What follows belongs to an exercise in optimizing a design on an open flow for small area; a production flow would make more cautious choices. At most, simulation tests tie the RTL to the original design; equivalence was not proved. Some runs may be left out. An edit can pass the tests and still lose a function that they never use. For runs 2 to 4, only the layout was checked, not whether the RTL still works. The clock cells of runs 6 to 9 come from the design's own scripts or RTL, not from TritonCTS. The flow treats the clock pin as an ideal source. Dropping or thinning the clock tree relies on that and would not hold on a real chip.

<file path="flow/config.mk">
export PLATFORM = sky130hd
export DESIGN_NAME = pwmblink
export DESIGN_NICKNAME = pwmblink
export VERILOG_FILES = /design/flow/design.v
export SDC_FILE = /design/flow/constraint.sdc
export NUM_CORES = 4
export LEC_CHECK = 0
export CAP_MARGIN = 20
export CORE_MARGIN = 2
export CORE_UTILIZATION = 40
export SLEW_MARGIN = 20
</file>
<file path="flow/constraint.sdc">
create_clock -name core_clock -period 40.0 [get_ports {clk}]
set_input_delay 8.0000 -clock core_clock [delete_from_list [all_inputs] [get_ports {clk}]]
set_output_delay 8.0000 -clock core_clock [all_outputs]
set_load 0.01 [all_outputs]
</file>
<file path="flow/design.v">
module pwmblink(
    input  logic clk,
    input  logic rst,
    output logic RGB_R,
    output logic RGB_B,
    output logic RGB_G
);
    parameter CLKMAX = 12000000;  
    logic [31:0] counter;
    logic [8:0] x;  
    logic [7:0] sharktooth;  
    logic [7:0] red;
    logic [7:0] green;
    logic [7:0] blue;
    always_ff @(posedge clk) begin
        if (rst) begin
            counter <= 0;
            x <= 0;
            sharktooth <= 0;
        end else begin
        if (counter >= CLKMAX/360) begin
            counter <= 0;
            if (x >= 359) begin
                x <= 0;
            end
            else begin
                x <= x + 1;
            end
            end
        else begin
            counter <= counter + 1;
        end
        sharktooth <= sharktooth + 1;
        end
    end
    always_comb begin
        if(x < 60) begin
            green = 255*x/60;
            blue = 0;
            red  = 255;
        end else if (x < 120) begin
            green = 255;
            blue = 0;
            red  = 255 - 255*(x-60)/60;
        end else if (x < 180) begin
            green = 255;
            blue = 255*(x-120)/60;
            red  = 0;
        end else if (x < 240) begin
            green = 255 - 255*(x-180)/60;
            blue = 255;
            red  = 0;
        end else if (x < 300) begin
            green = 0;
            blue = 255;
            red  = 255*(x-240)/60;
        end else begin
            green = 0;
            blue = 255 - 255*(x-300)/60;
            red  = 255;
        end
    end
    assign {RGB_R, RGB_G, RGB_B} = {sharktooth < red, sharktooth < green, sharktooth < blue};
endmodule
</file>
<file path="flow/run.sh">
#!/bin/bash
# synth_recipe.tcl (not shown) runs the flow's synth.tcl, then flattens the netlist and writes it again
# the make line also repeats each setting of config.mk as NAME=value (left out here)
make -C /OpenROAD-flow-scripts/flow DESIGN_CONFIG=/design/flow/config.mk WORK_HOME=/design/flow/orfs CLKGATE_MAP_FILE= SYNTH_SCRIPT=/design/flow/synth_recipe.tcl finish
</file>
Figure 1. M1 wires (run 1).
Scale bar: 100 µm. Supply wires on this layer in gray.
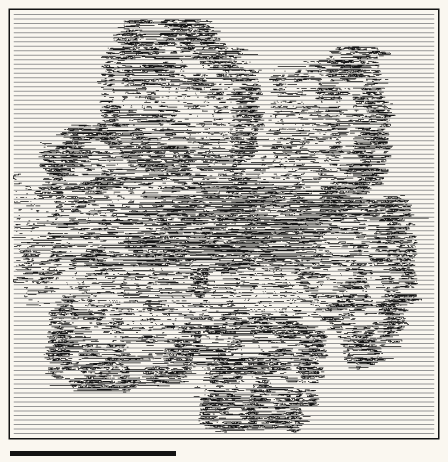
- nets with wire on the layer: 3,615
- main direction: horizontal

Figure 2. Metal 2 (run 1).
Scale bar: 100 µm.
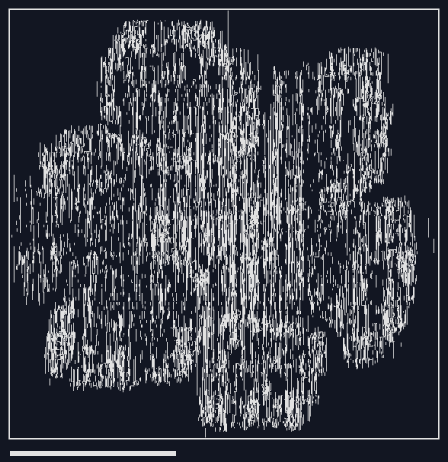
- nets with wire on the layer: 3,137
- share of all routed wire: 45%
- main direction: vertical
- wire length on this layer: 31.1 mm
Vias: 24,200
met2 Use GR: 33.0%
WL final: 68,900 µm

==> summary.txt, run 1 <==
Outcome
  – Status: timing/DRC/antenna clean

Synth
  – Synth Area in Simple Gates: 18.9%
  – Post-synthesis sequential area ratio: 3.79%
  – Number of warnings issued by yosys: 1
  – EDFF count, synth: 0
  – Syn Inst Count: 3,333
  – Synth Area in Adders: 28.4%
  – Main combinational cell family by area after synthesis: compound AO/OA/AOI/OAI gates
  – Syn Std Cell Area: 25,900 µm²
  – Synthesis-stage register bit count: 49
  – Synth cell types: 142
  – Post-Synth XOR/XNOR Area: 9.10%
  – Compound-Gate Fraction of Synth Area: 29.6%
  – Ys async rst share: 0%
  – Avg Inst Size Synth: 7.77 µm²
  – Main synth FF type: dfxtp_1
  – Post-synthesis mux area share: 2.08%

GRT
  – Largest net degree at the start of global routing: 21
  – First-pass GRT wire length: 114,000 µm
  – Gr usage total: 20.2%
  – Vias in the first global route: 22,400
  – Gr ovfl total: 0
  – Initial antenna violation count: 0

Final layout
  – Final Util: 41.9%
  – Register Area: 981 µm²
  – Layout cells sized above 1: 5.71%
  – Multi-input logic area: 22,900 µm²
  – P&R area growth vs syn: 3.89%
  – # diodes: 0
  – Non-Filler Instances: 4,149
  – Fill cells: 6,615
  – Fin nets: 3,747

Place
  – I/O Buffers: 4
  – Dpl hpwl: 57,600 µm
  – Placed Instances: 4,141
  – RD Place Congestion: 0.935

Routing
  – Initial DRC count: 1,887
  – Post-DR vias/cell: 5.83
  – Pre-Repair DR Iteration Count: 6
  – WL/cell: 16.6 µm
  – DRC viols: 0
  – Post-DRT Antenna Nets: 0

Timing
  – Final period utilization: 58.5%
  – Fin. max-slew vios: 0
  – Setup-violating endpoint count in the final report: 0
  – RSZ-0062 raised after global routing: false
  – Setup TNS: 0 ns
  – Hold slack final: 0.492 ns
  – Max Fclk: 42.7 MHz
  – Fin crit period: 23.40 ns
  – Worst slew margin: 28.1%
  – Hold Violations, Final: 0
  – Max Clock Skew: 0.00808 ns
  – Worst-margin pin slew: 1.07 ns

Floorplan
  – Core area: 64,200 µm²
  – Initial core utilization: 40.3%
  – Die area: 66,800 µm²
  – Chip width: 258 µm
  – Die Y-Extent: 258 µm
  – IO Pins: 5
  – Row cnt: 93

Setup path
  – Req. time, crit path: 32.00 ns
  – Crit. End Element: output port
  – Startpoint types: flop
  – Delay-heaviest family, CP: compound AO/OA/AOI/OAI gates
  – Slowest cell on the critical path: dfxtp_1
  – Crit-path max cell delay: 0.93 ns
  – Bufs and invs on worst path: 6
  – Crit-path max FO: 17
  – WP data arrival: 15.40 ns
  – CP Class: reg2out
  – Most used cell, CP: o21ai_0

CTS
  – Setup bufs post-CTS: 0
  – Worst skew pair latency: 0.30 ns
  – # hold bufs at CTS: 0
  – H-tree depth: 2
  – Resized cells post-CTS: 0
  – Clock input transition at the sequential cells of the worst setup and hold paths: 0.07 ns
  – Total CTS buffers: 5
  – CTS tree: yes
  – CTS Sinks: 49
  – Clk root buf: clkbuf_16
  – Clock tree buffer depth: 2

Job
  – Max-cap violations: 0

Hold path
  – Worst hold path class: reg2reg
Figure 3. The metal 3 layer (run 1).
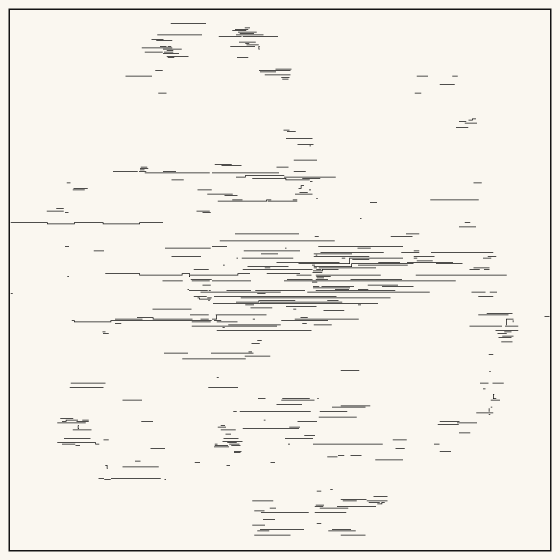
- longest straight run: 81.9 µm
- nets with wire on the layer: 285
- share of all routed wire: 5.7%
- main direction: horizontal
- wire length on this layer: 3,890 µm
GR Util met3: 2.13%

Figure 4. Met4 routing (run 1).
Supply wires on this layer in gray.
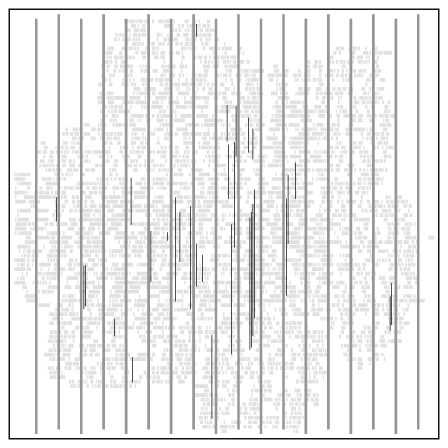
- nets with wire on the layer: 30
- main direction: vertical

run 1: tightest hold or removal path, delay by kind of cell (launching register included):
family	cells	cell delay (ns)
flops	1	0.34
simple gates	1	0.07
compound gates	1	0.05
run 1: layer usage:
layer	GRT usage, %	up-vias	wire length, µm
li1	-	12000	-
met1	29.0	11500	32800
met2	33.0	693	31100
met3	2.13	67	3890
met4	3.42	0	1160
met5	0	-	0
run 1: per-stage QoR:
stage | instance area (µm²) | setup slack (ns)
after floorplan | 26000 | 19.79
after global placement | 26800 | 17.45
after detailed placement | 26800 | 17.24
after CTS | 26900 | 16.87
after global routing | 26900 | 15.35
final | 26900 | 16.60
run 1: worst paths after layout:
kind / from / endpoint / slack, ns / depth (start not counted)
worst min register to register: counter[15] / counter[15] / 0.49 / 2
worst max-delay path: x[6] / RGB_B / 16.60 / 45
worst min-delay path: counter[15] / counter[15] / 0.49 / 2
worst max register to register: counter[1] / x[6] / 37.29 / 12
run 1: state kept, by name (all words and copies together) (netlist names):
signal      flops
counter        32
x               9
sharktooth      8
run 1: final cells by class:
class,count,share of cell area (%)
multi-input combinational,2769,85.0
inverter,453,6.33
tap,855,3.98
clock buffer,6,0.516
clock inverter,2,0.0651
sequential,49,3.65
timing repair buffer,15,0.456
run 1: placed cells by master, fill, tap and decap left out, types with 14 or more instances in the layout:
cell type,n
and3_1,41
a221oi_1,17
o2111ai_1,22
nor4_1,29
or3_1,19
a211oi_1,56
o22ai_1,18
o21ai_1,30
nor2_1,215
nand2_1,218
dfxtp_1,49
nor2b_1,21
nand3_1,109
conb_1,16
fa_1,220
or2_2,29
a2111oi_0,14
a211o_1,29
nor3_1,95
a21oi_1,194
o21a_1,44
nand2b_1,28
o21ai_0,134
mux2i_1,32
o211ai_1,54
ha_1,232
nand4_1,38
a21o_1,85
inv_1,446
xor2_1,87
o31ai_1,21
xnor2_1,149
a31oi_1,44
o21bai_1,16
and2_1,35
run 1: synthesized netlist by cell type, types with 10 or more instances:
cell type	instances	area, µm²
o21ai_1	30	150
nor3_1	95	475
o21ai_0	134	671
and3_1	41	257
a31oi_1	44	275
mux2i_1	32	320
a21o_1	85	638
a211o_1	29	254
clkbuf_1	37	139
nand4_1	38	238
inv_1	446	1670
nor2b_1	21	131
buf_2	23	115
dfxtp_1	49	981
o22ai_1	18	113
xor2_1	87	762
fa_1	220	4400
a2111oi_0	14	123
or3_1	19	119
o211a_1	12	120
nand2b_1	28	175
o31ai_1	21	158
a31o_2	12	105
a21oi_1	194	971
or2_2	29	181
o211ai_1	54	405
and4_1	11	96.3
xnor2_1	149	1310
nor4_1	29	181
o221ai_1	10	87.6
a221oi_1	17	149
nor2_1	215	807
mux2_2	12	135
ha_1	232	2900
a21boi_0	10	75.1
o32ai_1	10	87.6
and2_1	35	219
nand3_1	109	546
nand2_1	218	818
o2111ai_1	22	193
a211oi_1	56	420
o21a_1	44	330
o21bai_1	16	120
run 1: cell families (layout without fill, tap and decap cells):
logic type / count (synthesis) / in the layout
flops: 49 / 49
mux: 50 / 50
other cells: 1 / 16
compound gates: 1031 / 1031
xor+xnor: 251 / 251
buf+inv: 530 / 476
fa+ha+maj: 457 / 457
simple gates: 964 / 964
==> run 2: changes to the inputs <==
==> flow/design.v (replaced) <==
module pwmblink(
    input  logic clk,
    input  logic rst,
    output logic RGB_R,
    output logic RGB_B,
    output logic RGB_G
);
    logic [7:0]  s;
    localparam logic [15:0] POL   = 16'h5555;
    localparam logic [15:0] LSEED = 16'h1765;
    localparam logic [15:0] LLAST = 16'hc904;
    localparam logic [15:0] LMASK = 16'h36df;    
    logic [15:0] q;
    wire  [15:0] l = q ^ POL;
    logic [5:0]  t;
    logic [2:0]  j;
    wire step  = ((l & LMASK) == (LLAST & LMASK));
    wire tlast = &(t | 6'b000100);    
    logic [7:0] sc;   
    logic [5:0] tc;   
    always_comb begin
        sc[0] = 1'b1;
        for (int i = 1; i < 8; i++) sc[i] = sc[i-1] & s[i-1];
        tc[0] = step;
        for (int i = 1; i < 6; i++) tc[i] = tc[i-1] & t[i-1];
    end
    always_ff @(posedge clk) begin
        if (rst) begin
            s <= 8'd0;
            t <= 6'd0;
            j <= 3'd0;
        end else begin
            s <= s ^ sc;
            if (step & tlast) begin
                t <= 6'd0;
                j <= {j[1:0], ~j[2]};
            end else begin
                t <= t ^ tc;
            end
        end
        if (rst | step) q <= LSEED ^ POL;
        else            q <= {l[14:0], l[15] ^ l[2]} ^ POL;
    end
    wire fall = ^j;
    logic [7:0] d;
    logic [6:0] dc;
    always_comb begin
        d[1:0] = t[3:2];
        dc[0] = 1'b0;
        for (int i = 0; i < 6; i++) begin
            logic b;
            b = (i < 2) ? t[i+4] : 1'b0;
            d[i+2]  = t[i] ^ b ^ dc[i];
            dc[i+1] = (t[i] & b) | (t[i] & dc[i]) | (b & dc[i]);
        end
    end
    logic [8:0] lt;
    always_comb begin
        lt[0] = 1'b0;
        for (int i = 0; i < 8; i++) begin
            logic e;
            e = d[i] ^ fall;
            lt[i+1] = (~s[i] & e) | (~s[i] & lt[i]) | (e & lt[i]);
        end
    end
    wire cmp  = lt[8];
    wire full = ~&s;
    assign RGB_R = (~j[1] & ~j[0]) ? full : (j[1] ^ j[0]) ? cmp : 1'b0;
    assign RGB_G = (~j[2] &  j[0]) ? full : (j[2] ~^ j[0]) ? cmp : 1'b0;
    assign RGB_B = ( j[2] &  j[1]) ? full : (j[2] ^ j[1]) ? cmp : 1'b0;
endmodule
--- a/flow/config.mk
+++ b/flow/config.mk
@@ -10,2 +10,5 @@
 export CORE_UTILIZATION = 40
+export CTS_BUF_LIST = sky130_fd_sc_hd__clkbuf_4
+export CTS_CLUSTER_DIAMETER = 200
+export CTS_CLUSTER_SIZE = 50
 export SLEW_MARGIN = 20
Figure 5. Cell placement (run 2).
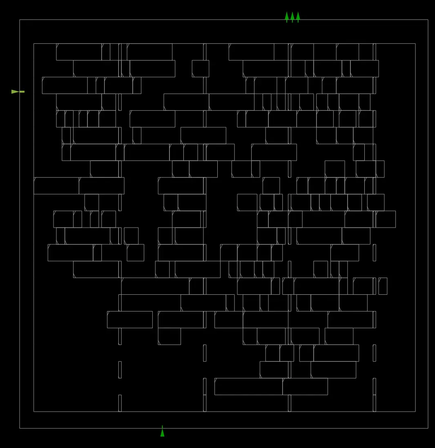
Non-Filler Instances: 216
number of sequential cells: 33
core area: 3720 µm²
Final Util: 46.9%
row cnt: 22

Figure 6. M1 wires (run 2).
Scale bar: 20 µm. Supply wires on this layer in gray.
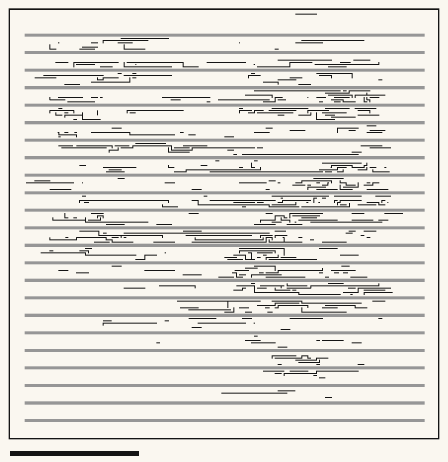
- main direction: horizontal
- nets with wire on the layer: 182

==> run 2 against run 1 <==
Against the previous run:
- first-iteration DRC count down 97%
- global-route usage down 5.9 points
- die area down 93%
- core utilization up 5.0 points
- clock skew up 0.0035 ns
- via count down 95%
- critical path depth down 31
- sequential share of layout area up 34 points
- hold slack worse by 0.12 ns
- count of clock-buffer cells in the layout down 1
- cell count down 95%
==> summary.txt, run 2 <==
Outcome
  – Status: timing/DRC/antenna clean

Floorplan
  – Chip width: 66.5 µm (-74%)

Final layout
  – Top flop regs: q x16, s x8, t x6
  – Layout cells sized above 1: 7.14% (+1.4 points)
  – Largest register FFs: 16 (-50%)
  – Most frequent cells in the layout: dfxtp_1, nor2_1, ha_1
  – Fin nets: 188 (-95%)
  – Fin area: 1740 µm² (-94%)
  – P&R area growth vs syn: 11.7%
  – Register bank with the most flops: q
  – Fill cells: 353 (-95%)

Synth
  – Post-synthesis sequential area ratio: 42.3% (+39 points)
  – Main synth FF type: dfxtp_1
  – Top cells by count, synth: dfxtp_1, nor2_1, ha_1
  – Leading area contributor after synthesis: dfxtp_1
  – Most numerous cell in the Yosys netlist: dfxtp_1
  – Ys async rst share: 0% (unchanged)
  – Synthesis-stage register bit count: 33 (-33%)
  – EDFF count, synth: 0 (unchanged)

Routing
  – Initial DRC count: 63 (-97%)
  – Pre-Repair DR Iteration Count: 4 (-2)
  – Post-DR vias/cell: 5.20 (-11%)

CTS
  – Clk root buf: clkbuf_4
  – # hold bufs at CTS: 0 (unchanged)
  – CTS Sinks: 33 (-33%)
  – H-tree depth: 2 (unchanged)
  – Clock input transition at the sequential cells of the worst setup and hold paths: 0.11 ns (+0.04 ns)
  – Worst skew pair latency: 0.33 ns (+0.03 ns)
  – Setup bufs post-CTS: 0 (unchanged)

Setup path
  – CP Class: reg2out
  – Crit. End Element: output port
  – Crit-path max FO: 4 (-13)
  – Slowest cell on the critical path: clkdlybuf4s50_1
  – Delay-heaviest family, CP: adder cells
  – Startpoint types: flop

Timing
  – Fin crit period: 11.32 ns (-12.08 ns)
  – Setup TNS: 0 ns (unchanged)
  – Max Clock Skew: 0.0115 ns (+0.00347 ns)
  – Fin. max-slew vios: 0 (unchanged)

GRT
  – Most used routing layer: met2
  – Vias in the first global route: 1,073 (-95%)
  – GR Util met1: 17.4% (-12 points)
  – First-pass GRT wire length: 4750 µm (-96%)
  – Gr ovfl total: 0 (unchanged)
  – Met2 Use GR: 23.6% (-9.4 points)
  – Gr usage total: 14.3% (-5.9 points)

Hold path
  – Worst hold path class: reg2reg
Figure 7. Signal wires by layer (run 2).
Scale bar: 20 µm. Two of the layers only.
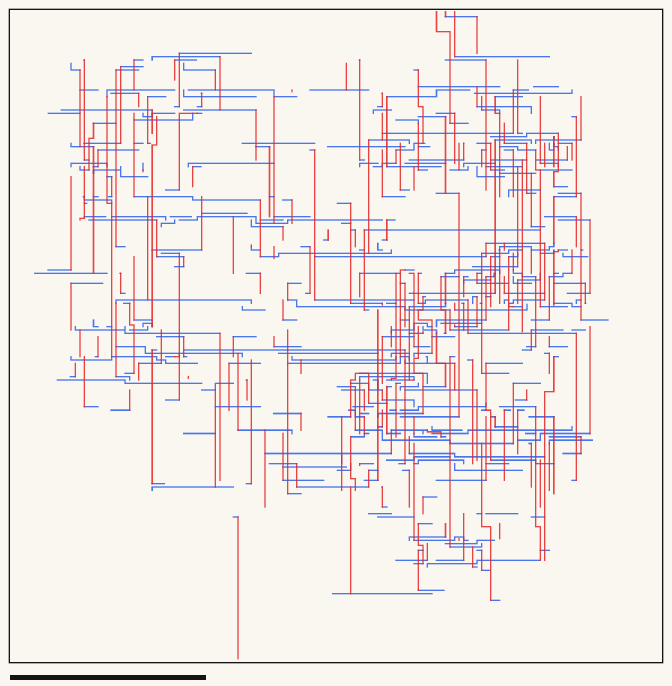
- metal 1: blue (wire length 1,250 µm)
- metal 2: red (wire length 1,280 µm)

run 2: stage by stage:
step	instances	hold slack, ns
6_report	216	0.371
5_1_grt	216	0.379
4_1_cts	216	0.367
3_5_place_dp	208	0.364
3_3_place_gp	208	0.352
2_1_floorplan	161	0.343
run 2: path summary, 6_finish.rpt:
| check | startpoint | to | slack (ns) | cells past startpoint |
|---|---|---|---|---|
| max | t[4] | RGB_B | 28.68 | 14 |
| min | q[5] | q[6] | 0.37 | 1 |
| max reg2reg | q[7] | t[5] | 37.90 | 10 |
| min reg2reg | q[5] | q[6] | 0.37 | 1 |
run 2: cell type report:
type	count	area, µm²	area share (%)
multi-input combinational	106	816	46.8
sequential	33	661	37.9
clock inverter	3	65.1	3.73
inverter	17	63.8	3.66
tap	48	60.1	3.45
timing repair buffer	4	40.0	2.30
clock buffer	5	37.5	2.15
run 2: cell families (layout without fill, tap and decap cells):
group | after synthesis | in the layout | synth area share, %
mux | 3 | 3 | 1.92
simple gates | 49 | 49 | 16.8
compound gates | 29 | 29 | 14.0
fa+ha+maj | 19 | 19 | 15.7
buf+inv | 22 | 29 | 5.37
xor+xnor | 6 | 6 | 3.85
flops | 33 | 33 | 42.3
run 2: layer usage:
layer,share of wire [%],vias up,routed length (µm)
met5,0,-,0
met4,1.9,0,50
met3,3.7,7,100
met2,48,14,1280
met1,47,526,1250
li1,-,577,-
==> run 3: changes to the inputs <==
==> flow/flow/run.sh (new file) <==
#!/bin/bash
# Layout flow: the standard ORFS flow, except that synthesis maps the logic
# with an area-oriented ABC script and without the adder cells, the I/O
# ports get the smallest buffer, and the clock tree is one small level.
set -euo pipefail
HERE=$PWD

# synthesis: ORFS's synth (through synth_recipe.tcl, so the same registers,
# -nofsm -noshare, flatten and renames) with flow/abc_area.script
rm -rf "$HERE/myscripts"
cp -r "$FLOW_HOME/scripts" "$HERE/myscripts"
cp "$HERE/flow/abc_area.script" "$HERE/myscripts/abc_area.script"
make -C "$FLOW_HOME" DESIGN_CONFIG="$HERE/config.mk" WORK_HOME="$HERE/orfs" \
  CLKGATE_MAP_FILE= SYNTH_SCRIPT="$HERE/synth_recipe.tcl" \
  SCRIPTS_DIR="$HERE/myscripts" ABC_AREA=1 ADDER_MAP_FILE= synth \
  > "$HERE/synth.log" 2>&1

# the rest of the standard flow
bash standard.sh \
  "BUFFER_PORTS_ARGS=-buffer_cell sky130_fd_sc_hd__buf_1" \
  "CTS_ARGS=-sink_clustering_enable -repair_clock_nets -buf_list sky130_fd_sc_hd__clkbuf_4 -sink_clustering_size 50 -sink_clustering_max_diameter 200 -dont_use_dummy_load" \
  finish > "$HERE/layout.log" 2>&1
rm -rf "$HERE/myscripts"
==> flow/flow/abc_area.script (new file) <==
strash
&get -n
&st
&dch
&nf -R 1000
&put
strash
&get -n
&st
&dch
&nf -R 1000
&put
topo
==> flow/standard.sh (new file) <==
#!/bin/bash
# synth_recipe.tcl (not shown) runs the flow's synth.tcl, then flattens the netlist and writes it again
# the make line also repeats each setting of config.mk as NAME=value (left out here)
make -C /OpenROAD-flow-scripts/flow DESIGN_CONFIG=/design/flow/config.mk WORK_HOME=/design/flow/orfs CLKGATE_MAP_FILE= SYNTH_SCRIPT=/design/flow/synth_recipe.tcl "${@:-finish}"
--- a/flow/config.mk
+++ b/flow/config.mk
@@ -10,5 +10,2 @@
 export CORE_UTILIZATION = 40
-export CTS_BUF_LIST = sky130_fd_sc_hd__clkbuf_4
-export CTS_CLUSTER_DIAMETER = 200
-export CTS_CLUSTER_SIZE = 50
 export SLEW_MARGIN = 20
removed: flow/run.sh
Figure 8. Metal 2 (run 3).
Scale bar: 20 µm.
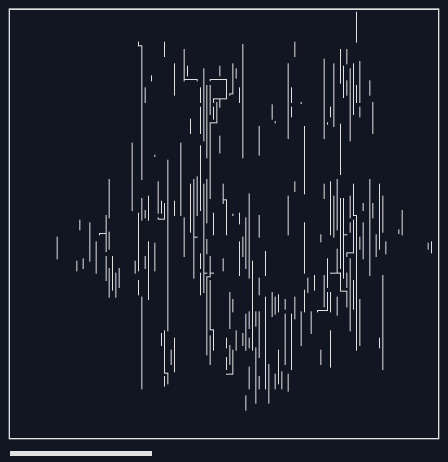
- longest straight run: 24.1 µm
- wire length on this layer: 905 µm
- nets with wire on the layer: 128
- main direction: vertical
- share of all routed wire: 42%

Figure 9. Cell placement (run 3).
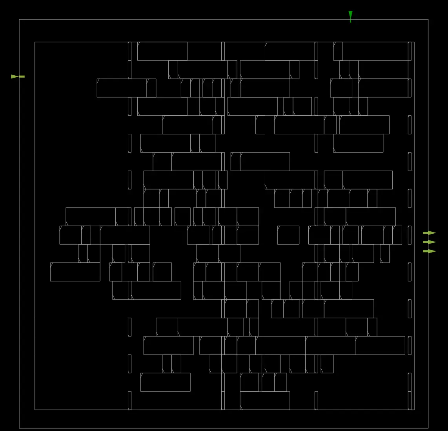
core area: 3050 µm²
Non-Filler Instances: 195

==> run 3 against run 2 <==
Against the previous run:
- register-to-register slack improved by 0.12 ns
- maximum frequency increased by 2.1%
- count of clock-buffer cells in the layout unchanged
- synthesized cell count decreased by 12%
- cell count decreased by 9.7%
- critical path depth decreased by 3
- core utilization decreased by 1.6 points
- synthesized area decreased by 18%
- die area decreased by 17%
==> summary.txt, run 3 <==
GRT
  – Gr ovfl total: 0 (unchanged)
  – Vias in the first global route: 889 (-17%)
  – First-pass GRT wire length: 3860 µm (-19%)

Synth
  – Most numerous cell in the Yosys netlist: dfxtp_1
  – Post-synthesis sequential area ratio: 51.8% (+9.4 points)
  – Ys async rst share: 0% (unchanged)
  – Leading area contributor after synthesis: dfxtp_1
  – EDFF count, synth: 0 (unchanged)
  – Main synth FF type: dfxtp_1
  – Top cells by count, synth: dfxtp_1, nor2_1, xnor2_1

Setup path
  – Reg2reg path depth: 7 (-3)
  – R2R setup slack: 38.02 ns (+0.12 ns)
  – Startpoint types: flop
  – Crit. End Element: output port
  – CP Class: reg2out
  – Slowest cell on the critical path: xnor2_1
  – Crit-path max FO: 6 (+2)
  – RR Startpoint: q[3]
  – RR Endpoint: t[2]

CTS
  – Clk root buf: clkbuf_4
  – H-tree depth: 2 (unchanged)
  – Clock input transition at the sequential cells of the worst setup and hold paths: 0.10 ns (about the same)
  – Worst skew pair latency: 0.33 ns (about the same)
  – # hold bufs at CTS: 0 (unchanged)
  – CTS Sinks: 33 (unchanged)

Final layout
  – Fin area: 1380 µm² (-21%)
  – # diodes: 0
  – Fill cells: 297 (-16%)
  – Fin nets: 155 (-18%)
  – Register bank with the most flops: q
  – Most frequent cells in the layout: dfxtp_1, nor2_1, xnor2_1
  – Layout cells sized above 1: 3.31% (-3.8 points)
  – P&R area growth vs syn: 8.43%
  – Largest register FFs: 16 (unchanged)

Hold path
  – Worst Hold Endpoint: q[9]
  – Worst hold path class: reg2reg
  – Cells on Worst Hold Path: 1 (unchanged)
  – Hold Startpoint: q[8]

Outcome
  – Status: timing/DRC/antenna clean

Timing
  – Fin. max-slew vios: 0 (unchanged)
  – Fin crit period: 11.09 ns (-0.228 ns)
  – Setup TNS: 0 ns (unchanged)
  – Final critical-path setup slack: 28.91 ns
  – Max Clock Skew: 0.0184 ns (+0.00689 ns)

Routing
  – Initial DRC count: 44 (-30%)
  – Post-DR vias/cell: 4.98 (-4.2%)

Floorplan
  – Row cnt: 20 (-9.1%)
  – Chip width: 60.5 µm (-9.0%)

Place
  – Placed Instances: 190 (-8.7%)
Figure 10. Signal wires by layer (run 3).
Scale bar: 20 µm. Two of the layers only.
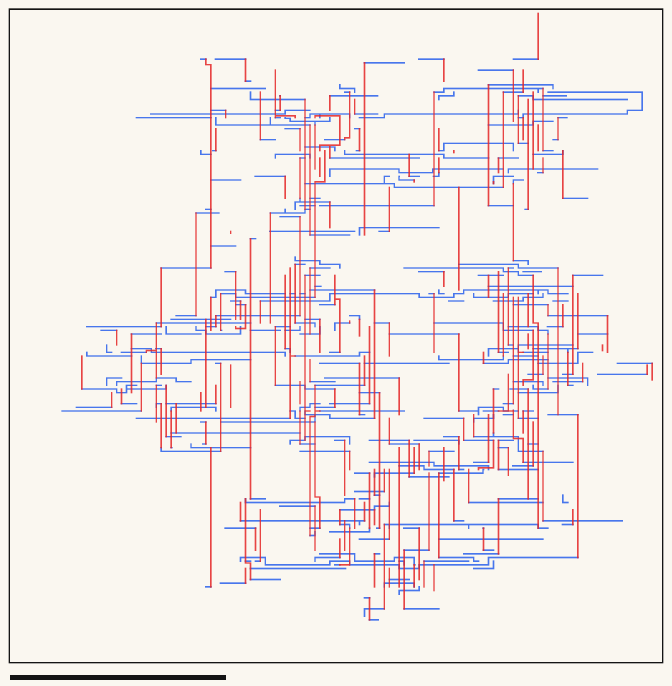
- metal 2: red (wire length 905 µm)
- metal 1: blue (wire length 1,110 µm)

run 3: cell count changes in the layout (fill, tap and decap cells not counted), moves of 5 or more:
| cell | before | now |
|---|---|---|
| a21oi_1 | 3 | 10 |
| and2_1 | 5 | 0 |
| and3_1 | 0 | 6 |
| ha_1 | 18 | 0 |
| inv_1 | 17 | 0 |
| nand2_1 | 2 | 9 |
| nand2b_1 | 6 | 0 |
| nor2_1 | 19 | 30 |
| nor2b_1 | 6 | 1 |
| xnor2_1 | 5 | 13 |
| xor2_1 | 0 | 6 |
run 3: cells by family after synthesis:
| group | after synthesis | synth area share [%] |
|---|---|---|
| compound gates | 26 | 12.6 |
| xor+xnor | 19 | 13.0 |
| buf+inv | 1 | 0.294 |
| flops | 33 | 51.8 |
| simple gates | 63 | 22.3 |
run 3: through the flow:
stage	util, %	hold slack, ns
2_1_floorplan	-	0.343
4_1_cts	45.3	0.358
3_5_place_dp	44.1	0.351
3_3_place_gp	44.1	0.352
5_1_grt	45.3	0.359
6_report	45.3	0.348
run 3: routing by layer:
metal	GRT usage, %	up-vias	share of wire (%)
met4	8.39	0	2.8
met3	5.12	7	3.8
met2	20.2	11	42
met5	0	-	0
met1	18.9	443	51
li1	-	511	-
run 3: area by class of cell:
cell class	instances	area, µm²	area share, %
timing repair buffer	4	15.0	1.08
clock buffer	5	37.5	2.71
sequential	33	661	47.7
multi-input combinational	108	612	44.2
tap	44	55.1	3.98
inverter	1	3.75	0.271
run 3: worst max-delay path by stage:
stage                     slack, ns     to  from  cells past startpoint
final                         28.91  RGB_G  j[0]                     11
after global routing          28.56  RGB_G  j[0]                     11
after CTS                     28.91  RGB_G  j[0]                     11
after detailed placement      29.29  RGB_G  j[2]                     11
after global placement        29.43  RGB_G  j[2]                     11
after floorplan               29.67  RGB_R  j[2]                     10
==> run 4: changes to the inputs <==
--- a/flow/design.v
+++ b/flow/design.v
@@ -15,3 +15,4 @@
     logic [5:0]  t;
-    logic [2:0]  j;
+    logic        f;
+    logic [1:0]  m;    
     wire step  = ((l & LMASK) == (LLAST & LMASK));
@@ -30,3 +31,4 @@
             t <= 6'd0;
-            j <= 3'd0;
+            f <= 1'b0;
+            m <= 2'd0;
         end else begin
@@ -35,3 +37,4 @@
                 t <= 6'd0;
-                j <= {j[1:0], ~j[2]};
+                f <= ~f;
+                if (f) m <= {m[0], ~(m[1] | m[0])};
             end else begin
@@ -43,3 +46,2 @@
     end
-    wire fall = ^j;
     logic [7:0] d;
@@ -61,3 +63,3 @@
             logic e;
-            e = d[i] ^ fall;
+            e = d[i] ^ f;
             lt[i+1] = (~s[i] & e) | (~s[i] & lt[i]) | (e & lt[i]);
@@ -65,7 +67,9 @@
     end
-    wire cmp  = lt[8];
-    wire full = ~&s;
-    assign RGB_R = (~j[1] & ~j[0]) ? full : (j[1] ^ j[0]) ? cmp : 1'b0;
-    assign RGB_G = (~j[2] &  j[0]) ? full : (j[2] ~^ j[0]) ? cmp : 1'b0;
-    assign RGB_B = ( j[2] &  j[1]) ? full : (j[2] ^ j[1]) ? cmp : 1'b0;
+    wire r = lt[8];      
+    wire u = ~&s;        
+    wire X = f ? r : u;
+    wire Y = f ? u : r;
+    assign RGB_R = m[0] ? 1'b0 : m[1] ? Y : X;
+    assign RGB_G = m[1] ? 1'b0 : m[0] ? X : Y;
+    assign RGB_B = m[0] ? Y : m[1] ? X : 1'b0;
 endmodule
==> flow/flow/run.sh (replaced) <==
#!/bin/bash
# Layout flow: the standard ORFS flow, except that synthesis maps the logic
# with an area-oriented ABC script and without the adder cells, the I/O
# ports get the smallest buffer, and the clock tree is a single buffer.
set -euo pipefail
HERE=$PWD

rm -rf "$HERE/myscripts"
cp -r "$FLOW_HOME/scripts" "$HERE/myscripts"
cp "$HERE/flow/abc_area.script" "$HERE/myscripts/abc_area.script"
sed -i "s|^log_cmd clock_tree_synthesis .*|source $HERE/flow/one_buf_cts.tcl|" "$HERE/myscripts/cts.tcl"
grep -q one_buf_cts "$HERE/myscripts/cts.tcl"

# synthesis: ORFS's synth through synth_recipe.tcl (so the same registers,
# -nofsm -noshare, flatten and renames) with flow/abc_area.script
make -C "$FLOW_HOME" DESIGN_CONFIG="$HERE/config.mk" WORK_HOME="$HERE/orfs" \
  CLKGATE_MAP_FILE= SYNTH_SCRIPT="$HERE/synth_recipe.tcl" \
  SCRIPTS_DIR="$HERE/myscripts" ABC_AREA=1 ADDER_MAP_FILE= synth \
  > "$HERE/synth.log" 2>&1

# the rest of the standard flow
export ONE_BUF_CELL=${ONE_BUF_CELL:-sky130_fd_sc_hd__clkbuf_4}
bash standard.sh SCRIPTS_DIR="$HERE/myscripts" \
  "BUFFER_PORTS_ARGS=-buffer_cell sky130_fd_sc_hd__buf_1" \
  finish > "$HERE/layout.log" 2>&1
rm -rf "$HERE/myscripts"
==> flow/flow/one_buf_cts.tcl (new file) <==
# Clock "tree" of a single buffer: the clock port drives one clock buffer
# placed at the centre of the flip-flops, which drives every flip-flop.
set clk_port [lindex [get_ports -of_objects [get_clocks *]] 0]
set clk_net_name [get_full_name [get_nets -of_objects $clk_port]]
set block [ord::get_db_block]
set sx 0.0
set sy 0.0
set n 0
foreach it [[$block findNet $clk_net_name] getITerms] {
  set bb [[$it getInst] getBBox]
  set sx [expr {$sx + ([$bb xMin] + [$bb xMax]) / 2.0}]
  set sy [expr {$sy + ([$bb yMin] + [$bb yMax]) / 2.0}]
  incr n
}
set dbu [$block getDbUnitsPerMicron]
set cx [expr {$sx / $n / $dbu}]
set cy [expr {$sy / $n / $dbu}]
puts "one_buf_cts: $n sinks on $clk_net_name, buffer at $cx $cy"
log_cmd insert_buffer -buffer_cell $::env(ONE_BUF_CELL) -net $clk_net_name \
  -location [list $cx $cy] -buffer_name clkbuf_0_clk -net_name clknet_0_clk
[$block findNet clknet_0_clk] setSigType CLOCK
[$block findNet $clk_net_name] setSigType CLOCK
global_connect
==> run 4 against run 3 <==
Against the previous run:
- the run now fails in 4_1_cts
- synthesized cell count grew 0.70%
- synthesized area shrank 0.59%
==> summary.txt, run 4 <==
Synth
  – Synthesis-stage register bit count: 33
  – Main combinational cell family by area after synthesis: simple AND/OR/NAND/NOR gates
  – Number of warnings issued by yosys: 1
  – Post-Synth XOR/XNOR Area: 9.66% (-3.4 points)
  – Top cells by count, synth: dfxtp_1, nor2_1, nand2_1
  – Ys async rst share: 0% (unchanged)
  – Post-synthesis sequential area ratio: 52.1% (+0.31 points)
  – Synth Area in Simple Gates: 22.8% (+0.53 points)
  – Compound-Gate Fraction of Synth Area: 14.4% (+1.8 points)
  – EDFF count, synth: 0 (unchanged)
  – Top-area cell type share of the netlist area: 52.1%
  – Synth Area in Adders: 0.789% (+0.79 points)
  – Leading post-synthesis cells by cell area: dfxtp_1, nor2_1, xnor2_1, a21oi_1, nand2_1
  – Post-synthesis mux area share: 0% (unchanged)
  – Most numerous cell in the Yosys netlist: dfxtp_1
  – Main synth FF type: dfxtp_1
  – Syn Inst Count: 143
  – Avg Inst Size Synth: 8.87 µm²
  – Syn Std Cell Area: 1270 µm²
  – Synth cell types: 23
  – Leading area contributor after synthesis: dfxtp_1

Outcome
  – Tool error: [ERROR STA-2204] get_property  is not an object.
  – Status: stopped before the end
  – Stopped at: 4_1_cts

Place
  – I/O Buffers: 4
  – RD Place Congestion: 0.781
  – Dpl hpwl: 1640 µm
  – Setup WS pre-CTS: 29.35 ns

Floorplan
  – Initial core utilization: 41.9%
  – Chip width: 60.3 µm (-0.27%)
  – Row cnt: 20 (unchanged)
  – Die Y-Extent: 60.3 µm
  – IO Pins: 5
[run 4: how the worst min path moves through the flow]
stage                end  cells past startpoint
detailed placement  q[9]                      1
global placement    q[9]                      1
floorplan           q[9]                      1
[run 4: logic make-up after synthesis]
family,Yosys count
and+or+nand+nor,64
adders and majority gates,1
xor gates and xnor gates,14
buffers and inverters,1
DFF,33
AOI/OAI and AO/OA,30
[run 4: metrics by stage]
stage	std cells	utilization [%]	instance area, µm²
2_1_floorplan	143	-	1270
3_5_place_dp	192	44.5	1350
3_3_place_gp	192	44.5	1350
==> run 5: changes to the inputs <==
==> flow/design.v (replaced) <==
module pwmblink(
    input  logic clk,
    input  logic rst,
    output logic RGB_R,
    output logic RGB_B,
    output logic RGB_G
);
    logic [7:0]  s;
    localparam logic [15:0] POL   = 16'h5555;
    localparam logic [15:0] LSEED = 16'h1765;
    localparam logic [15:0] LLAST = 16'hc904;
    localparam logic [15:0] LMASK = 16'h36df;    
    logic [15:0] q;
    wire  [15:0] l = q ^ POL;
    logic [5:0]  t;
    logic [2:0]  j;
    wire step  = ((l & LMASK) == (LLAST & LMASK));
    wire tlast = (t == 6'd59);
    always_ff @(posedge clk) begin
        if (rst) begin
            s <= 8'd0;
            t <= 6'd0;
            j <= 3'd0;
        end else begin
            s <= s + 8'd1;
            if (step) begin
                t <= tlast ? 6'd0 : t + 6'd1;
                if (tlast) j <= {j[1:0], ~j[2]};
            end
        end
        if (rst | step) q <= LSEED ^ POL;
        else            q <= {l[14:0], l[15] ^ l[2]} ^ POL;
    end
    wire fall = ^j;
    wire [7:0] d   = {t, 2'b00} + {4'b0, t[5:2]};
    wire [7:0] dd  = fall ? ~d : d;
    wire cmp  = s < dd;
    wire full = ~&s;
    assign RGB_R = (~j[1] & ~j[0]) ? full : (j[1] ^ j[0]) ? cmp : 1'b0;
    assign RGB_G = (~j[2] &  j[0]) ? full : (j[2] ~^ j[0]) ? cmp : 1'b0;
    assign RGB_B = ( j[2] &  j[1]) ? full : (j[2] ^ j[1]) ? cmp : 1'b0;
endmodule
==> flow/run.sh (new file) <==
#!/bin/bash
# synth_recipe.tcl (not shown) runs the flow's synth.tcl, then flattens the netlist and writes it again
# the make line also repeats each setting of config.mk as NAME=value (left out here)
make -C /OpenROAD-flow-scripts/flow DESIGN_CONFIG=/design/flow/config.mk WORK_HOME=/design/flow/orfs CLKGATE_MAP_FILE= SYNTH_SCRIPT=/design/flow/synth_recipe.tcl finish
removed: flow/flow/run.sh
removed: flow/flow/abc_area.script
removed: flow/flow/one_buf_cts.tcl
removed: flow/standard.sh
Figure 11. M1 wires (run 5).
Scale bar: 20 µm. Supply wires on this layer in gray.
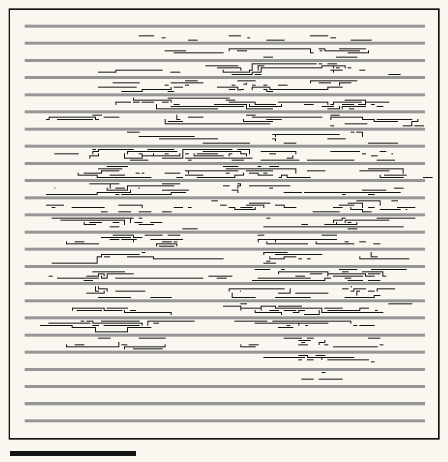
WL final: 2940 µm
GR Util met1: 17.0%
Vias: 1,234

Figure 12. Signal wires by layer (run 5).
Scale bar: 20 µm. Two of the layers only.
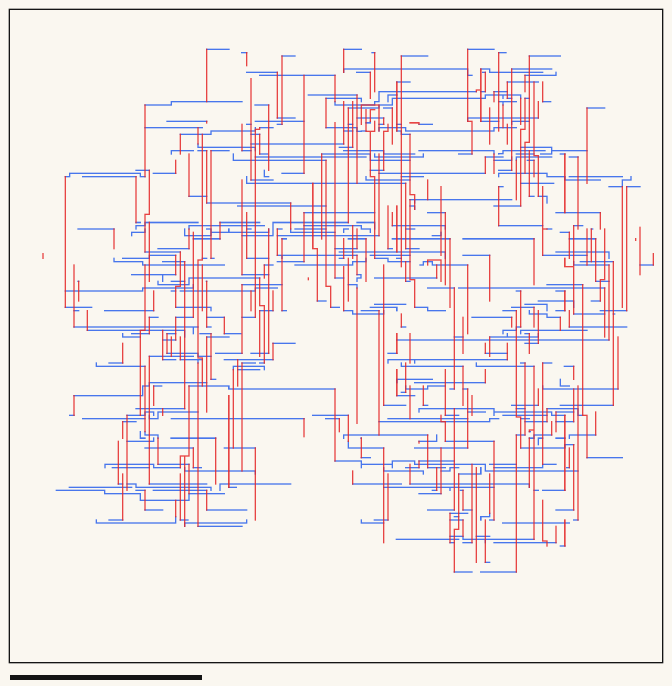
WL/cell: 12.6 µm
gr usage total: 14.6%

==> run 5 against run 4 <==
Against the previous run:
- the run now finishes clean
- synthesized cell count grew 23%
- synthesized area grew 29%
==> summary.txt, run 5 <==
Outcome
  – Status: timing/DRC/antenna clean

Place
  – I/O Buffers: 4 (unchanged)
  – RD Place Congestion: 0.855 (+9.4%)
  – Dpl hpwl: 2200 µm (+34%)

Synth
  – Compound-Gate Fraction of Synth Area: 7.60% (-6.8 points)
  – Synthesis-stage register bit count: 33 (unchanged)
  – Top cells by count, synth: dfxtp_1, nor2_1, ha_1
  – Post-Synth XOR/XNOR Area: 11.3% (+1.6 points)
  – Synth Area in Adders: 11.5% (+11 points)
  – Top-area cell type share of the netlist area: 40.5% (-12 points)
  – Post-synthesis mux area share: 1.84% (+1.8 points)
  – Main combinational cell family by area after synthesis: simple AND/OR/NAND/NOR gates
  – Most numerous cell in the Yosys netlist: dfxtp_1
  – Syn Std Cell Area: 1630 µm² (+29%)
  – Leading area contributor after synthesis: dfxtp_1
  – Synth Area in Simple Gates: 25.4% (+2.6 points)
  – Leading post-synthesis cells by cell area: dfxtp_1, ha_1, xor2_1, nor2_1, xnor2_1
  – Number of warnings issued by yosys: 1 (unchanged)
  – Syn Inst Count: 176 (+23%)
  – EDFF count, synth: 0 (unchanged)
  – Synth cell types: 29 (+26%)
  – Avg Inst Size Synth: 9.26 µm² (+4.4%)
  – Post-synthesis sequential area ratio: 40.5% (-12 points)
  – Ys async rst share: 0% (unchanged)
  – Main synth FF type: dfxtp_1

Hold path
  – Worst hold path class: reg2reg
  – Hold Startpoint: q[8]
  – Cells on Worst Hold Path: 1

CTS
  – # hold bufs at CTS: 0
  – Clock tree buffer depth: 2
  – H-tree depth: 2
  – CTS Sinks: 33
  – Total CTS buffers: 5
  – Clk root buf: clkbuf_8
  – Worst skew pair latency: 0.28 ns
  – Resized cells post-CTS: 0
  – CTS tree: yes

Final layout
  – Final Util: 45.6%
  – Layout cells sized above 1: 6.56%
  – Top flop regs: q x16, s x8, t x6
  – Most common cell after layout, fill and taps aside: dfxtp_1
  – Fin nets: 199

Timing
  – Final period utilization: 29.0%
  – Setup-violating endpoint count in the final report: 0

GRT
  – Largest net degree at the start of global routing: 26
  – Initial antenna violation count: 0
  – Gr ovfl total: 0
  – Vias in the first global route: 1,156
  – Most used routing layer: met2

Floorplan
  – IO Pins: 5 (unchanged)
  – Chip width: 67.8 µm (+12%)
  – Core area: 3970 µm²
  – Initial core utilization: 41.1% (-0.85 points)
  – Die Y-Extent: 67.8 µm (+12%)
  – Row cnt: 23 (+15%)

Setup path
  – Bufs and invs on worst path: 2
  – Reg2reg path depth: 4
  – Crit. End Element: output port
  – CP cell instances: inv_1, ha_1, xor2_1, xnor2_1, xor2_1, ha_1, a21oi_1, nor2_1, a211oi_1, a32o_1, clkdlybuf4s50_1
  – Slowest cell on the critical path: xor2_1
  – Delay-heaviest family, CP: XOR/XNOR gates
  – CP Depth: 11
  – Startpoint types: flop
  – RR Startpoint: q[1]

Routing
  – DRC viols: 0
  – Pre-Repair DR Iteration Count: 4

Job
  – Max-cap violations: 0
Figure 13. Metal 2 (run 5).
Scale bar: 20 µm.
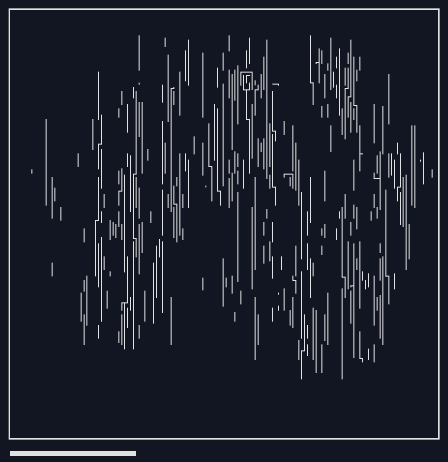
- main direction: vertical
- share of all routed wire: 47%
- nets with wire on the layer: 171
- wire length on this layer: 1,370 µm
met2 Use GR: 23.4%

run 5: cell count changes after synthesis, sizes merged, moves of 4 or more:
cell | previous run | this run
and4 | 0 | 4
clkbuf | 0 | 5
ha | 0 | 15
nand2 | 13 | 6
nand3 | 3 | 12
nor2b | 0 | 6
o22ai | 6 | 0
xor2 | 5 | 11
run 5: metrics by stage:
stage	hold WS (ns)	setup slack, ns	std cells	cell area, µm²
detailed placement	0.360	28.69	225	1710
finish	0.374	28.42	233	1810
global placement	0.348	28.81	225	1710
CTS	0.378	28.36	233	1810
floorplan	0.343	29.43	176	1630
global route	0.394	28.13	233	1810
run 5: cells by family after synthesis:
logic type,Yosys count
AND/OR/NAND/NOR,75
flip-flops,33
AO/OA/AOI/OAI,21
XOR/XNOR,21
adder cells (fa/ha/maj),15
buffers and inverters,8
multiplexers,3
run 5: final cells by class:
class,count,area [µm²]
multi-input cells,135,940
inverters,3,11.3
repair buffers,4,40.0
clock inverters,2,13.8
well taps,50,62.6
fillers,369,2160
flip-flops and latches,33,661
clock buffers,6,82.6
run 5: metal layers:
layer	wire (µm)	vias to the layer above	part of all wire, %
met3	92	2	3.1
met4	19	0	0.65
li1	-	632	-
met2	1370	18	47
met1	1460	582	50
met5	0	-	0
run 5: how the worst max path moves through the flow:
stage               from     to  slack [ns]
floorplan           j[0]  RGB_B       29.43
global placement    j[0]  RGB_G       28.81
detailed placement  j[0]  RGB_B       28.69
CTS                 j[0]  RGB_G       28.36
global route        j[1]  RGB_R       28.13
finish              j[0]  RGB_G       28.42
run 5: worst reg2reg max path: stages, from the launching register on:
cell     delay [ns]
dfxtp_1        0.34
nor4b_1        0.60
nand4_1        0.35
nor2_1         0.35
nor4_2         0.09
--- run 6 (changed files replaced; the others as in run 5) ---
removed: flow/run.sh
==> flow/design.v <==
module pwmblink(
    input  logic clk,
    input  logic rst,
    output logic RGB_R,
    output logic RGB_B,
    output logic RGB_G
);
    logic [7:0]  s;
    localparam logic [14:0] POL   = 15'h5555;
    localparam logic [14:0] LSEED = 15'h62e0;
    localparam logic [14:0] LLAST = 15'h406c;
    localparam logic [14:0] LMASK = 15'h47ff;    
    logic [14:0] q;
    wire  [14:0] l = q ^ POL;
    logic [5:0]  t;
    logic        f;
    logic [1:0]  m;    
    wire step  = ((l & LMASK) == (LLAST & LMASK));
    wire tlast = &(t | 6'b000100);    
    logic [7:0] sc;   
    logic [5:0] tc;   
    always_comb begin
        sc[0] = 1'b1;
        for (int i = 1; i < 8; i++) sc[i] = sc[i-1] & s[i-1];
        tc[0] = step;
        for (int i = 1; i < 6; i++) tc[i] = tc[i-1] & t[i-1];
    end
    always_ff @(posedge clk) begin
        if (rst) begin
            s <= 8'd0;
            t <= 6'd0;
            f <= 1'b0;
            m <= 2'd0;
        end else begin
            s <= s ^ sc;
            if (step & tlast) begin
                t <= 6'd0;
                f <= ~f;
                if (f) m <= {m[0], ~(m[1] | m[0])};
            end else begin
                t <= t ^ tc;
            end
        end
        if (rst | step) q <= LSEED ^ POL;
        else            q <= {l[13:0], l[14] ^ l[0] ^ s[0]} ^ POL;
    end
    logic [7:0] d;
    logic [6:0] dc;
    always_comb begin
        d[1:0] = t[3:2];
        dc[0] = 1'b0;
        for (int i = 0; i < 6; i++) begin
            logic b;
            b = (i < 2) ? t[i+4] : 1'b0;
            d[i+2]  = t[i] ^ b ^ dc[i];
            dc[i+1] = (t[i] & b) | (t[i] & dc[i]) | (b & dc[i]);
        end
    end
    logic [8:0] lt;
    always_comb begin
        lt[0] = 1'b0;
        for (int i = 0; i < 8; i++) begin
            logic e;
            e = d[i] ^ f;
            lt[i+1] = (~s[i] & e) | (~s[i] & lt[i]) | (e & lt[i]);
        end
    end
    wire r = lt[8];      
    wire u = ~&s;        
    wire X = f ? r : u;
    wire Y = f ? u : r;
    assign RGB_R = m[0] ? 1'b0 : m[1] ? Y : X;
    assign RGB_G = m[1] ? 1'b0 : m[0] ? X : Y;
    assign RGB_B = m[0] ? Y : m[1] ? X : 1'b0;
endmodule
==> flow/flow/run.sh <==
#!/bin/bash
# Layout flow: the standard ORFS flow (standard.sh) with three changes:
#  - synthesis is ORFS's synth through synth_recipe.tcl (so the same registers,
#    -nofsm -noshare, flatten and renames), but without the adder cells and
#    with an area-oriented ABC script: each flow/abc_*.script is tried and the
#    smallest netlist is kept;
#  - the I/O ports get the smallest buffer (buf_1);
#  - the clock "tree" is one inverter pair (flow/one_buf_cts.tcl).
# Each tool's output goes to a log file in this folder.
set -euo pipefail
HERE=$PWD
export ONE_BUF_CELL="sky130_fd_sc_hd__inv_2 sky130_fd_sc_hd__inv_12"

rm -rf "$HERE/myscripts"
cp -r "$FLOW_HOME/scripts" "$HERE/myscripts"
sed -i "s|^log_cmd clock_tree_synthesis .*|source $HERE/flow/one_buf_cts.tcl|" "$HERE/myscripts/cts.tcl"
grep -q one_buf_cts "$HERE/myscripts/cts.tcl"

# synthesis, once per ABC script
names=()
for f in "$HERE"/flow/abc_*.script; do
  n=$(basename "$f" .script)
  names+=("$n")
  rm -rf "$HERE/sd_$n"
  cp -r "$HERE/myscripts" "$HERE/sd_$n"
  cp "$f" "$HERE/sd_$n/abc_area.script"
  make -C "$FLOW_HOME" DESIGN_CONFIG="$HERE/config.mk" WORK_HOME="$HERE/try_$n" \
    CLKGATE_MAP_FILE= SYNTH_SCRIPT="$HERE/synth_recipe.tcl" \
    SCRIPTS_DIR="$HERE/sd_$n" ABC_AREA=1 ADDER_MAP_FILE= synth \
    > "$HERE/synth_$n.log" 2>&1 &
done
wait
best=""
best_area=""
for n in "${names[@]}"; do
  rpt="$HERE/try_$n/reports/$FLOW_PLATFORM/pwmblink/base/synth_stat.txt"
  [[ -f "$rpt" && -f "$HERE/try_$n/results/$FLOW_PLATFORM/pwmblink/base/1_synth.odb" ]] || continue
  a=$(awk '/Chip area/ {print $NF}' "$rpt")
  echo "synthesis with $n: area $a" >> "$HERE/synth_choice.log"
  if [[ -z "$best" ]] || awk -v a="$a" -v b="$best_area" 'BEGIN {exit !(a < b)}'; then
    best=$n
    best_area=$a
  fi
done
echo "kept: $best ($best_area)" >> "$HERE/synth_choice.log"
rm -rf "$HERE/orfs"
mv "$HERE/try_$best" "$HERE/orfs"
for n in "${names[@]}"; do rm -rf "$HERE/try_$n" "$HERE/sd_$n"; done

# the rest of the standard flow
bash standard.sh SCRIPTS_DIR="$HERE/myscripts" \
  "BUFFER_PORTS_ARGS=-buffer_cell sky130_fd_sc_hd__buf_1" \
  finish > "$HERE/layout.log" 2>&1
rm -rf "$HERE/myscripts"
==> flow/flow/abc_a6.script <==
strash
&get -n
&st
&dch
&nf -R 1000
&put
strash
&get -n
&st
&dch
&nf -R 1000
&put
topo
==> flow/flow/abc_c4.script <==
strash
&get -n
&st
&dc2
&dch
&nf -R 1000
&put
strash
&get -n
&st
&dch
&nf -R 1000
&put
topo
==> flow/flow/abc_d3.script <==
strash
&get -n
&st
&deepsyn -T 30
&put
&get -n
&st
&dch
&nf -R 1000
&put
strash
&get -n
&st
&dch
&nf -R 1000
&put
topo
==> flow/flow/abc_d5.script <==
strash
&get -n
&st
&deepsyn -T 30
&put
&get -n
&st
&dch
&nf -R 1000
&put
strash
&get -n
&st
&deepsyn -T 30
&put
&get -n
&st
&dch
&nf -R 1000
&put
topo
==> flow/flow/one_buf_cts.tcl <==
# Clock "tree" of one driver: the clock port drives a chain of cells (a
# buffer, or two inverters) placed at the centre of the flip-flops, and the
# last cell of the chain drives every flip-flop.  ONE_BUF_CELL lists the
# chain's cells, from the port to the flip-flops.
set block [ord::get_db_block]
set db [ord::get_db]
set clk_port [get_full_name [lindex [get_property [lindex [all_clocks] 0] sources] 0]]
set clk_net [[$block findBTerm $clk_port] getNet]
set sinks [$clk_net getITerms]
set sx 0.0
set sy 0.0
set n 0
foreach it $sinks {
  set bb [[$it getInst] getBBox]
  set sx [expr {$sx + ([$bb xMin] + [$bb xMax]) / 2.0}]
  set sy [expr {$sy + ([$bb yMin] + [$bb yMax]) / 2.0}]
  incr n
}
set cx [expr {int($sx / $n)}]
set cy [expr {int($sy / $n)}]
set cells $::env(ONE_BUF_CELL)
puts "one_buf_cts: $n sinks on [$clk_net getName], chain $cells at $cx $cy"
foreach it $sinks { $it disconnect }
set in_net $clk_net
set k 0
foreach cell $cells {
  set master [$db findMaster $cell]
  set inst [odb::dbInst_create $block $master clkbuf_${k}_clk]
  set out_net [odb::dbNet_create $block clknet_${k}_clk]
  $out_net setSigType CLOCK
  set a ""
  set y ""
  foreach mt [$master getMTerms] {
    if {[$mt getSigType] ne "SIGNAL"} { continue }
    if {[$mt getIoType] eq "INPUT"} { set a [$mt getName] } else { set y [$mt getName] }
  }
  [$inst findITerm $a] connect $in_net
  [$inst findITerm $y] connect $out_net
  $inst setLocation $cx $cy
  $inst setPlacementStatus PLACED
  set in_net $out_net
  incr k
}
foreach it $sinks { $it connect $in_net }
$clk_net setSigType CLOCK
global_connect
==> flow/standard.sh <==
#!/bin/bash
# synth_recipe.tcl (not shown) runs the flow's synth.tcl, then flattens the netlist and writes it again
# the make line also repeats each setting of config.mk as NAME=value (left out here)
make -C /OpenROAD-flow-scripts/flow DESIGN_CONFIG=/design/flow/config.mk WORK_HOME=/design/flow/orfs CLKGATE_MAP_FILE= SYNTH_SCRIPT=/design/flow/synth_recipe.tcl "${@:-finish}"
==> flow/config.mk <==
export PLATFORM = sky130hd
export DESIGN_NAME = pwmblink
export DESIGN_NICKNAME = pwmblink
export VERILOG_FILES = /design/flow/design.v
export SDC_FILE = /design/flow/constraint.sdc
export NUM_CORES = 4
export LEC_CHECK = 0
export CAP_MARGIN = 20
export CORE_AREA = 2 2 62 62
export DIE_AREA = 0 0 64 64
export GPL_TIMING_DRIVEN = 0
export SLEW_MARGIN = 20
Figure 14. Cell sizes after repair (run 6).
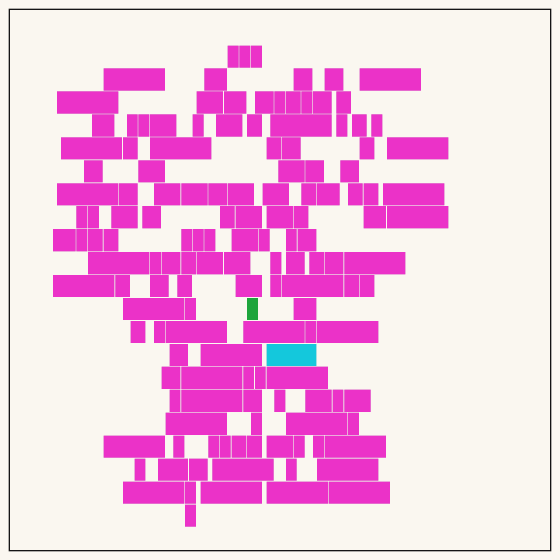
- _0 and _1 cells: magenta (cells 142; share 99%)
- _6 and larger: cyan (cells 1; share 0.69%)
- _2 cells: green (cells 1; share 0.69%)
P&R area growth vs syn: 7.44%
fin area: 1340 µm²

Figure 15. M1 wires (run 6).
Scale bar: 20 µm. Supply wires on this layer in gray.
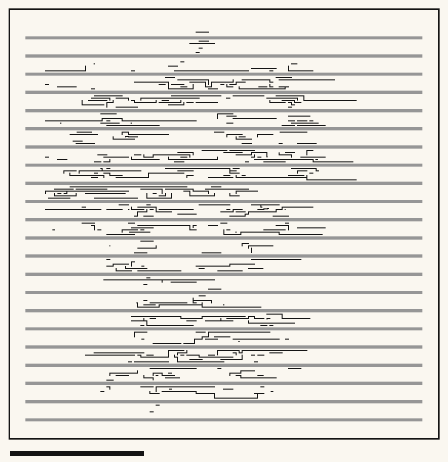
- wire length on this layer: 1,020 µm
- main direction: horizontal
- nets with wire on the layer: 140
- share of all routed wire: 51%

==> run 6 against run 5 <==
Against the previous run:
- final area fell by 26%
- global-route usage fell by 3.9 points
- critical path type unchanged
- largest cell class is now sequential cells
- hold slack improved by 0.0049 ns
- critical path depth did not move
==> summary.txt, run 6 <==
Outcome
  – Status: timing/DRC/antenna clean

Setup path
  – Bufs and invs on worst path: 1 (-1)
  – Crit. End Element: output port
  – Startpoint types: flop
  – Reg2reg path depth: 6 (+2)
  – Slowest cell on the critical path: dfxtp_1
  – CP cell instances: and3_1, nor2_1, nor2_1, nand2_1, xnor2_1, o22ai_1, a21oi_1, a221oi_1, o21ai_0, a211oi_1, buf_1
  – Delay-heaviest family, CP: compound AO/OA/AOI/OAI gates
  – CP Depth: 11 (unchanged)

Final layout
  – Fill cells: 336 (-8.9%)
  – Fin nets: 148 (-26%)
  – Top flop regs: q x15, s x8, t x6
  – Most common cell after layout, fill and taps aside: dfxtp_1

Floorplan
  – IO Pins: 5 (unchanged)
  – Chip width: 64 µm (-5.7%)
  – Initial core utilization: 36.7% (-4.3 points)
  – Core area: 3390 µm² (-15%)
  – Die Y-Extent: 64 µm (-5.7%)

CTS
  – Resized cells post-CTS: 0 (unchanged)
  – # hold bufs at CTS: 0 (unchanged)
  – Worst skew pair latency: 0.17 ns (-0.11 ns)

Synth
  – Leading post-synthesis cells by cell area: dfxtp_1, nor2_1, xnor2_1, xor2_1, nor3_1
  – Synthesis-stage register bit count: 32 (-3.0%)
  – Leading area contributor after synthesis: dfxtp_1
  – Avg Inst Size Synth: 9.02 µm² (-2.6%)
  – Syn Std Cell Area: 1240 µm² (-24%)
  – Most numerous cell in the Yosys netlist: dfxtp_1
  – Ys async rst share: 0% (unchanged)
  – Top-area cell type share of the netlist area: 51.5% (+11 points)
  – Synth cell types: 25 (-14%)
  – Top cells by count, synth: dfxtp_1, nor2_1, nand2_1
  – Syn Inst Count: 138 (-22%)
  – EDFF count, synth: 0 (unchanged)
  – Main synth FF type: dfxtp_1

Place
  – Dpl cell area: 1320 µm² (-23%)
  – I/O Buffers: 4 (unchanged)
  – Dpl hpwl: 1490 µm (-32%)
  – RD Place Congestion: 0.724 (-15%)

Routing
  – Metal2 WL: 924 µm (-33%)
  – WL final: 2000 µm (-32%)
  – Metal-1 WL: 1020 µm (-30%)
  – Vias: 949 (-23%)

Hold path
  – Worst hold path class: reg2reg
  – Cells on Worst Hold Path: 1 (unchanged)

Timing
  – Setup TNS: 0 ns
  – Final period utilization: 25.9% (-3.1 points)
  – Setup-violating endpoint count in the final report: 0 (unchanged)

Job
  – Max-cap violations: 0 (unchanged)

GRT
  – Gr usage total: 10.7% (-3.9 points)
  – Vias in the first global route: 912 (-21%)
  – Gr ovfl total: 0 (unchanged)
  – Initial antenna violation count: 0 (unchanged)
  – Largest net degree at the start of global routing: 33 (+27%)
Figure 16. Metal 2 (run 6).
Scale bar: 20 µm.
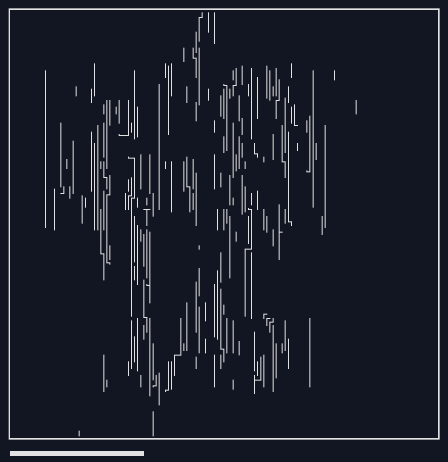
- longest straight run: 23.5 µm
- wire length on this layer: 924 µm

-- run 6: changes by cell type in the layout (fill, tap and decap cells not counted), sizes merged, moves of 6 or more --
cell | previous run | this run
ha | 15 | 0
nand3 | 12 | 2
nand2 | 6 | 13
clkbuf | 6 | 0
nor2b | 6 | 0
nor3 | 4 | 10
-- run 6: worst register-to-register path: stages, from the launching register on --
cell     delay, ns
dfxtp_1       0.33
or4b_1        0.52
nor3_1        0.43
and3_1        0.29
and4_1        0.27
a21oi_1       0.12
a22o_1        0.27
-- run 6: area by class of cell --
type	instances	area (µm²)	area share, %
well taps	46	57.6	4.30
flip-flops and latches	32	641	47.9
multi-input cells	106	604	45.2
inverters	2	20.0	1.50
repair buffers	4	15.0	1.12
-- run 6: kinds of logic (layout without fill, tap and decap cells) --
logic type             Yosys count  after routing  share of synthesized area (%)
buffers and inverters            0              6                              0
AND/OR/NAND/NOR                 67             67                           25.9
XOR/XNOR                        14             14                           9.85
AO/OA/AOI/OAI                   25             25                           12.8
flip-flops                      32             32                           51.5
-- run 6: through the flow --
stage	setup WS (ns)	util (%)	hold WS, ns	cells
after floorplan	30.08	-	0.343	138
after global placement	29.89	38.9	0.344	188
final	29.64	39.5	0.379	190
after CTS	29.83	39.5	0.356	190
after global routing	29.33	39.5	0.394	190
after detailed placement	29.84	38.9	0.355	188
-- run 6: layer usage --
layer | vias to the layer above | global-route usage, %
li1 | 493 | -
met1 | 450 | 14.9
met2 | 4 | 18.4
met3 | 2 | 0.704
met4 | 0 | 1.63
met5 | - | 0
-- run 6: worst paths after layout --
path,startpoint,endpoint
worst min-delay path,q[11],q[12]
worst max register to register,q[7],m[1]
worst max-delay path,t[4],RGB_R
worst min register to register,q[11],q[12]
==> run 7: changes to the inputs <==
--- a/flow/flow/run.sh
+++ b/flow/flow/run.sh
@@ -18,7 +18,5 @@
 
-# synthesis, once per ABC script
-names=()
-for f in "$HERE"/flow/abc_*.script; do
+synth_try() {
+  local f=$1 n
   n=$(basename "$f" .script)
-  names+=("$n")
   rm -rf "$HERE/sd_$n"
@@ -29,3 +27,11 @@
     SCRIPTS_DIR="$HERE/sd_$n" ABC_AREA=1 ADDER_MAP_FILE= synth \
-    > "$HERE/synth_$n.log" 2>&1 &
+    > "$HERE/synth_$n.log" 2>&1 || true
+}
+names=()
+running=0
+for f in "$HERE"/flow/abc_*.script; do
+  names+=("$(basename "$f" .script)")
+  synth_try "$f" &
+  running=$((running + 1))
+  if (( running >= 4 )); then wait -n || true; running=$((running - 1)); fi
 done
==> flow/flow/abc_f4.script (new file) <==
strash
&get -n
&st
&deepsyn -T 30
&put
&get -n
&st
&dch
&nf -R 1000 -a
&put
strash
&get -n
&st
&deepsyn -T 30
&put
&get -n
&st
&dch
&nf -R 1000
&put
topo
==> flow/flow/abc_g1.script (new file) <==
strash
&get -n
&st
&deepsyn -T 30
&put
&get -n
&st
&dch
&nf -R 1000 -C 32 -F 8 -A 8 -p
&put
strash
&get -n
&st
&deepsyn -T 30
&put
&get -n
&st
&dch
&nf -R 1000 -C 32 -F 8 -A 8 -p
&put
topo
==> flow/flow/abc_g2.script (new file) <==
strash
&get -n
&st
&deepsyn -T 30
&put
&get -n
&st
&dch
&nf -R 1000 -C 32 -F 8 -A 8 -p -a
&put
strash
&get -n
&st
&deepsyn -T 30
&put
&get -n
&st
&dch
&nf -R 1000 -C 32 -F 8 -A 8 -p -a
&put
topo
==> flow/flow/abc_g4.script (new file) <==
strash
&get -n
&st
&deepsyn -T 30
&put
&get -n
&st
&dch
&nf -R 1000 -C 32 -F 8 -A 8 -p
&put
strash
&get -n
&st
&dch
&nf -R 1000 -C 32 -F 8 -A 8 -p
&put
strash
&get -n
&st
&dch
&nf -R 1000 -C 32 -F 8 -A 8 -p
&put
topo
removed: flow/flow/abc_d3.script
Figure 17. Cell placement (run 7).
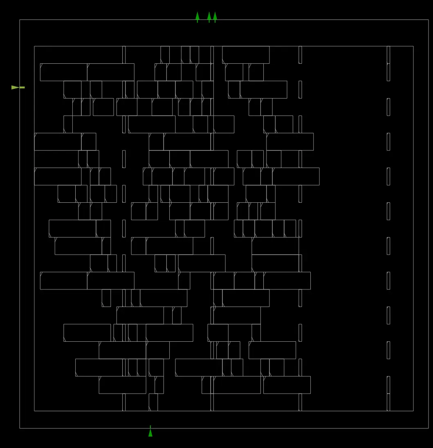
Final Util: 39.4%
row cnt: 21
Seq/total area: 48.0%
Tapcells: 46

Figure 18. Signal wires by layer (run 7).
Scale bar: 20 µm. Two of the layers only.
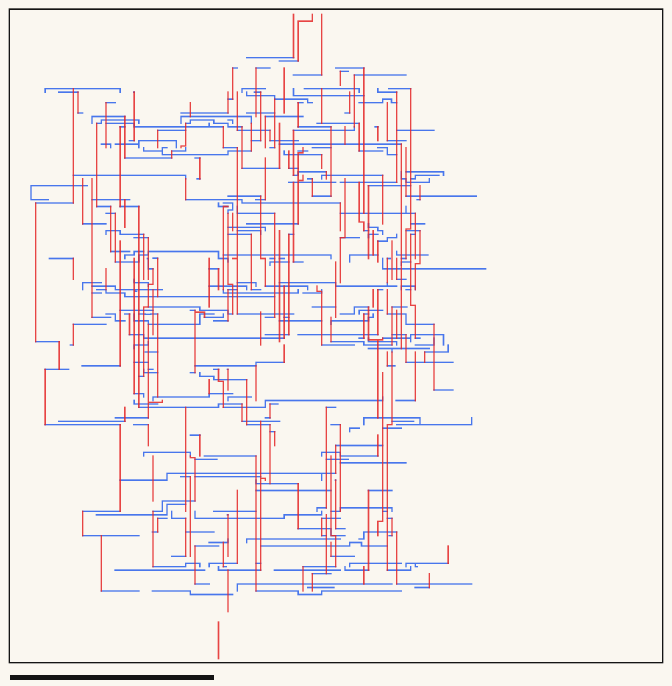
Vias: 912
gr usage total: 9.66%
WL/cell: 10.3 µm
WL final: 1940 µm

==> run 7 against run 6 <==
Against the previous run:
- still clean
- synthesized area decreased by 0.30%
- via count decreased by 3.9%
- sequential share of layout area increased by 0.13 points
- hold slack got worse by 0.0057 ns
- critical path depth unchanged
- largest cell class unchanged
- highest routed layer unchanged
==> summary.txt, run 7 <==
Place
  – Dpl hpwl: 1450 µm (-3.1%)
  – Setup WS pre-CTS: 29.78 ns (-0.0548 ns)
  – Placed Instances: 186 (-1.1%)
  – I/O Buffers: 4 (unchanged)
  – Dpl cell area: 1310 µm² (-0.28%)

Synth
  – EDFF count, synth: 0 (unchanged)
  – Synthesis-stage register bit count: 32 (unchanged)
  – Ys async rst share: 0% (unchanged)
  – Synth cell types: 25 (unchanged)
  – Synth Area in Adders: 0% (unchanged)
  – Post-Synth XOR/XNOR Area: 9.88% (+0.030 points)
  – Synth Area in Simple Gates: 23.7% (-2.2 points)
  – Leading area contributor after synthesis: dfxtp_1
  – Main combinational cell family by area after synthesis: simple AND/OR/NAND/NOR gates
  – Syn Std Cell Area: 1240 µm² (-0.30%)
  – Leading post-synthesis cells by cell area: dfxtp_1, xnor2_1, a21oi_1, nor2_1, nand2_1
  – Post-synthesis mux area share: 0% (unchanged)

CTS
  – Worst skew pair latency: 0.17 ns (about the same)
  – Resized cells post-CTS: 0 (unchanged)

Timing
  – Final critical-path setup slack: 29.60 ns (-0.0418 ns)
  – Hold slack final: 0.374 ns (-0.00571 ns)
  – Setup-violating endpoint count in the final report: 0 (unchanged)
  – Final period utilization: 26.0% (+0.10 points)

Final layout
  – P&R area growth vs syn: 7.46% (about the same)
  – Most common cell after layout, fill and taps aside: dfxtp_1
  – Top flop regs: q x15, s x8, t x6
  – Non-Filler Instances: 188 (-1.1%)
  – Fin nets: 146 (-1.4%)

Hold path
  – Cells on Worst Hold Path: 1 (unchanged)

Job
  – Max-cap violations: 0 (unchanged)

Setup path
  – CP cell instances: and3_1, nor2_1, nor2_1, nand2_1, xnor2_1, o22ai_1, a21oi_1, a221oi_1, o21ai_0, a211oi_1, buf_1
  – Reg2reg path depth: 7 (+1)
  – Bufs and invs on worst path: 1 (unchanged)
  – CP Depth: 11 (unchanged)
  – Delay-heaviest family, CP: compound AO/OA/AOI/OAI gates
  – Crit. End Element: output port

GRT
  – Initial antenna violation count: 0 (unchanged)
  – Largest net degree at the start of global routing: 33 (unchanged)
  – Gr ovfl total: 0 (unchanged)
  – Vias in the first global route: 866 (-5.0%)

Floorplan
  – Core area: 3390 µm² (unchanged)
  – Chip width: 64 µm (unchanged)
  – Initial core utilization: 36.6% (-0.11 points)
  – Die Y-Extent: 64 µm (unchanged)

Outcome
  – Status: timing/DRC/antenna clean
Figure 19. Metal 2 (run 7).
Scale bar: 20 µm.
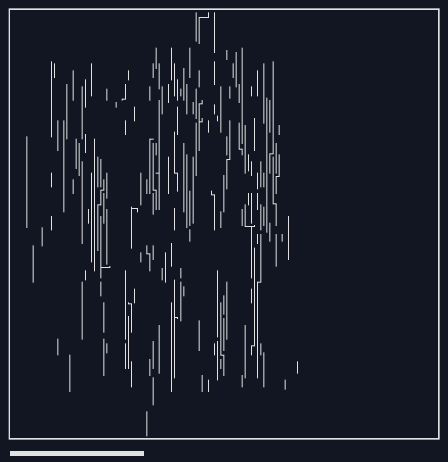
- main direction: vertical
- nets with wire on the layer: 110
- wire length on this layer: 882 µm
- share of all routed wire: 45%
- longest straight run: 20.1 µm

## run 7: changes by cell type after synthesis, sizes merged, moves of 2 or more
cell   change
a21oi      +4
and2       -2
nand3      +2
nor2       -6
o21a       +2
## run 7: cell families (layout without fill, tap and decap cells)
family	after synthesis	count (layout)
XOR/XNOR	14	14
AO/OA/AOI/OAI	29	29
buffers and inverters	0	6
flip-flops	32	32
AND/OR/NAND/NOR	61	61
## run 7: worst paths after layout
| path | start | endpoint | slack, ns |
|---|---|---|---|
| setup / recovery | t[4] | RGB_R | 29.60 |
| hold / removal | q[12] | q[13] | 0.37 |
| setup reg to reg | q[7] | m[1] | 37.54 |
| hold reg to reg | q[12] | q[13] | 0.37 |
## run 7: per-layer routing
layer | up-vias | GRT usage (%) | wire, µm
met5 | - | 0 | 0
met4 | 0 | 1.36 | 19
met3 | 2 | 0.704 | 24
met2 | 1 | 17.8 | 882
met1 | 417 | 12.5 | 1020
li1 | 492 | - | -
## run 7: layout make-up
type                       instances  area [µm²]
multi-input combinational        104         601
inverter                           2        20.0
timing repair buffer               4        15.0
tap                               46        57.6
fill                             344        2060
sequential                        32         641
## run 7: worst register-to-register path: stages, from the launching register on
cell     delay [ns]
dfxtp_1        0.32
or4b_1         0.52
nor3_1         0.46
and2_0         0.31
nand2_1        0.11
nor2_1         0.22
a21oi_1        0.15
a22o_1         0.27
==> run 8: changes to the inputs <==
--- a/flow/design.v
+++ b/flow/design.v
@@ -9,5 +9,5 @@
     localparam logic [14:0] POL   = 15'h5555;
-    localparam logic [14:0] LSEED = 15'h62e0;
-    localparam logic [14:0] LLAST = 15'h406c;
-    localparam logic [14:0] LMASK = 15'h47ff;    
+    localparam logic [14:0] LSEED = 15'h500e;
+    localparam logic [14:0] LLAST = 15'h6faa;
+    localparam logic [14:0] LMASK = 15'h2aff;    
     logic [14:0] q;
@@ -17,3 +17,3 @@
     logic [1:0]  m;    
-    wire step  = ((l & LMASK) == (LLAST & LMASK));
+    wire step  = ((l & LMASK) == (LLAST & LMASK)) & s[0];
     wire tlast = &(t | 6'b000100);    
Figure 20. Metal 2 (run 8).
Scale bar: 20 µm.
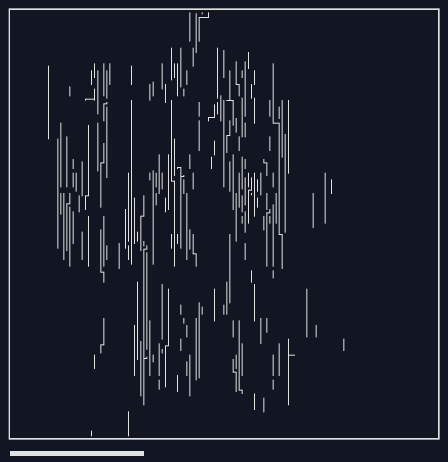
Vias: 944
WL final: 1990 µm
met2 Use GR: 19.3%

Figure 21. Signal wires by layer (run 8).
Scale bar: 20 µm. Two of the layers only.
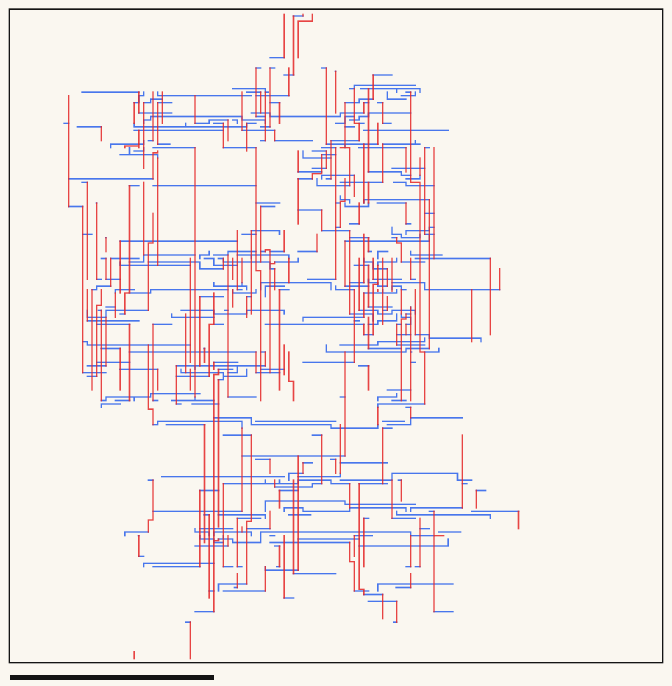
- metal 1: blue (wire length 998 µm)
- metal 2: red (wire length 950 µm)

==> run 8 against run 7 <==
Against the previous run:
- still clean
- hold slack improved by 0.020 ns
- critical endpoint unchanged
- final area decreased by 0.28%
- critical path depth increased by 1
==> summary.txt, run 8 <==
Outcome
  – Status: timing/DRC/antenna clean

Routing
  – WL/cell: 10.5 µm (+1.6%)
  – Post-DR vias/cell: 4.97
  – Pre-Repair DR Iteration Count: 4
  – DRC viols: 0

Timing
  – Max Fclk: 95.5 MHz
  – Worst slew margin: 42.7%
  – Hold slack final: 0.393 ns (+0.0197 ns)
  – RSZ-0062 raised after global routing: false
  – Max Clock Skew: 0.00244 ns
  – Setup-violating endpoint count in the final report: 0 (unchanged)
  – Setup TNS: 0 ns
  – Final period utilization: 26.2% (+0.19 points)
  – Fin crit period: 10.47 ns

Final layout
  – P&R area growth vs syn: 7.48% (about the same)
  – Most common cell after layout, fill and taps aside: dfxtp_1
  – Top flop regs: q x15, s x8, t x6
  – Fin nets: 148 (+1.4%)
  – Register bank with the most flops: q
  – Layout cells sized above 1: 1.39%
  – Fill cells: 347 (+0.87%)

Setup path
  – Bufs and invs on worst path: 1 (unchanged)
  – Worst Setup SP: f
  – Crit-path max FO: 9
  – RR Endpoint: t[2]
  – Crit. End Element: output port
  – Delay-heaviest family, CP: compound AO/OA/AOI/OAI gates
  – R2R setup slack: 37.91 ns (+0.37 ns)
  – CP Class: reg2out
  – RR Startpoint: s[0]
  – Reg2reg path depth: 7 (unchanged)
  – CP cell instances: xor2_1, xnor2_1, nor2_1, a21oi_1, a21oi_1, a21oi_1, a21oi_1, nor2_1, a221oi_1, o21ai_0, a211oi_1, buf_1
  – Req. time, crit path: 32.00 ns
  – Startpoint types: flop

Synth
  – Post-synthesis sequential area ratio: 51.8%
  – Avg Inst Size Synth: 8.97 µm²
  – Synthesis-stage register bit count: 32 (unchanged)
  – Synth cell types: 20 (-20%)
  – Syn Inst Count: 138
  – Leading post-synthesis cells by cell area: dfxtp_1, a21oi_1, nor2_1, xnor2_1, xor2_1
  – Leading area contributor after synthesis: dfxtp_1
  – Syn Std Cell Area: 1240 µm² (-0.30%)
  – Top-area cell type share of the netlist area: 51.8%
  – Ys async rst share: 0% (unchanged)
  – Main synth FF type: dfxtp_1
  – EDFF count, synth: 0 (unchanged)

Hold path
  – Hold Startpoint: q[7]
  – Worst Hold Endpoint: q[8]
  – Cells on Worst Hold Path: 1 (unchanged)

Floorplan
  – Chip width: 64 µm (unchanged)
  – Core area: 3390 µm² (unchanged)
  – Die Y-Extent: 64 µm (unchanged)
  – Row cnt: 21 (unchanged)
  – Initial core utilization: 36.5% (-0.11 points)
  – IO Pins: 5

CTS
  – Resized cells post-CTS: 0 (unchanged)
  – # hold bufs at CTS: 0
  – Setup bufs post-CTS: 0
  – Clock input transition at the sequential cells of the worst setup and hold paths: 0.11 ns
  – Worst skew pair latency: 0.17 ns (about the same)

Place
  – I/O Buffers: 4 (unchanged)
  – Dpl hpwl: 1470 µm (+1.6%)

GRT
  – Largest net degree at the start of global routing: 33 (unchanged)
  – Gr ovfl total: 0 (unchanged)
  – Vias in the first global route: 906 (+4.6%)
  – Initial antenna violation count: 0 (unchanged)
  – Gr usage total: 10.2% (+0.54 points)

Job
  – Max-cap violations: 0 (unchanged)
Figure 22. M1 wires (run 8).
Scale bar: 20 µm. Supply wires on this layer in gray.
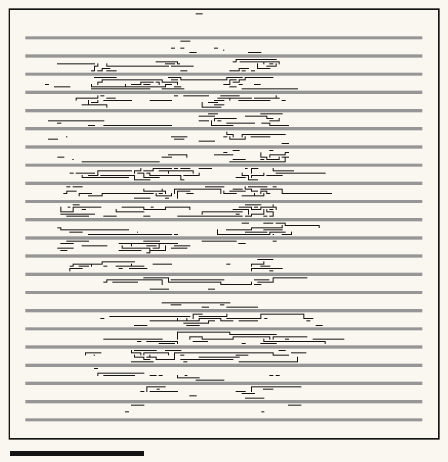
- main direction: horizontal
- nets with wire on the layer: 140
- share of all routed wire: 50%

-- run 8: cell count changes after synthesis, moves of 2 or more --
cell / before / now
a21oi_1: 13 / 18
nor2_1: 17 / 22
nand2b_1: 3 / 1
nor3_1: 10 / 7
nand2_1: 14 / 12
nand4_1: 1 / 4
-- run 8: through the flow --
stage	utilization (%)	std cells	worst slack, ns	area [µm²]
global placement	38.6	188	29.77	1310
floorplan	-	138	29.97	1240
CTS	39.2	190	29.70	1330
detailed placement	38.6	188	29.73	1310
finish	39.2	190	29.53	1330
global route	39.2	190	29.18	1330
-- run 8: cells by family (layout without fill, tap and decap cells) --
group	after synthesis	after routing	synth area share, %
AOI/OAI and AO/OA	33	33	16.2
buffers and inverters	0	6	0
and+or+nand+nor	58	58	21.4
DFF	32	32	51.8
xor gates and xnor gates	15	15	10.6
-- run 8: how the worst max path moves through the flow --
stage | end | cells past startpoint
finish | RGB_R | 12
global route | RGB_G | 12
CTS | RGB_R | 12
detailed placement | RGB_R | 12
global placement | RGB_G | 12
floorplan | RGB_G | 11
-- run 8: worst reg2reg max path, delay by kind of cell (launching register included) --
| kind | cells | cell delay, ns |
|---|---|---|
| AO/OA/AOI/OAI | 2 | 0.19 |
| flip-flops | 1 | 0.48 |
| AND/OR/NAND/NOR | 5 | 1.31 |
-- run 8: area by class of cell --
cell class	count	area (µm²)	area share, %
inverter	2	20.0	1.51
multi-input combinational	106	597	44.9
sequential	32	641	48.2
tap	46	57.6	4.33
timing repair buffer	4	15.0	1.13
-- run 8: layer usage --
layer  share of wire (%)  GRT usage (%)  wire length, µm
met3                0.90          0.528               18
met4                 1.4           1.36               27
met1                  50           13.0              997
met5                   0              0                0
met2                  48           19.3              949
==> run 9: changes to the inputs <==
==> flow/flow/abc_h1.script (new file) <==
strash
&get -n
&st
&deepsyn -T 60 -S 1
&put
&get -n
&st
&dch
&nf -R 1000 -C 32 -F 8 -A 8 -p
&put
strash
&get -n
&st
&deepsyn -T 60 -S 1
&put
&get -n
&st
&dch
&nf -R 1000 -C 32 -F 8 -A 8 -p
&put
topo
==> flow/flow/abc_h5.script (new file) <==
strash
&get -n
&st
&deepsyn -T 60 -S 5
&put
&get -n
&st
&dch
&nf -R 1000 -C 32 -F 8 -A 8 -p
&put
strash
&get -n
&st
&deepsyn -T 60 -S 5
&put
&get -n
&st
&dch
&nf -R 1000 -C 32 -F 8 -A 8 -p
&put
topo
==> flow/flow/abc_h6.script (new file) <==
strash
&get -n
&st
&deepsyn -T 60 -S 6
&put
&get -n
&st
&dch
&nf -R 1000 -C 32 -F 8 -A 8 -p
&put
strash
&get -n
&st
&deepsyn -T 60 -S 6
&put
&get -n
&st
&dch
&nf -R 1000 -C 32 -F 8 -A 8 -p
&put
topo
Figure 23. M1 wires (run 9).
Scale bar: 20 µm. Supply wires on this layer in gray.
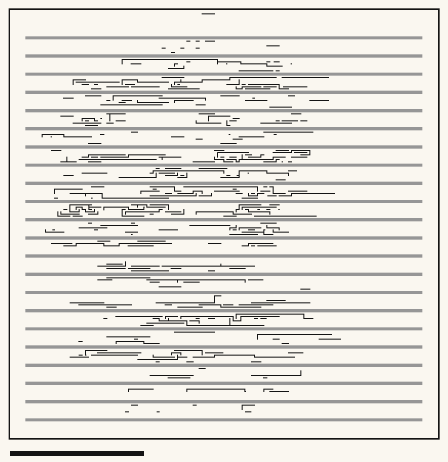
- nets with wire on the layer: 135
- wire length on this layer: 1,000 µm
- longest straight run: 14.7 µm
- main direction: horizontal
Vias: 924
WL final: 2030 µm
GR Util met1: 13.4%

Figure 24. Metal 2 (run 9).
Scale bar: 20 µm.
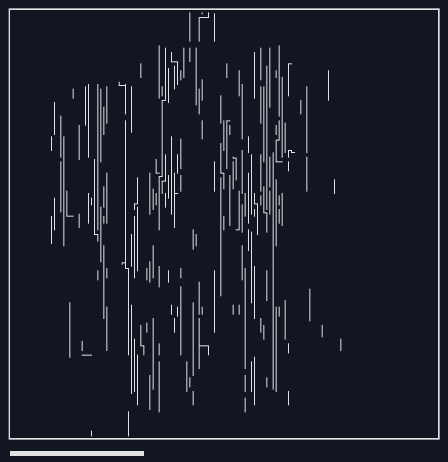
- longest straight run: 35.4 µm
- share of all routed wire: 49%
- nets with wire on the layer: 117
- wire length on this layer: 984 µm
- main direction: vertical
met2 Use GR: 18.4%

==> run 9 against run 8 <==
Against the previous run:
- clock skew down 0.00089 ns
- maximum frequency down 1.4%
- synthesized area down 0.51%
- critical endpoint unchanged
- critical path depth down 2
- final area down 0.47%
- largest cell class unchanged
- still clean on timing, DRC and antenna
- cell count down 2.6%
- global-route usage down 0.16 points
- hold slack worse by 0.0022 ns
==> summary.txt, run 9 <==
Outcome
  – Status: timing/DRC/antenna clean

Final layout
  – # diodes: 0
  – Most common cell after layout, fill and taps aside: dfxtp_1
  – Most frequent cells in the layout: dfxtp_1, nor2_1, a21oi_1
  – P&R area growth vs syn: 7.52% (about the same)
  – Top flop regs: q x15, s x8, t x6
  – Fill cells: 348 (+0.29%)
  – Register bank with the most flops: q
  – Largest register FFs: 15
  – Non-Filler Instances: 185 (-2.6%)
  – Fin nets: 143 (-3.4%)
  – Layout cells sized above 1: 1.44% (+0.050 points)

Hold path
  – Cells on Worst Hold Path: 1 (unchanged)
  – Worst hold path class: reg2reg
  – Hold Startpoint: q[8]
  – Worst Hold Endpoint: q[9]

Timing
  – Setup TNS: 0 ns (unchanged)
  – Worst slew margin: 40.0% (-2.7 points)
  – Fin crit period: 10.62 ns (+0.144 ns)
  – Final period utilization: 26.5% (+0.36 points)
  – RSZ-0062 raised after global routing: false
  – Fin. max-slew vios: 0
  – Max Fclk: 94.2 MHz (-1.4%)
  – Worst-margin pin slew: 0.900 ns
  – Hold Violations, Final: 0
  – Max Clock Skew: 0.00155 ns (-0.000892 ns)
  – Setup-violating endpoint count in the final report: 0 (unchanged)

Place
  – I/O Buffers: 4 (unchanged)
  – Placed Instances: 183 (-2.7%)
  – RD Place Congestion: 0.753
  – Dpl hpwl: 1500 µm (+2.2%)

Synth
  – Number of warnings issued by yosys: 1
  – Main synth FF type: dfxtp_1
  – Ys async rst share: 0% (unchanged)
  – Top cells by count, synth: dfxtp_1, nor2_1, a21oi_1
  – Syn Std Cell Area: 1230 µm² (-0.51%)
  – Synth cell types: 26 (+30%)
  – Top-area cell type share of the netlist area: 52.0% (+0.26 points)
  – Avg Inst Size Synth: 9.26 µm² (+3.2%)
  – Leading post-synthesis cells by cell area: dfxtp_1, xnor2_1, nor2_1, a21oi_1, xor2_1
  – EDFF count, synth: 0 (unchanged)
  – Syn Inst Count: 133 (-3.6%)
  – Leading area contributor after synthesis: dfxtp_1
  – Synthesis-stage register bit count: 32 (unchanged)
  – Post-synthesis sequential area ratio: 52.0% (+0.26 points)
  – Most numerous cell in the Yosys netlist: dfxtp_1

Floorplan
  – Chip width: 64 µm (unchanged)
  – Initial core utilization: 36.3% (-0.18 points)
  – Die area: 4100 µm²
  – IO Pins: 5 (unchanged)
  – Core area: 3390 µm² (unchanged)
  – Die Y-Extent: 64 µm (unchanged)
  – Row cnt: 21 (unchanged)

Setup path
  – Crit. End Element: output port
  – RR Startpoint: s[0]
  – Slowest cell on the critical path: dfxtp_1
  – Req. time, crit path: 32.00 ns (about the same)
  – WP data arrival: 2.62 ns
  – Worst Setup SP: f
  – R2R setup slack: 37.70 ns (-0.21 ns)
  – RR Endpoint: m[0]
  – Reg2reg path depth: 7 (unchanged)
  – CP cell instances: xnor2_1, o22ai_1, nand2_1, a22oi_1, a21oi_1, a221oi_1, o21ai_0, maj3_1, a211oi_1, buf_1
  – Startpoint types: flop
  – Crit-path max FO: 8 (-1)
  – CP Class: reg2out
  – Crit-path max cell delay: 0.56 ns

Routing
  – Post-DRT Antenna Nets: 0
  – DRC viols: 0 (unchanged)
  – Pre-Repair DR Iteration Count: 4 (unchanged)
  – WL/cell: 11.0 µm (+4.5%)
  – Initial DRC count: 19
  – Post-DR vias/cell: 4.99 (+0.53%)

GRT
  – Largest net degree at the start of global routing: 33 (unchanged)
  – First-pass GRT wire length: 3570 µm
  – Gr ovfl total: 0 (unchanged)
  – Vias in the first global route: 868 (-4.2%)
  – Initial antenna violation count: 0 (unchanged)
  – Gr usage total: 10.0% (-0.16 points)

Job
  – Max-cap violations: 0 (unchanged)

CTS
  – # hold bufs at CTS: 0 (unchanged)
  – Clock input transition at the sequential cells of the worst setup and hold paths: 0.11 ns (about the same)
  – Setup bufs post-CTS: 0 (unchanged)
  – Worst skew pair latency: 0.16 ns (about the same)
  – Resized cells post-CTS: 0 (unchanged)
Figure 25. Cell sizes after repair (run 9).
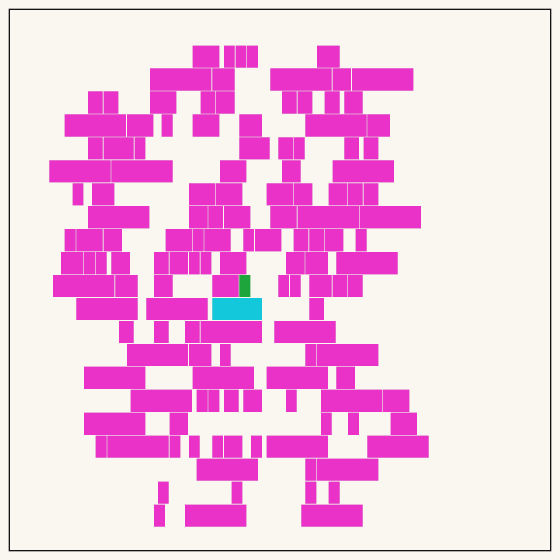
- _2 cells: green (cells 1; share 0.72%)
- _0 and _1 cells: magenta (cells 137; share 99%)
- _6 and larger: cyan (cells 1; share 0.72%)

-- run 9: worst max-delay path: cells and delay by family (launching register included) --
kind | cells | cell delay (ns)
compound gates | 6 | 1.02
xor+xnor | 1 | 0.19
fa+ha+maj | 1 | 0.40
buf+inv | 1 | 0.18
flops | 1 | 0.56
simple gates | 1 | 0.09
-- run 9: cell families (layout without fill, tap and decap cells) --
logic type,after synthesis,count (layout),synth area share (%)
and+or+nand+nor,54,54,20.7
DFF,32,32,52.0
adders and majority gates,1,1,0.813
AOI/OAI and AO/OA,31,31,15.8
xor gates and xnor gates,15,15,10.7
buffers and inverters,0,6,0
-- run 9: stage by stage --
stage | setup WS (ns) | utilization, % | hold slack (ns) | instance area (µm²)
2_1_floorplan | 29.84 | - | 0.358 | 1230
3_3_place_gp | 29.64 | 38.5 | 0.363 | 1300
3_5_place_dp | 29.58 | 38.5 | 0.370 | 1300
4_1_cts | 29.57 | 39.1 | 0.371 | 1320
5_1_grt | 29.09 | 39.1 | 0.406 | 1320
6_report | 29.38 | 39.1 | 0.391 | 1320
-- run 9: metal layers --
metal  part of all wire (%)  global-route usage, %  vias to the layer above
met3                   0.74                  0.528                        2
met4                    1.3                   1.09                        0
met2                     48                   18.4                        2
met5                      0                      0                        -
met1                     49                   13.4                      435
li1                       -                      -                      485
-- run 9: area by class of cell --
class	instances	area (µm²)	share of cell area, %
multi-input cells	101	591	44.6
repair buffers	4	15.0	1.13
well taps	46	57.6	4.35
inverters	2	20.0	1.51
flip-flops and latches	32	641	48.4
-- run 9: worst max path at each step --
stage | depth (start not counted) | to | slack [ns]
after CTS | 10 | RGB_R | 29.57
after global placement | 10 | RGB_G | 29.64
after floorplan | 9 | RGB_G | 29.84
final | 10 | RGB_R | 29.38
after detailed placement | 10 | RGB_R | 29.58
after global routing | 11 | RGB_G | 29.09

==> separate check: timing with driven ports <==
No port has a modelled driver above. Below, the same layouts with a new extraction and two added sets of constraints. Step 1 (the two cells are an assumption about what drives the block):
set clk [get_ports {clk}]
set_driving_cell -lib_cell sky130_fd_sc_hd__clkbuf_16 $clk
set_driving_cell -lib_cell sky130_fd_sc_hd__buf_2 [delete_from_list [all_inputs] $clk]
Step 2, shift: input delay + t, output delay - t, t = (earliest + latest rising clock arrival at the registers) / 2. This alone moves slack from input paths to output paths. Three values: ideal ports, drivers, drivers and shift; two values: the first two.
| run | t, ns | slack for setup (ns) | hold WS [ns] | slew at the worst register clock pin (ns) |
|---|---|---|---|---|
| run 1 | 0.337 | 16.595 / 16.554 / 16.891 | 0.492 / 0.492 / 0.492 | 0.08 / 0.08 |
| run 2 | 0.347 | 28.679 / 28.658 / 29.005 | 0.371 / 0.371 / 0.371 | 0.11 / 0.11 |
| run 3 | 0.348 | 28.906 / 28.883 / 29.231 | 0.348 / 0.348 / 0.348 | 0.10 / 0.10 |
| run 5 | 0.305 | 28.418 / 28.393 / 28.698 | 0.374 / 0.374 / 0.374 | 0.07 / 0.07 |
| run 6 | 0.191 | 29.642 / 29.614 / 29.805 | 0.379 / 0.379 / 0.379 | 0.11 / 0.11 |
| run 7 | 0.196 | 29.600 / 29.573 / 29.769 | 0.374 / 0.374 / 0.374 | 0.11 / 0.11 |
| run 8 | 0.191 | 29.525 / 29.499 / 29.690 | 0.393 / 0.393 / 0.393 | 0.11 / 0.11 |
| run 9 | 0.189 | 29.381 / 29.356 / 29.544 | 0.391 / 0.391 / 0.391 | 0.11 / 0.11 |
After both steps setup and hold are still met in every run listed.
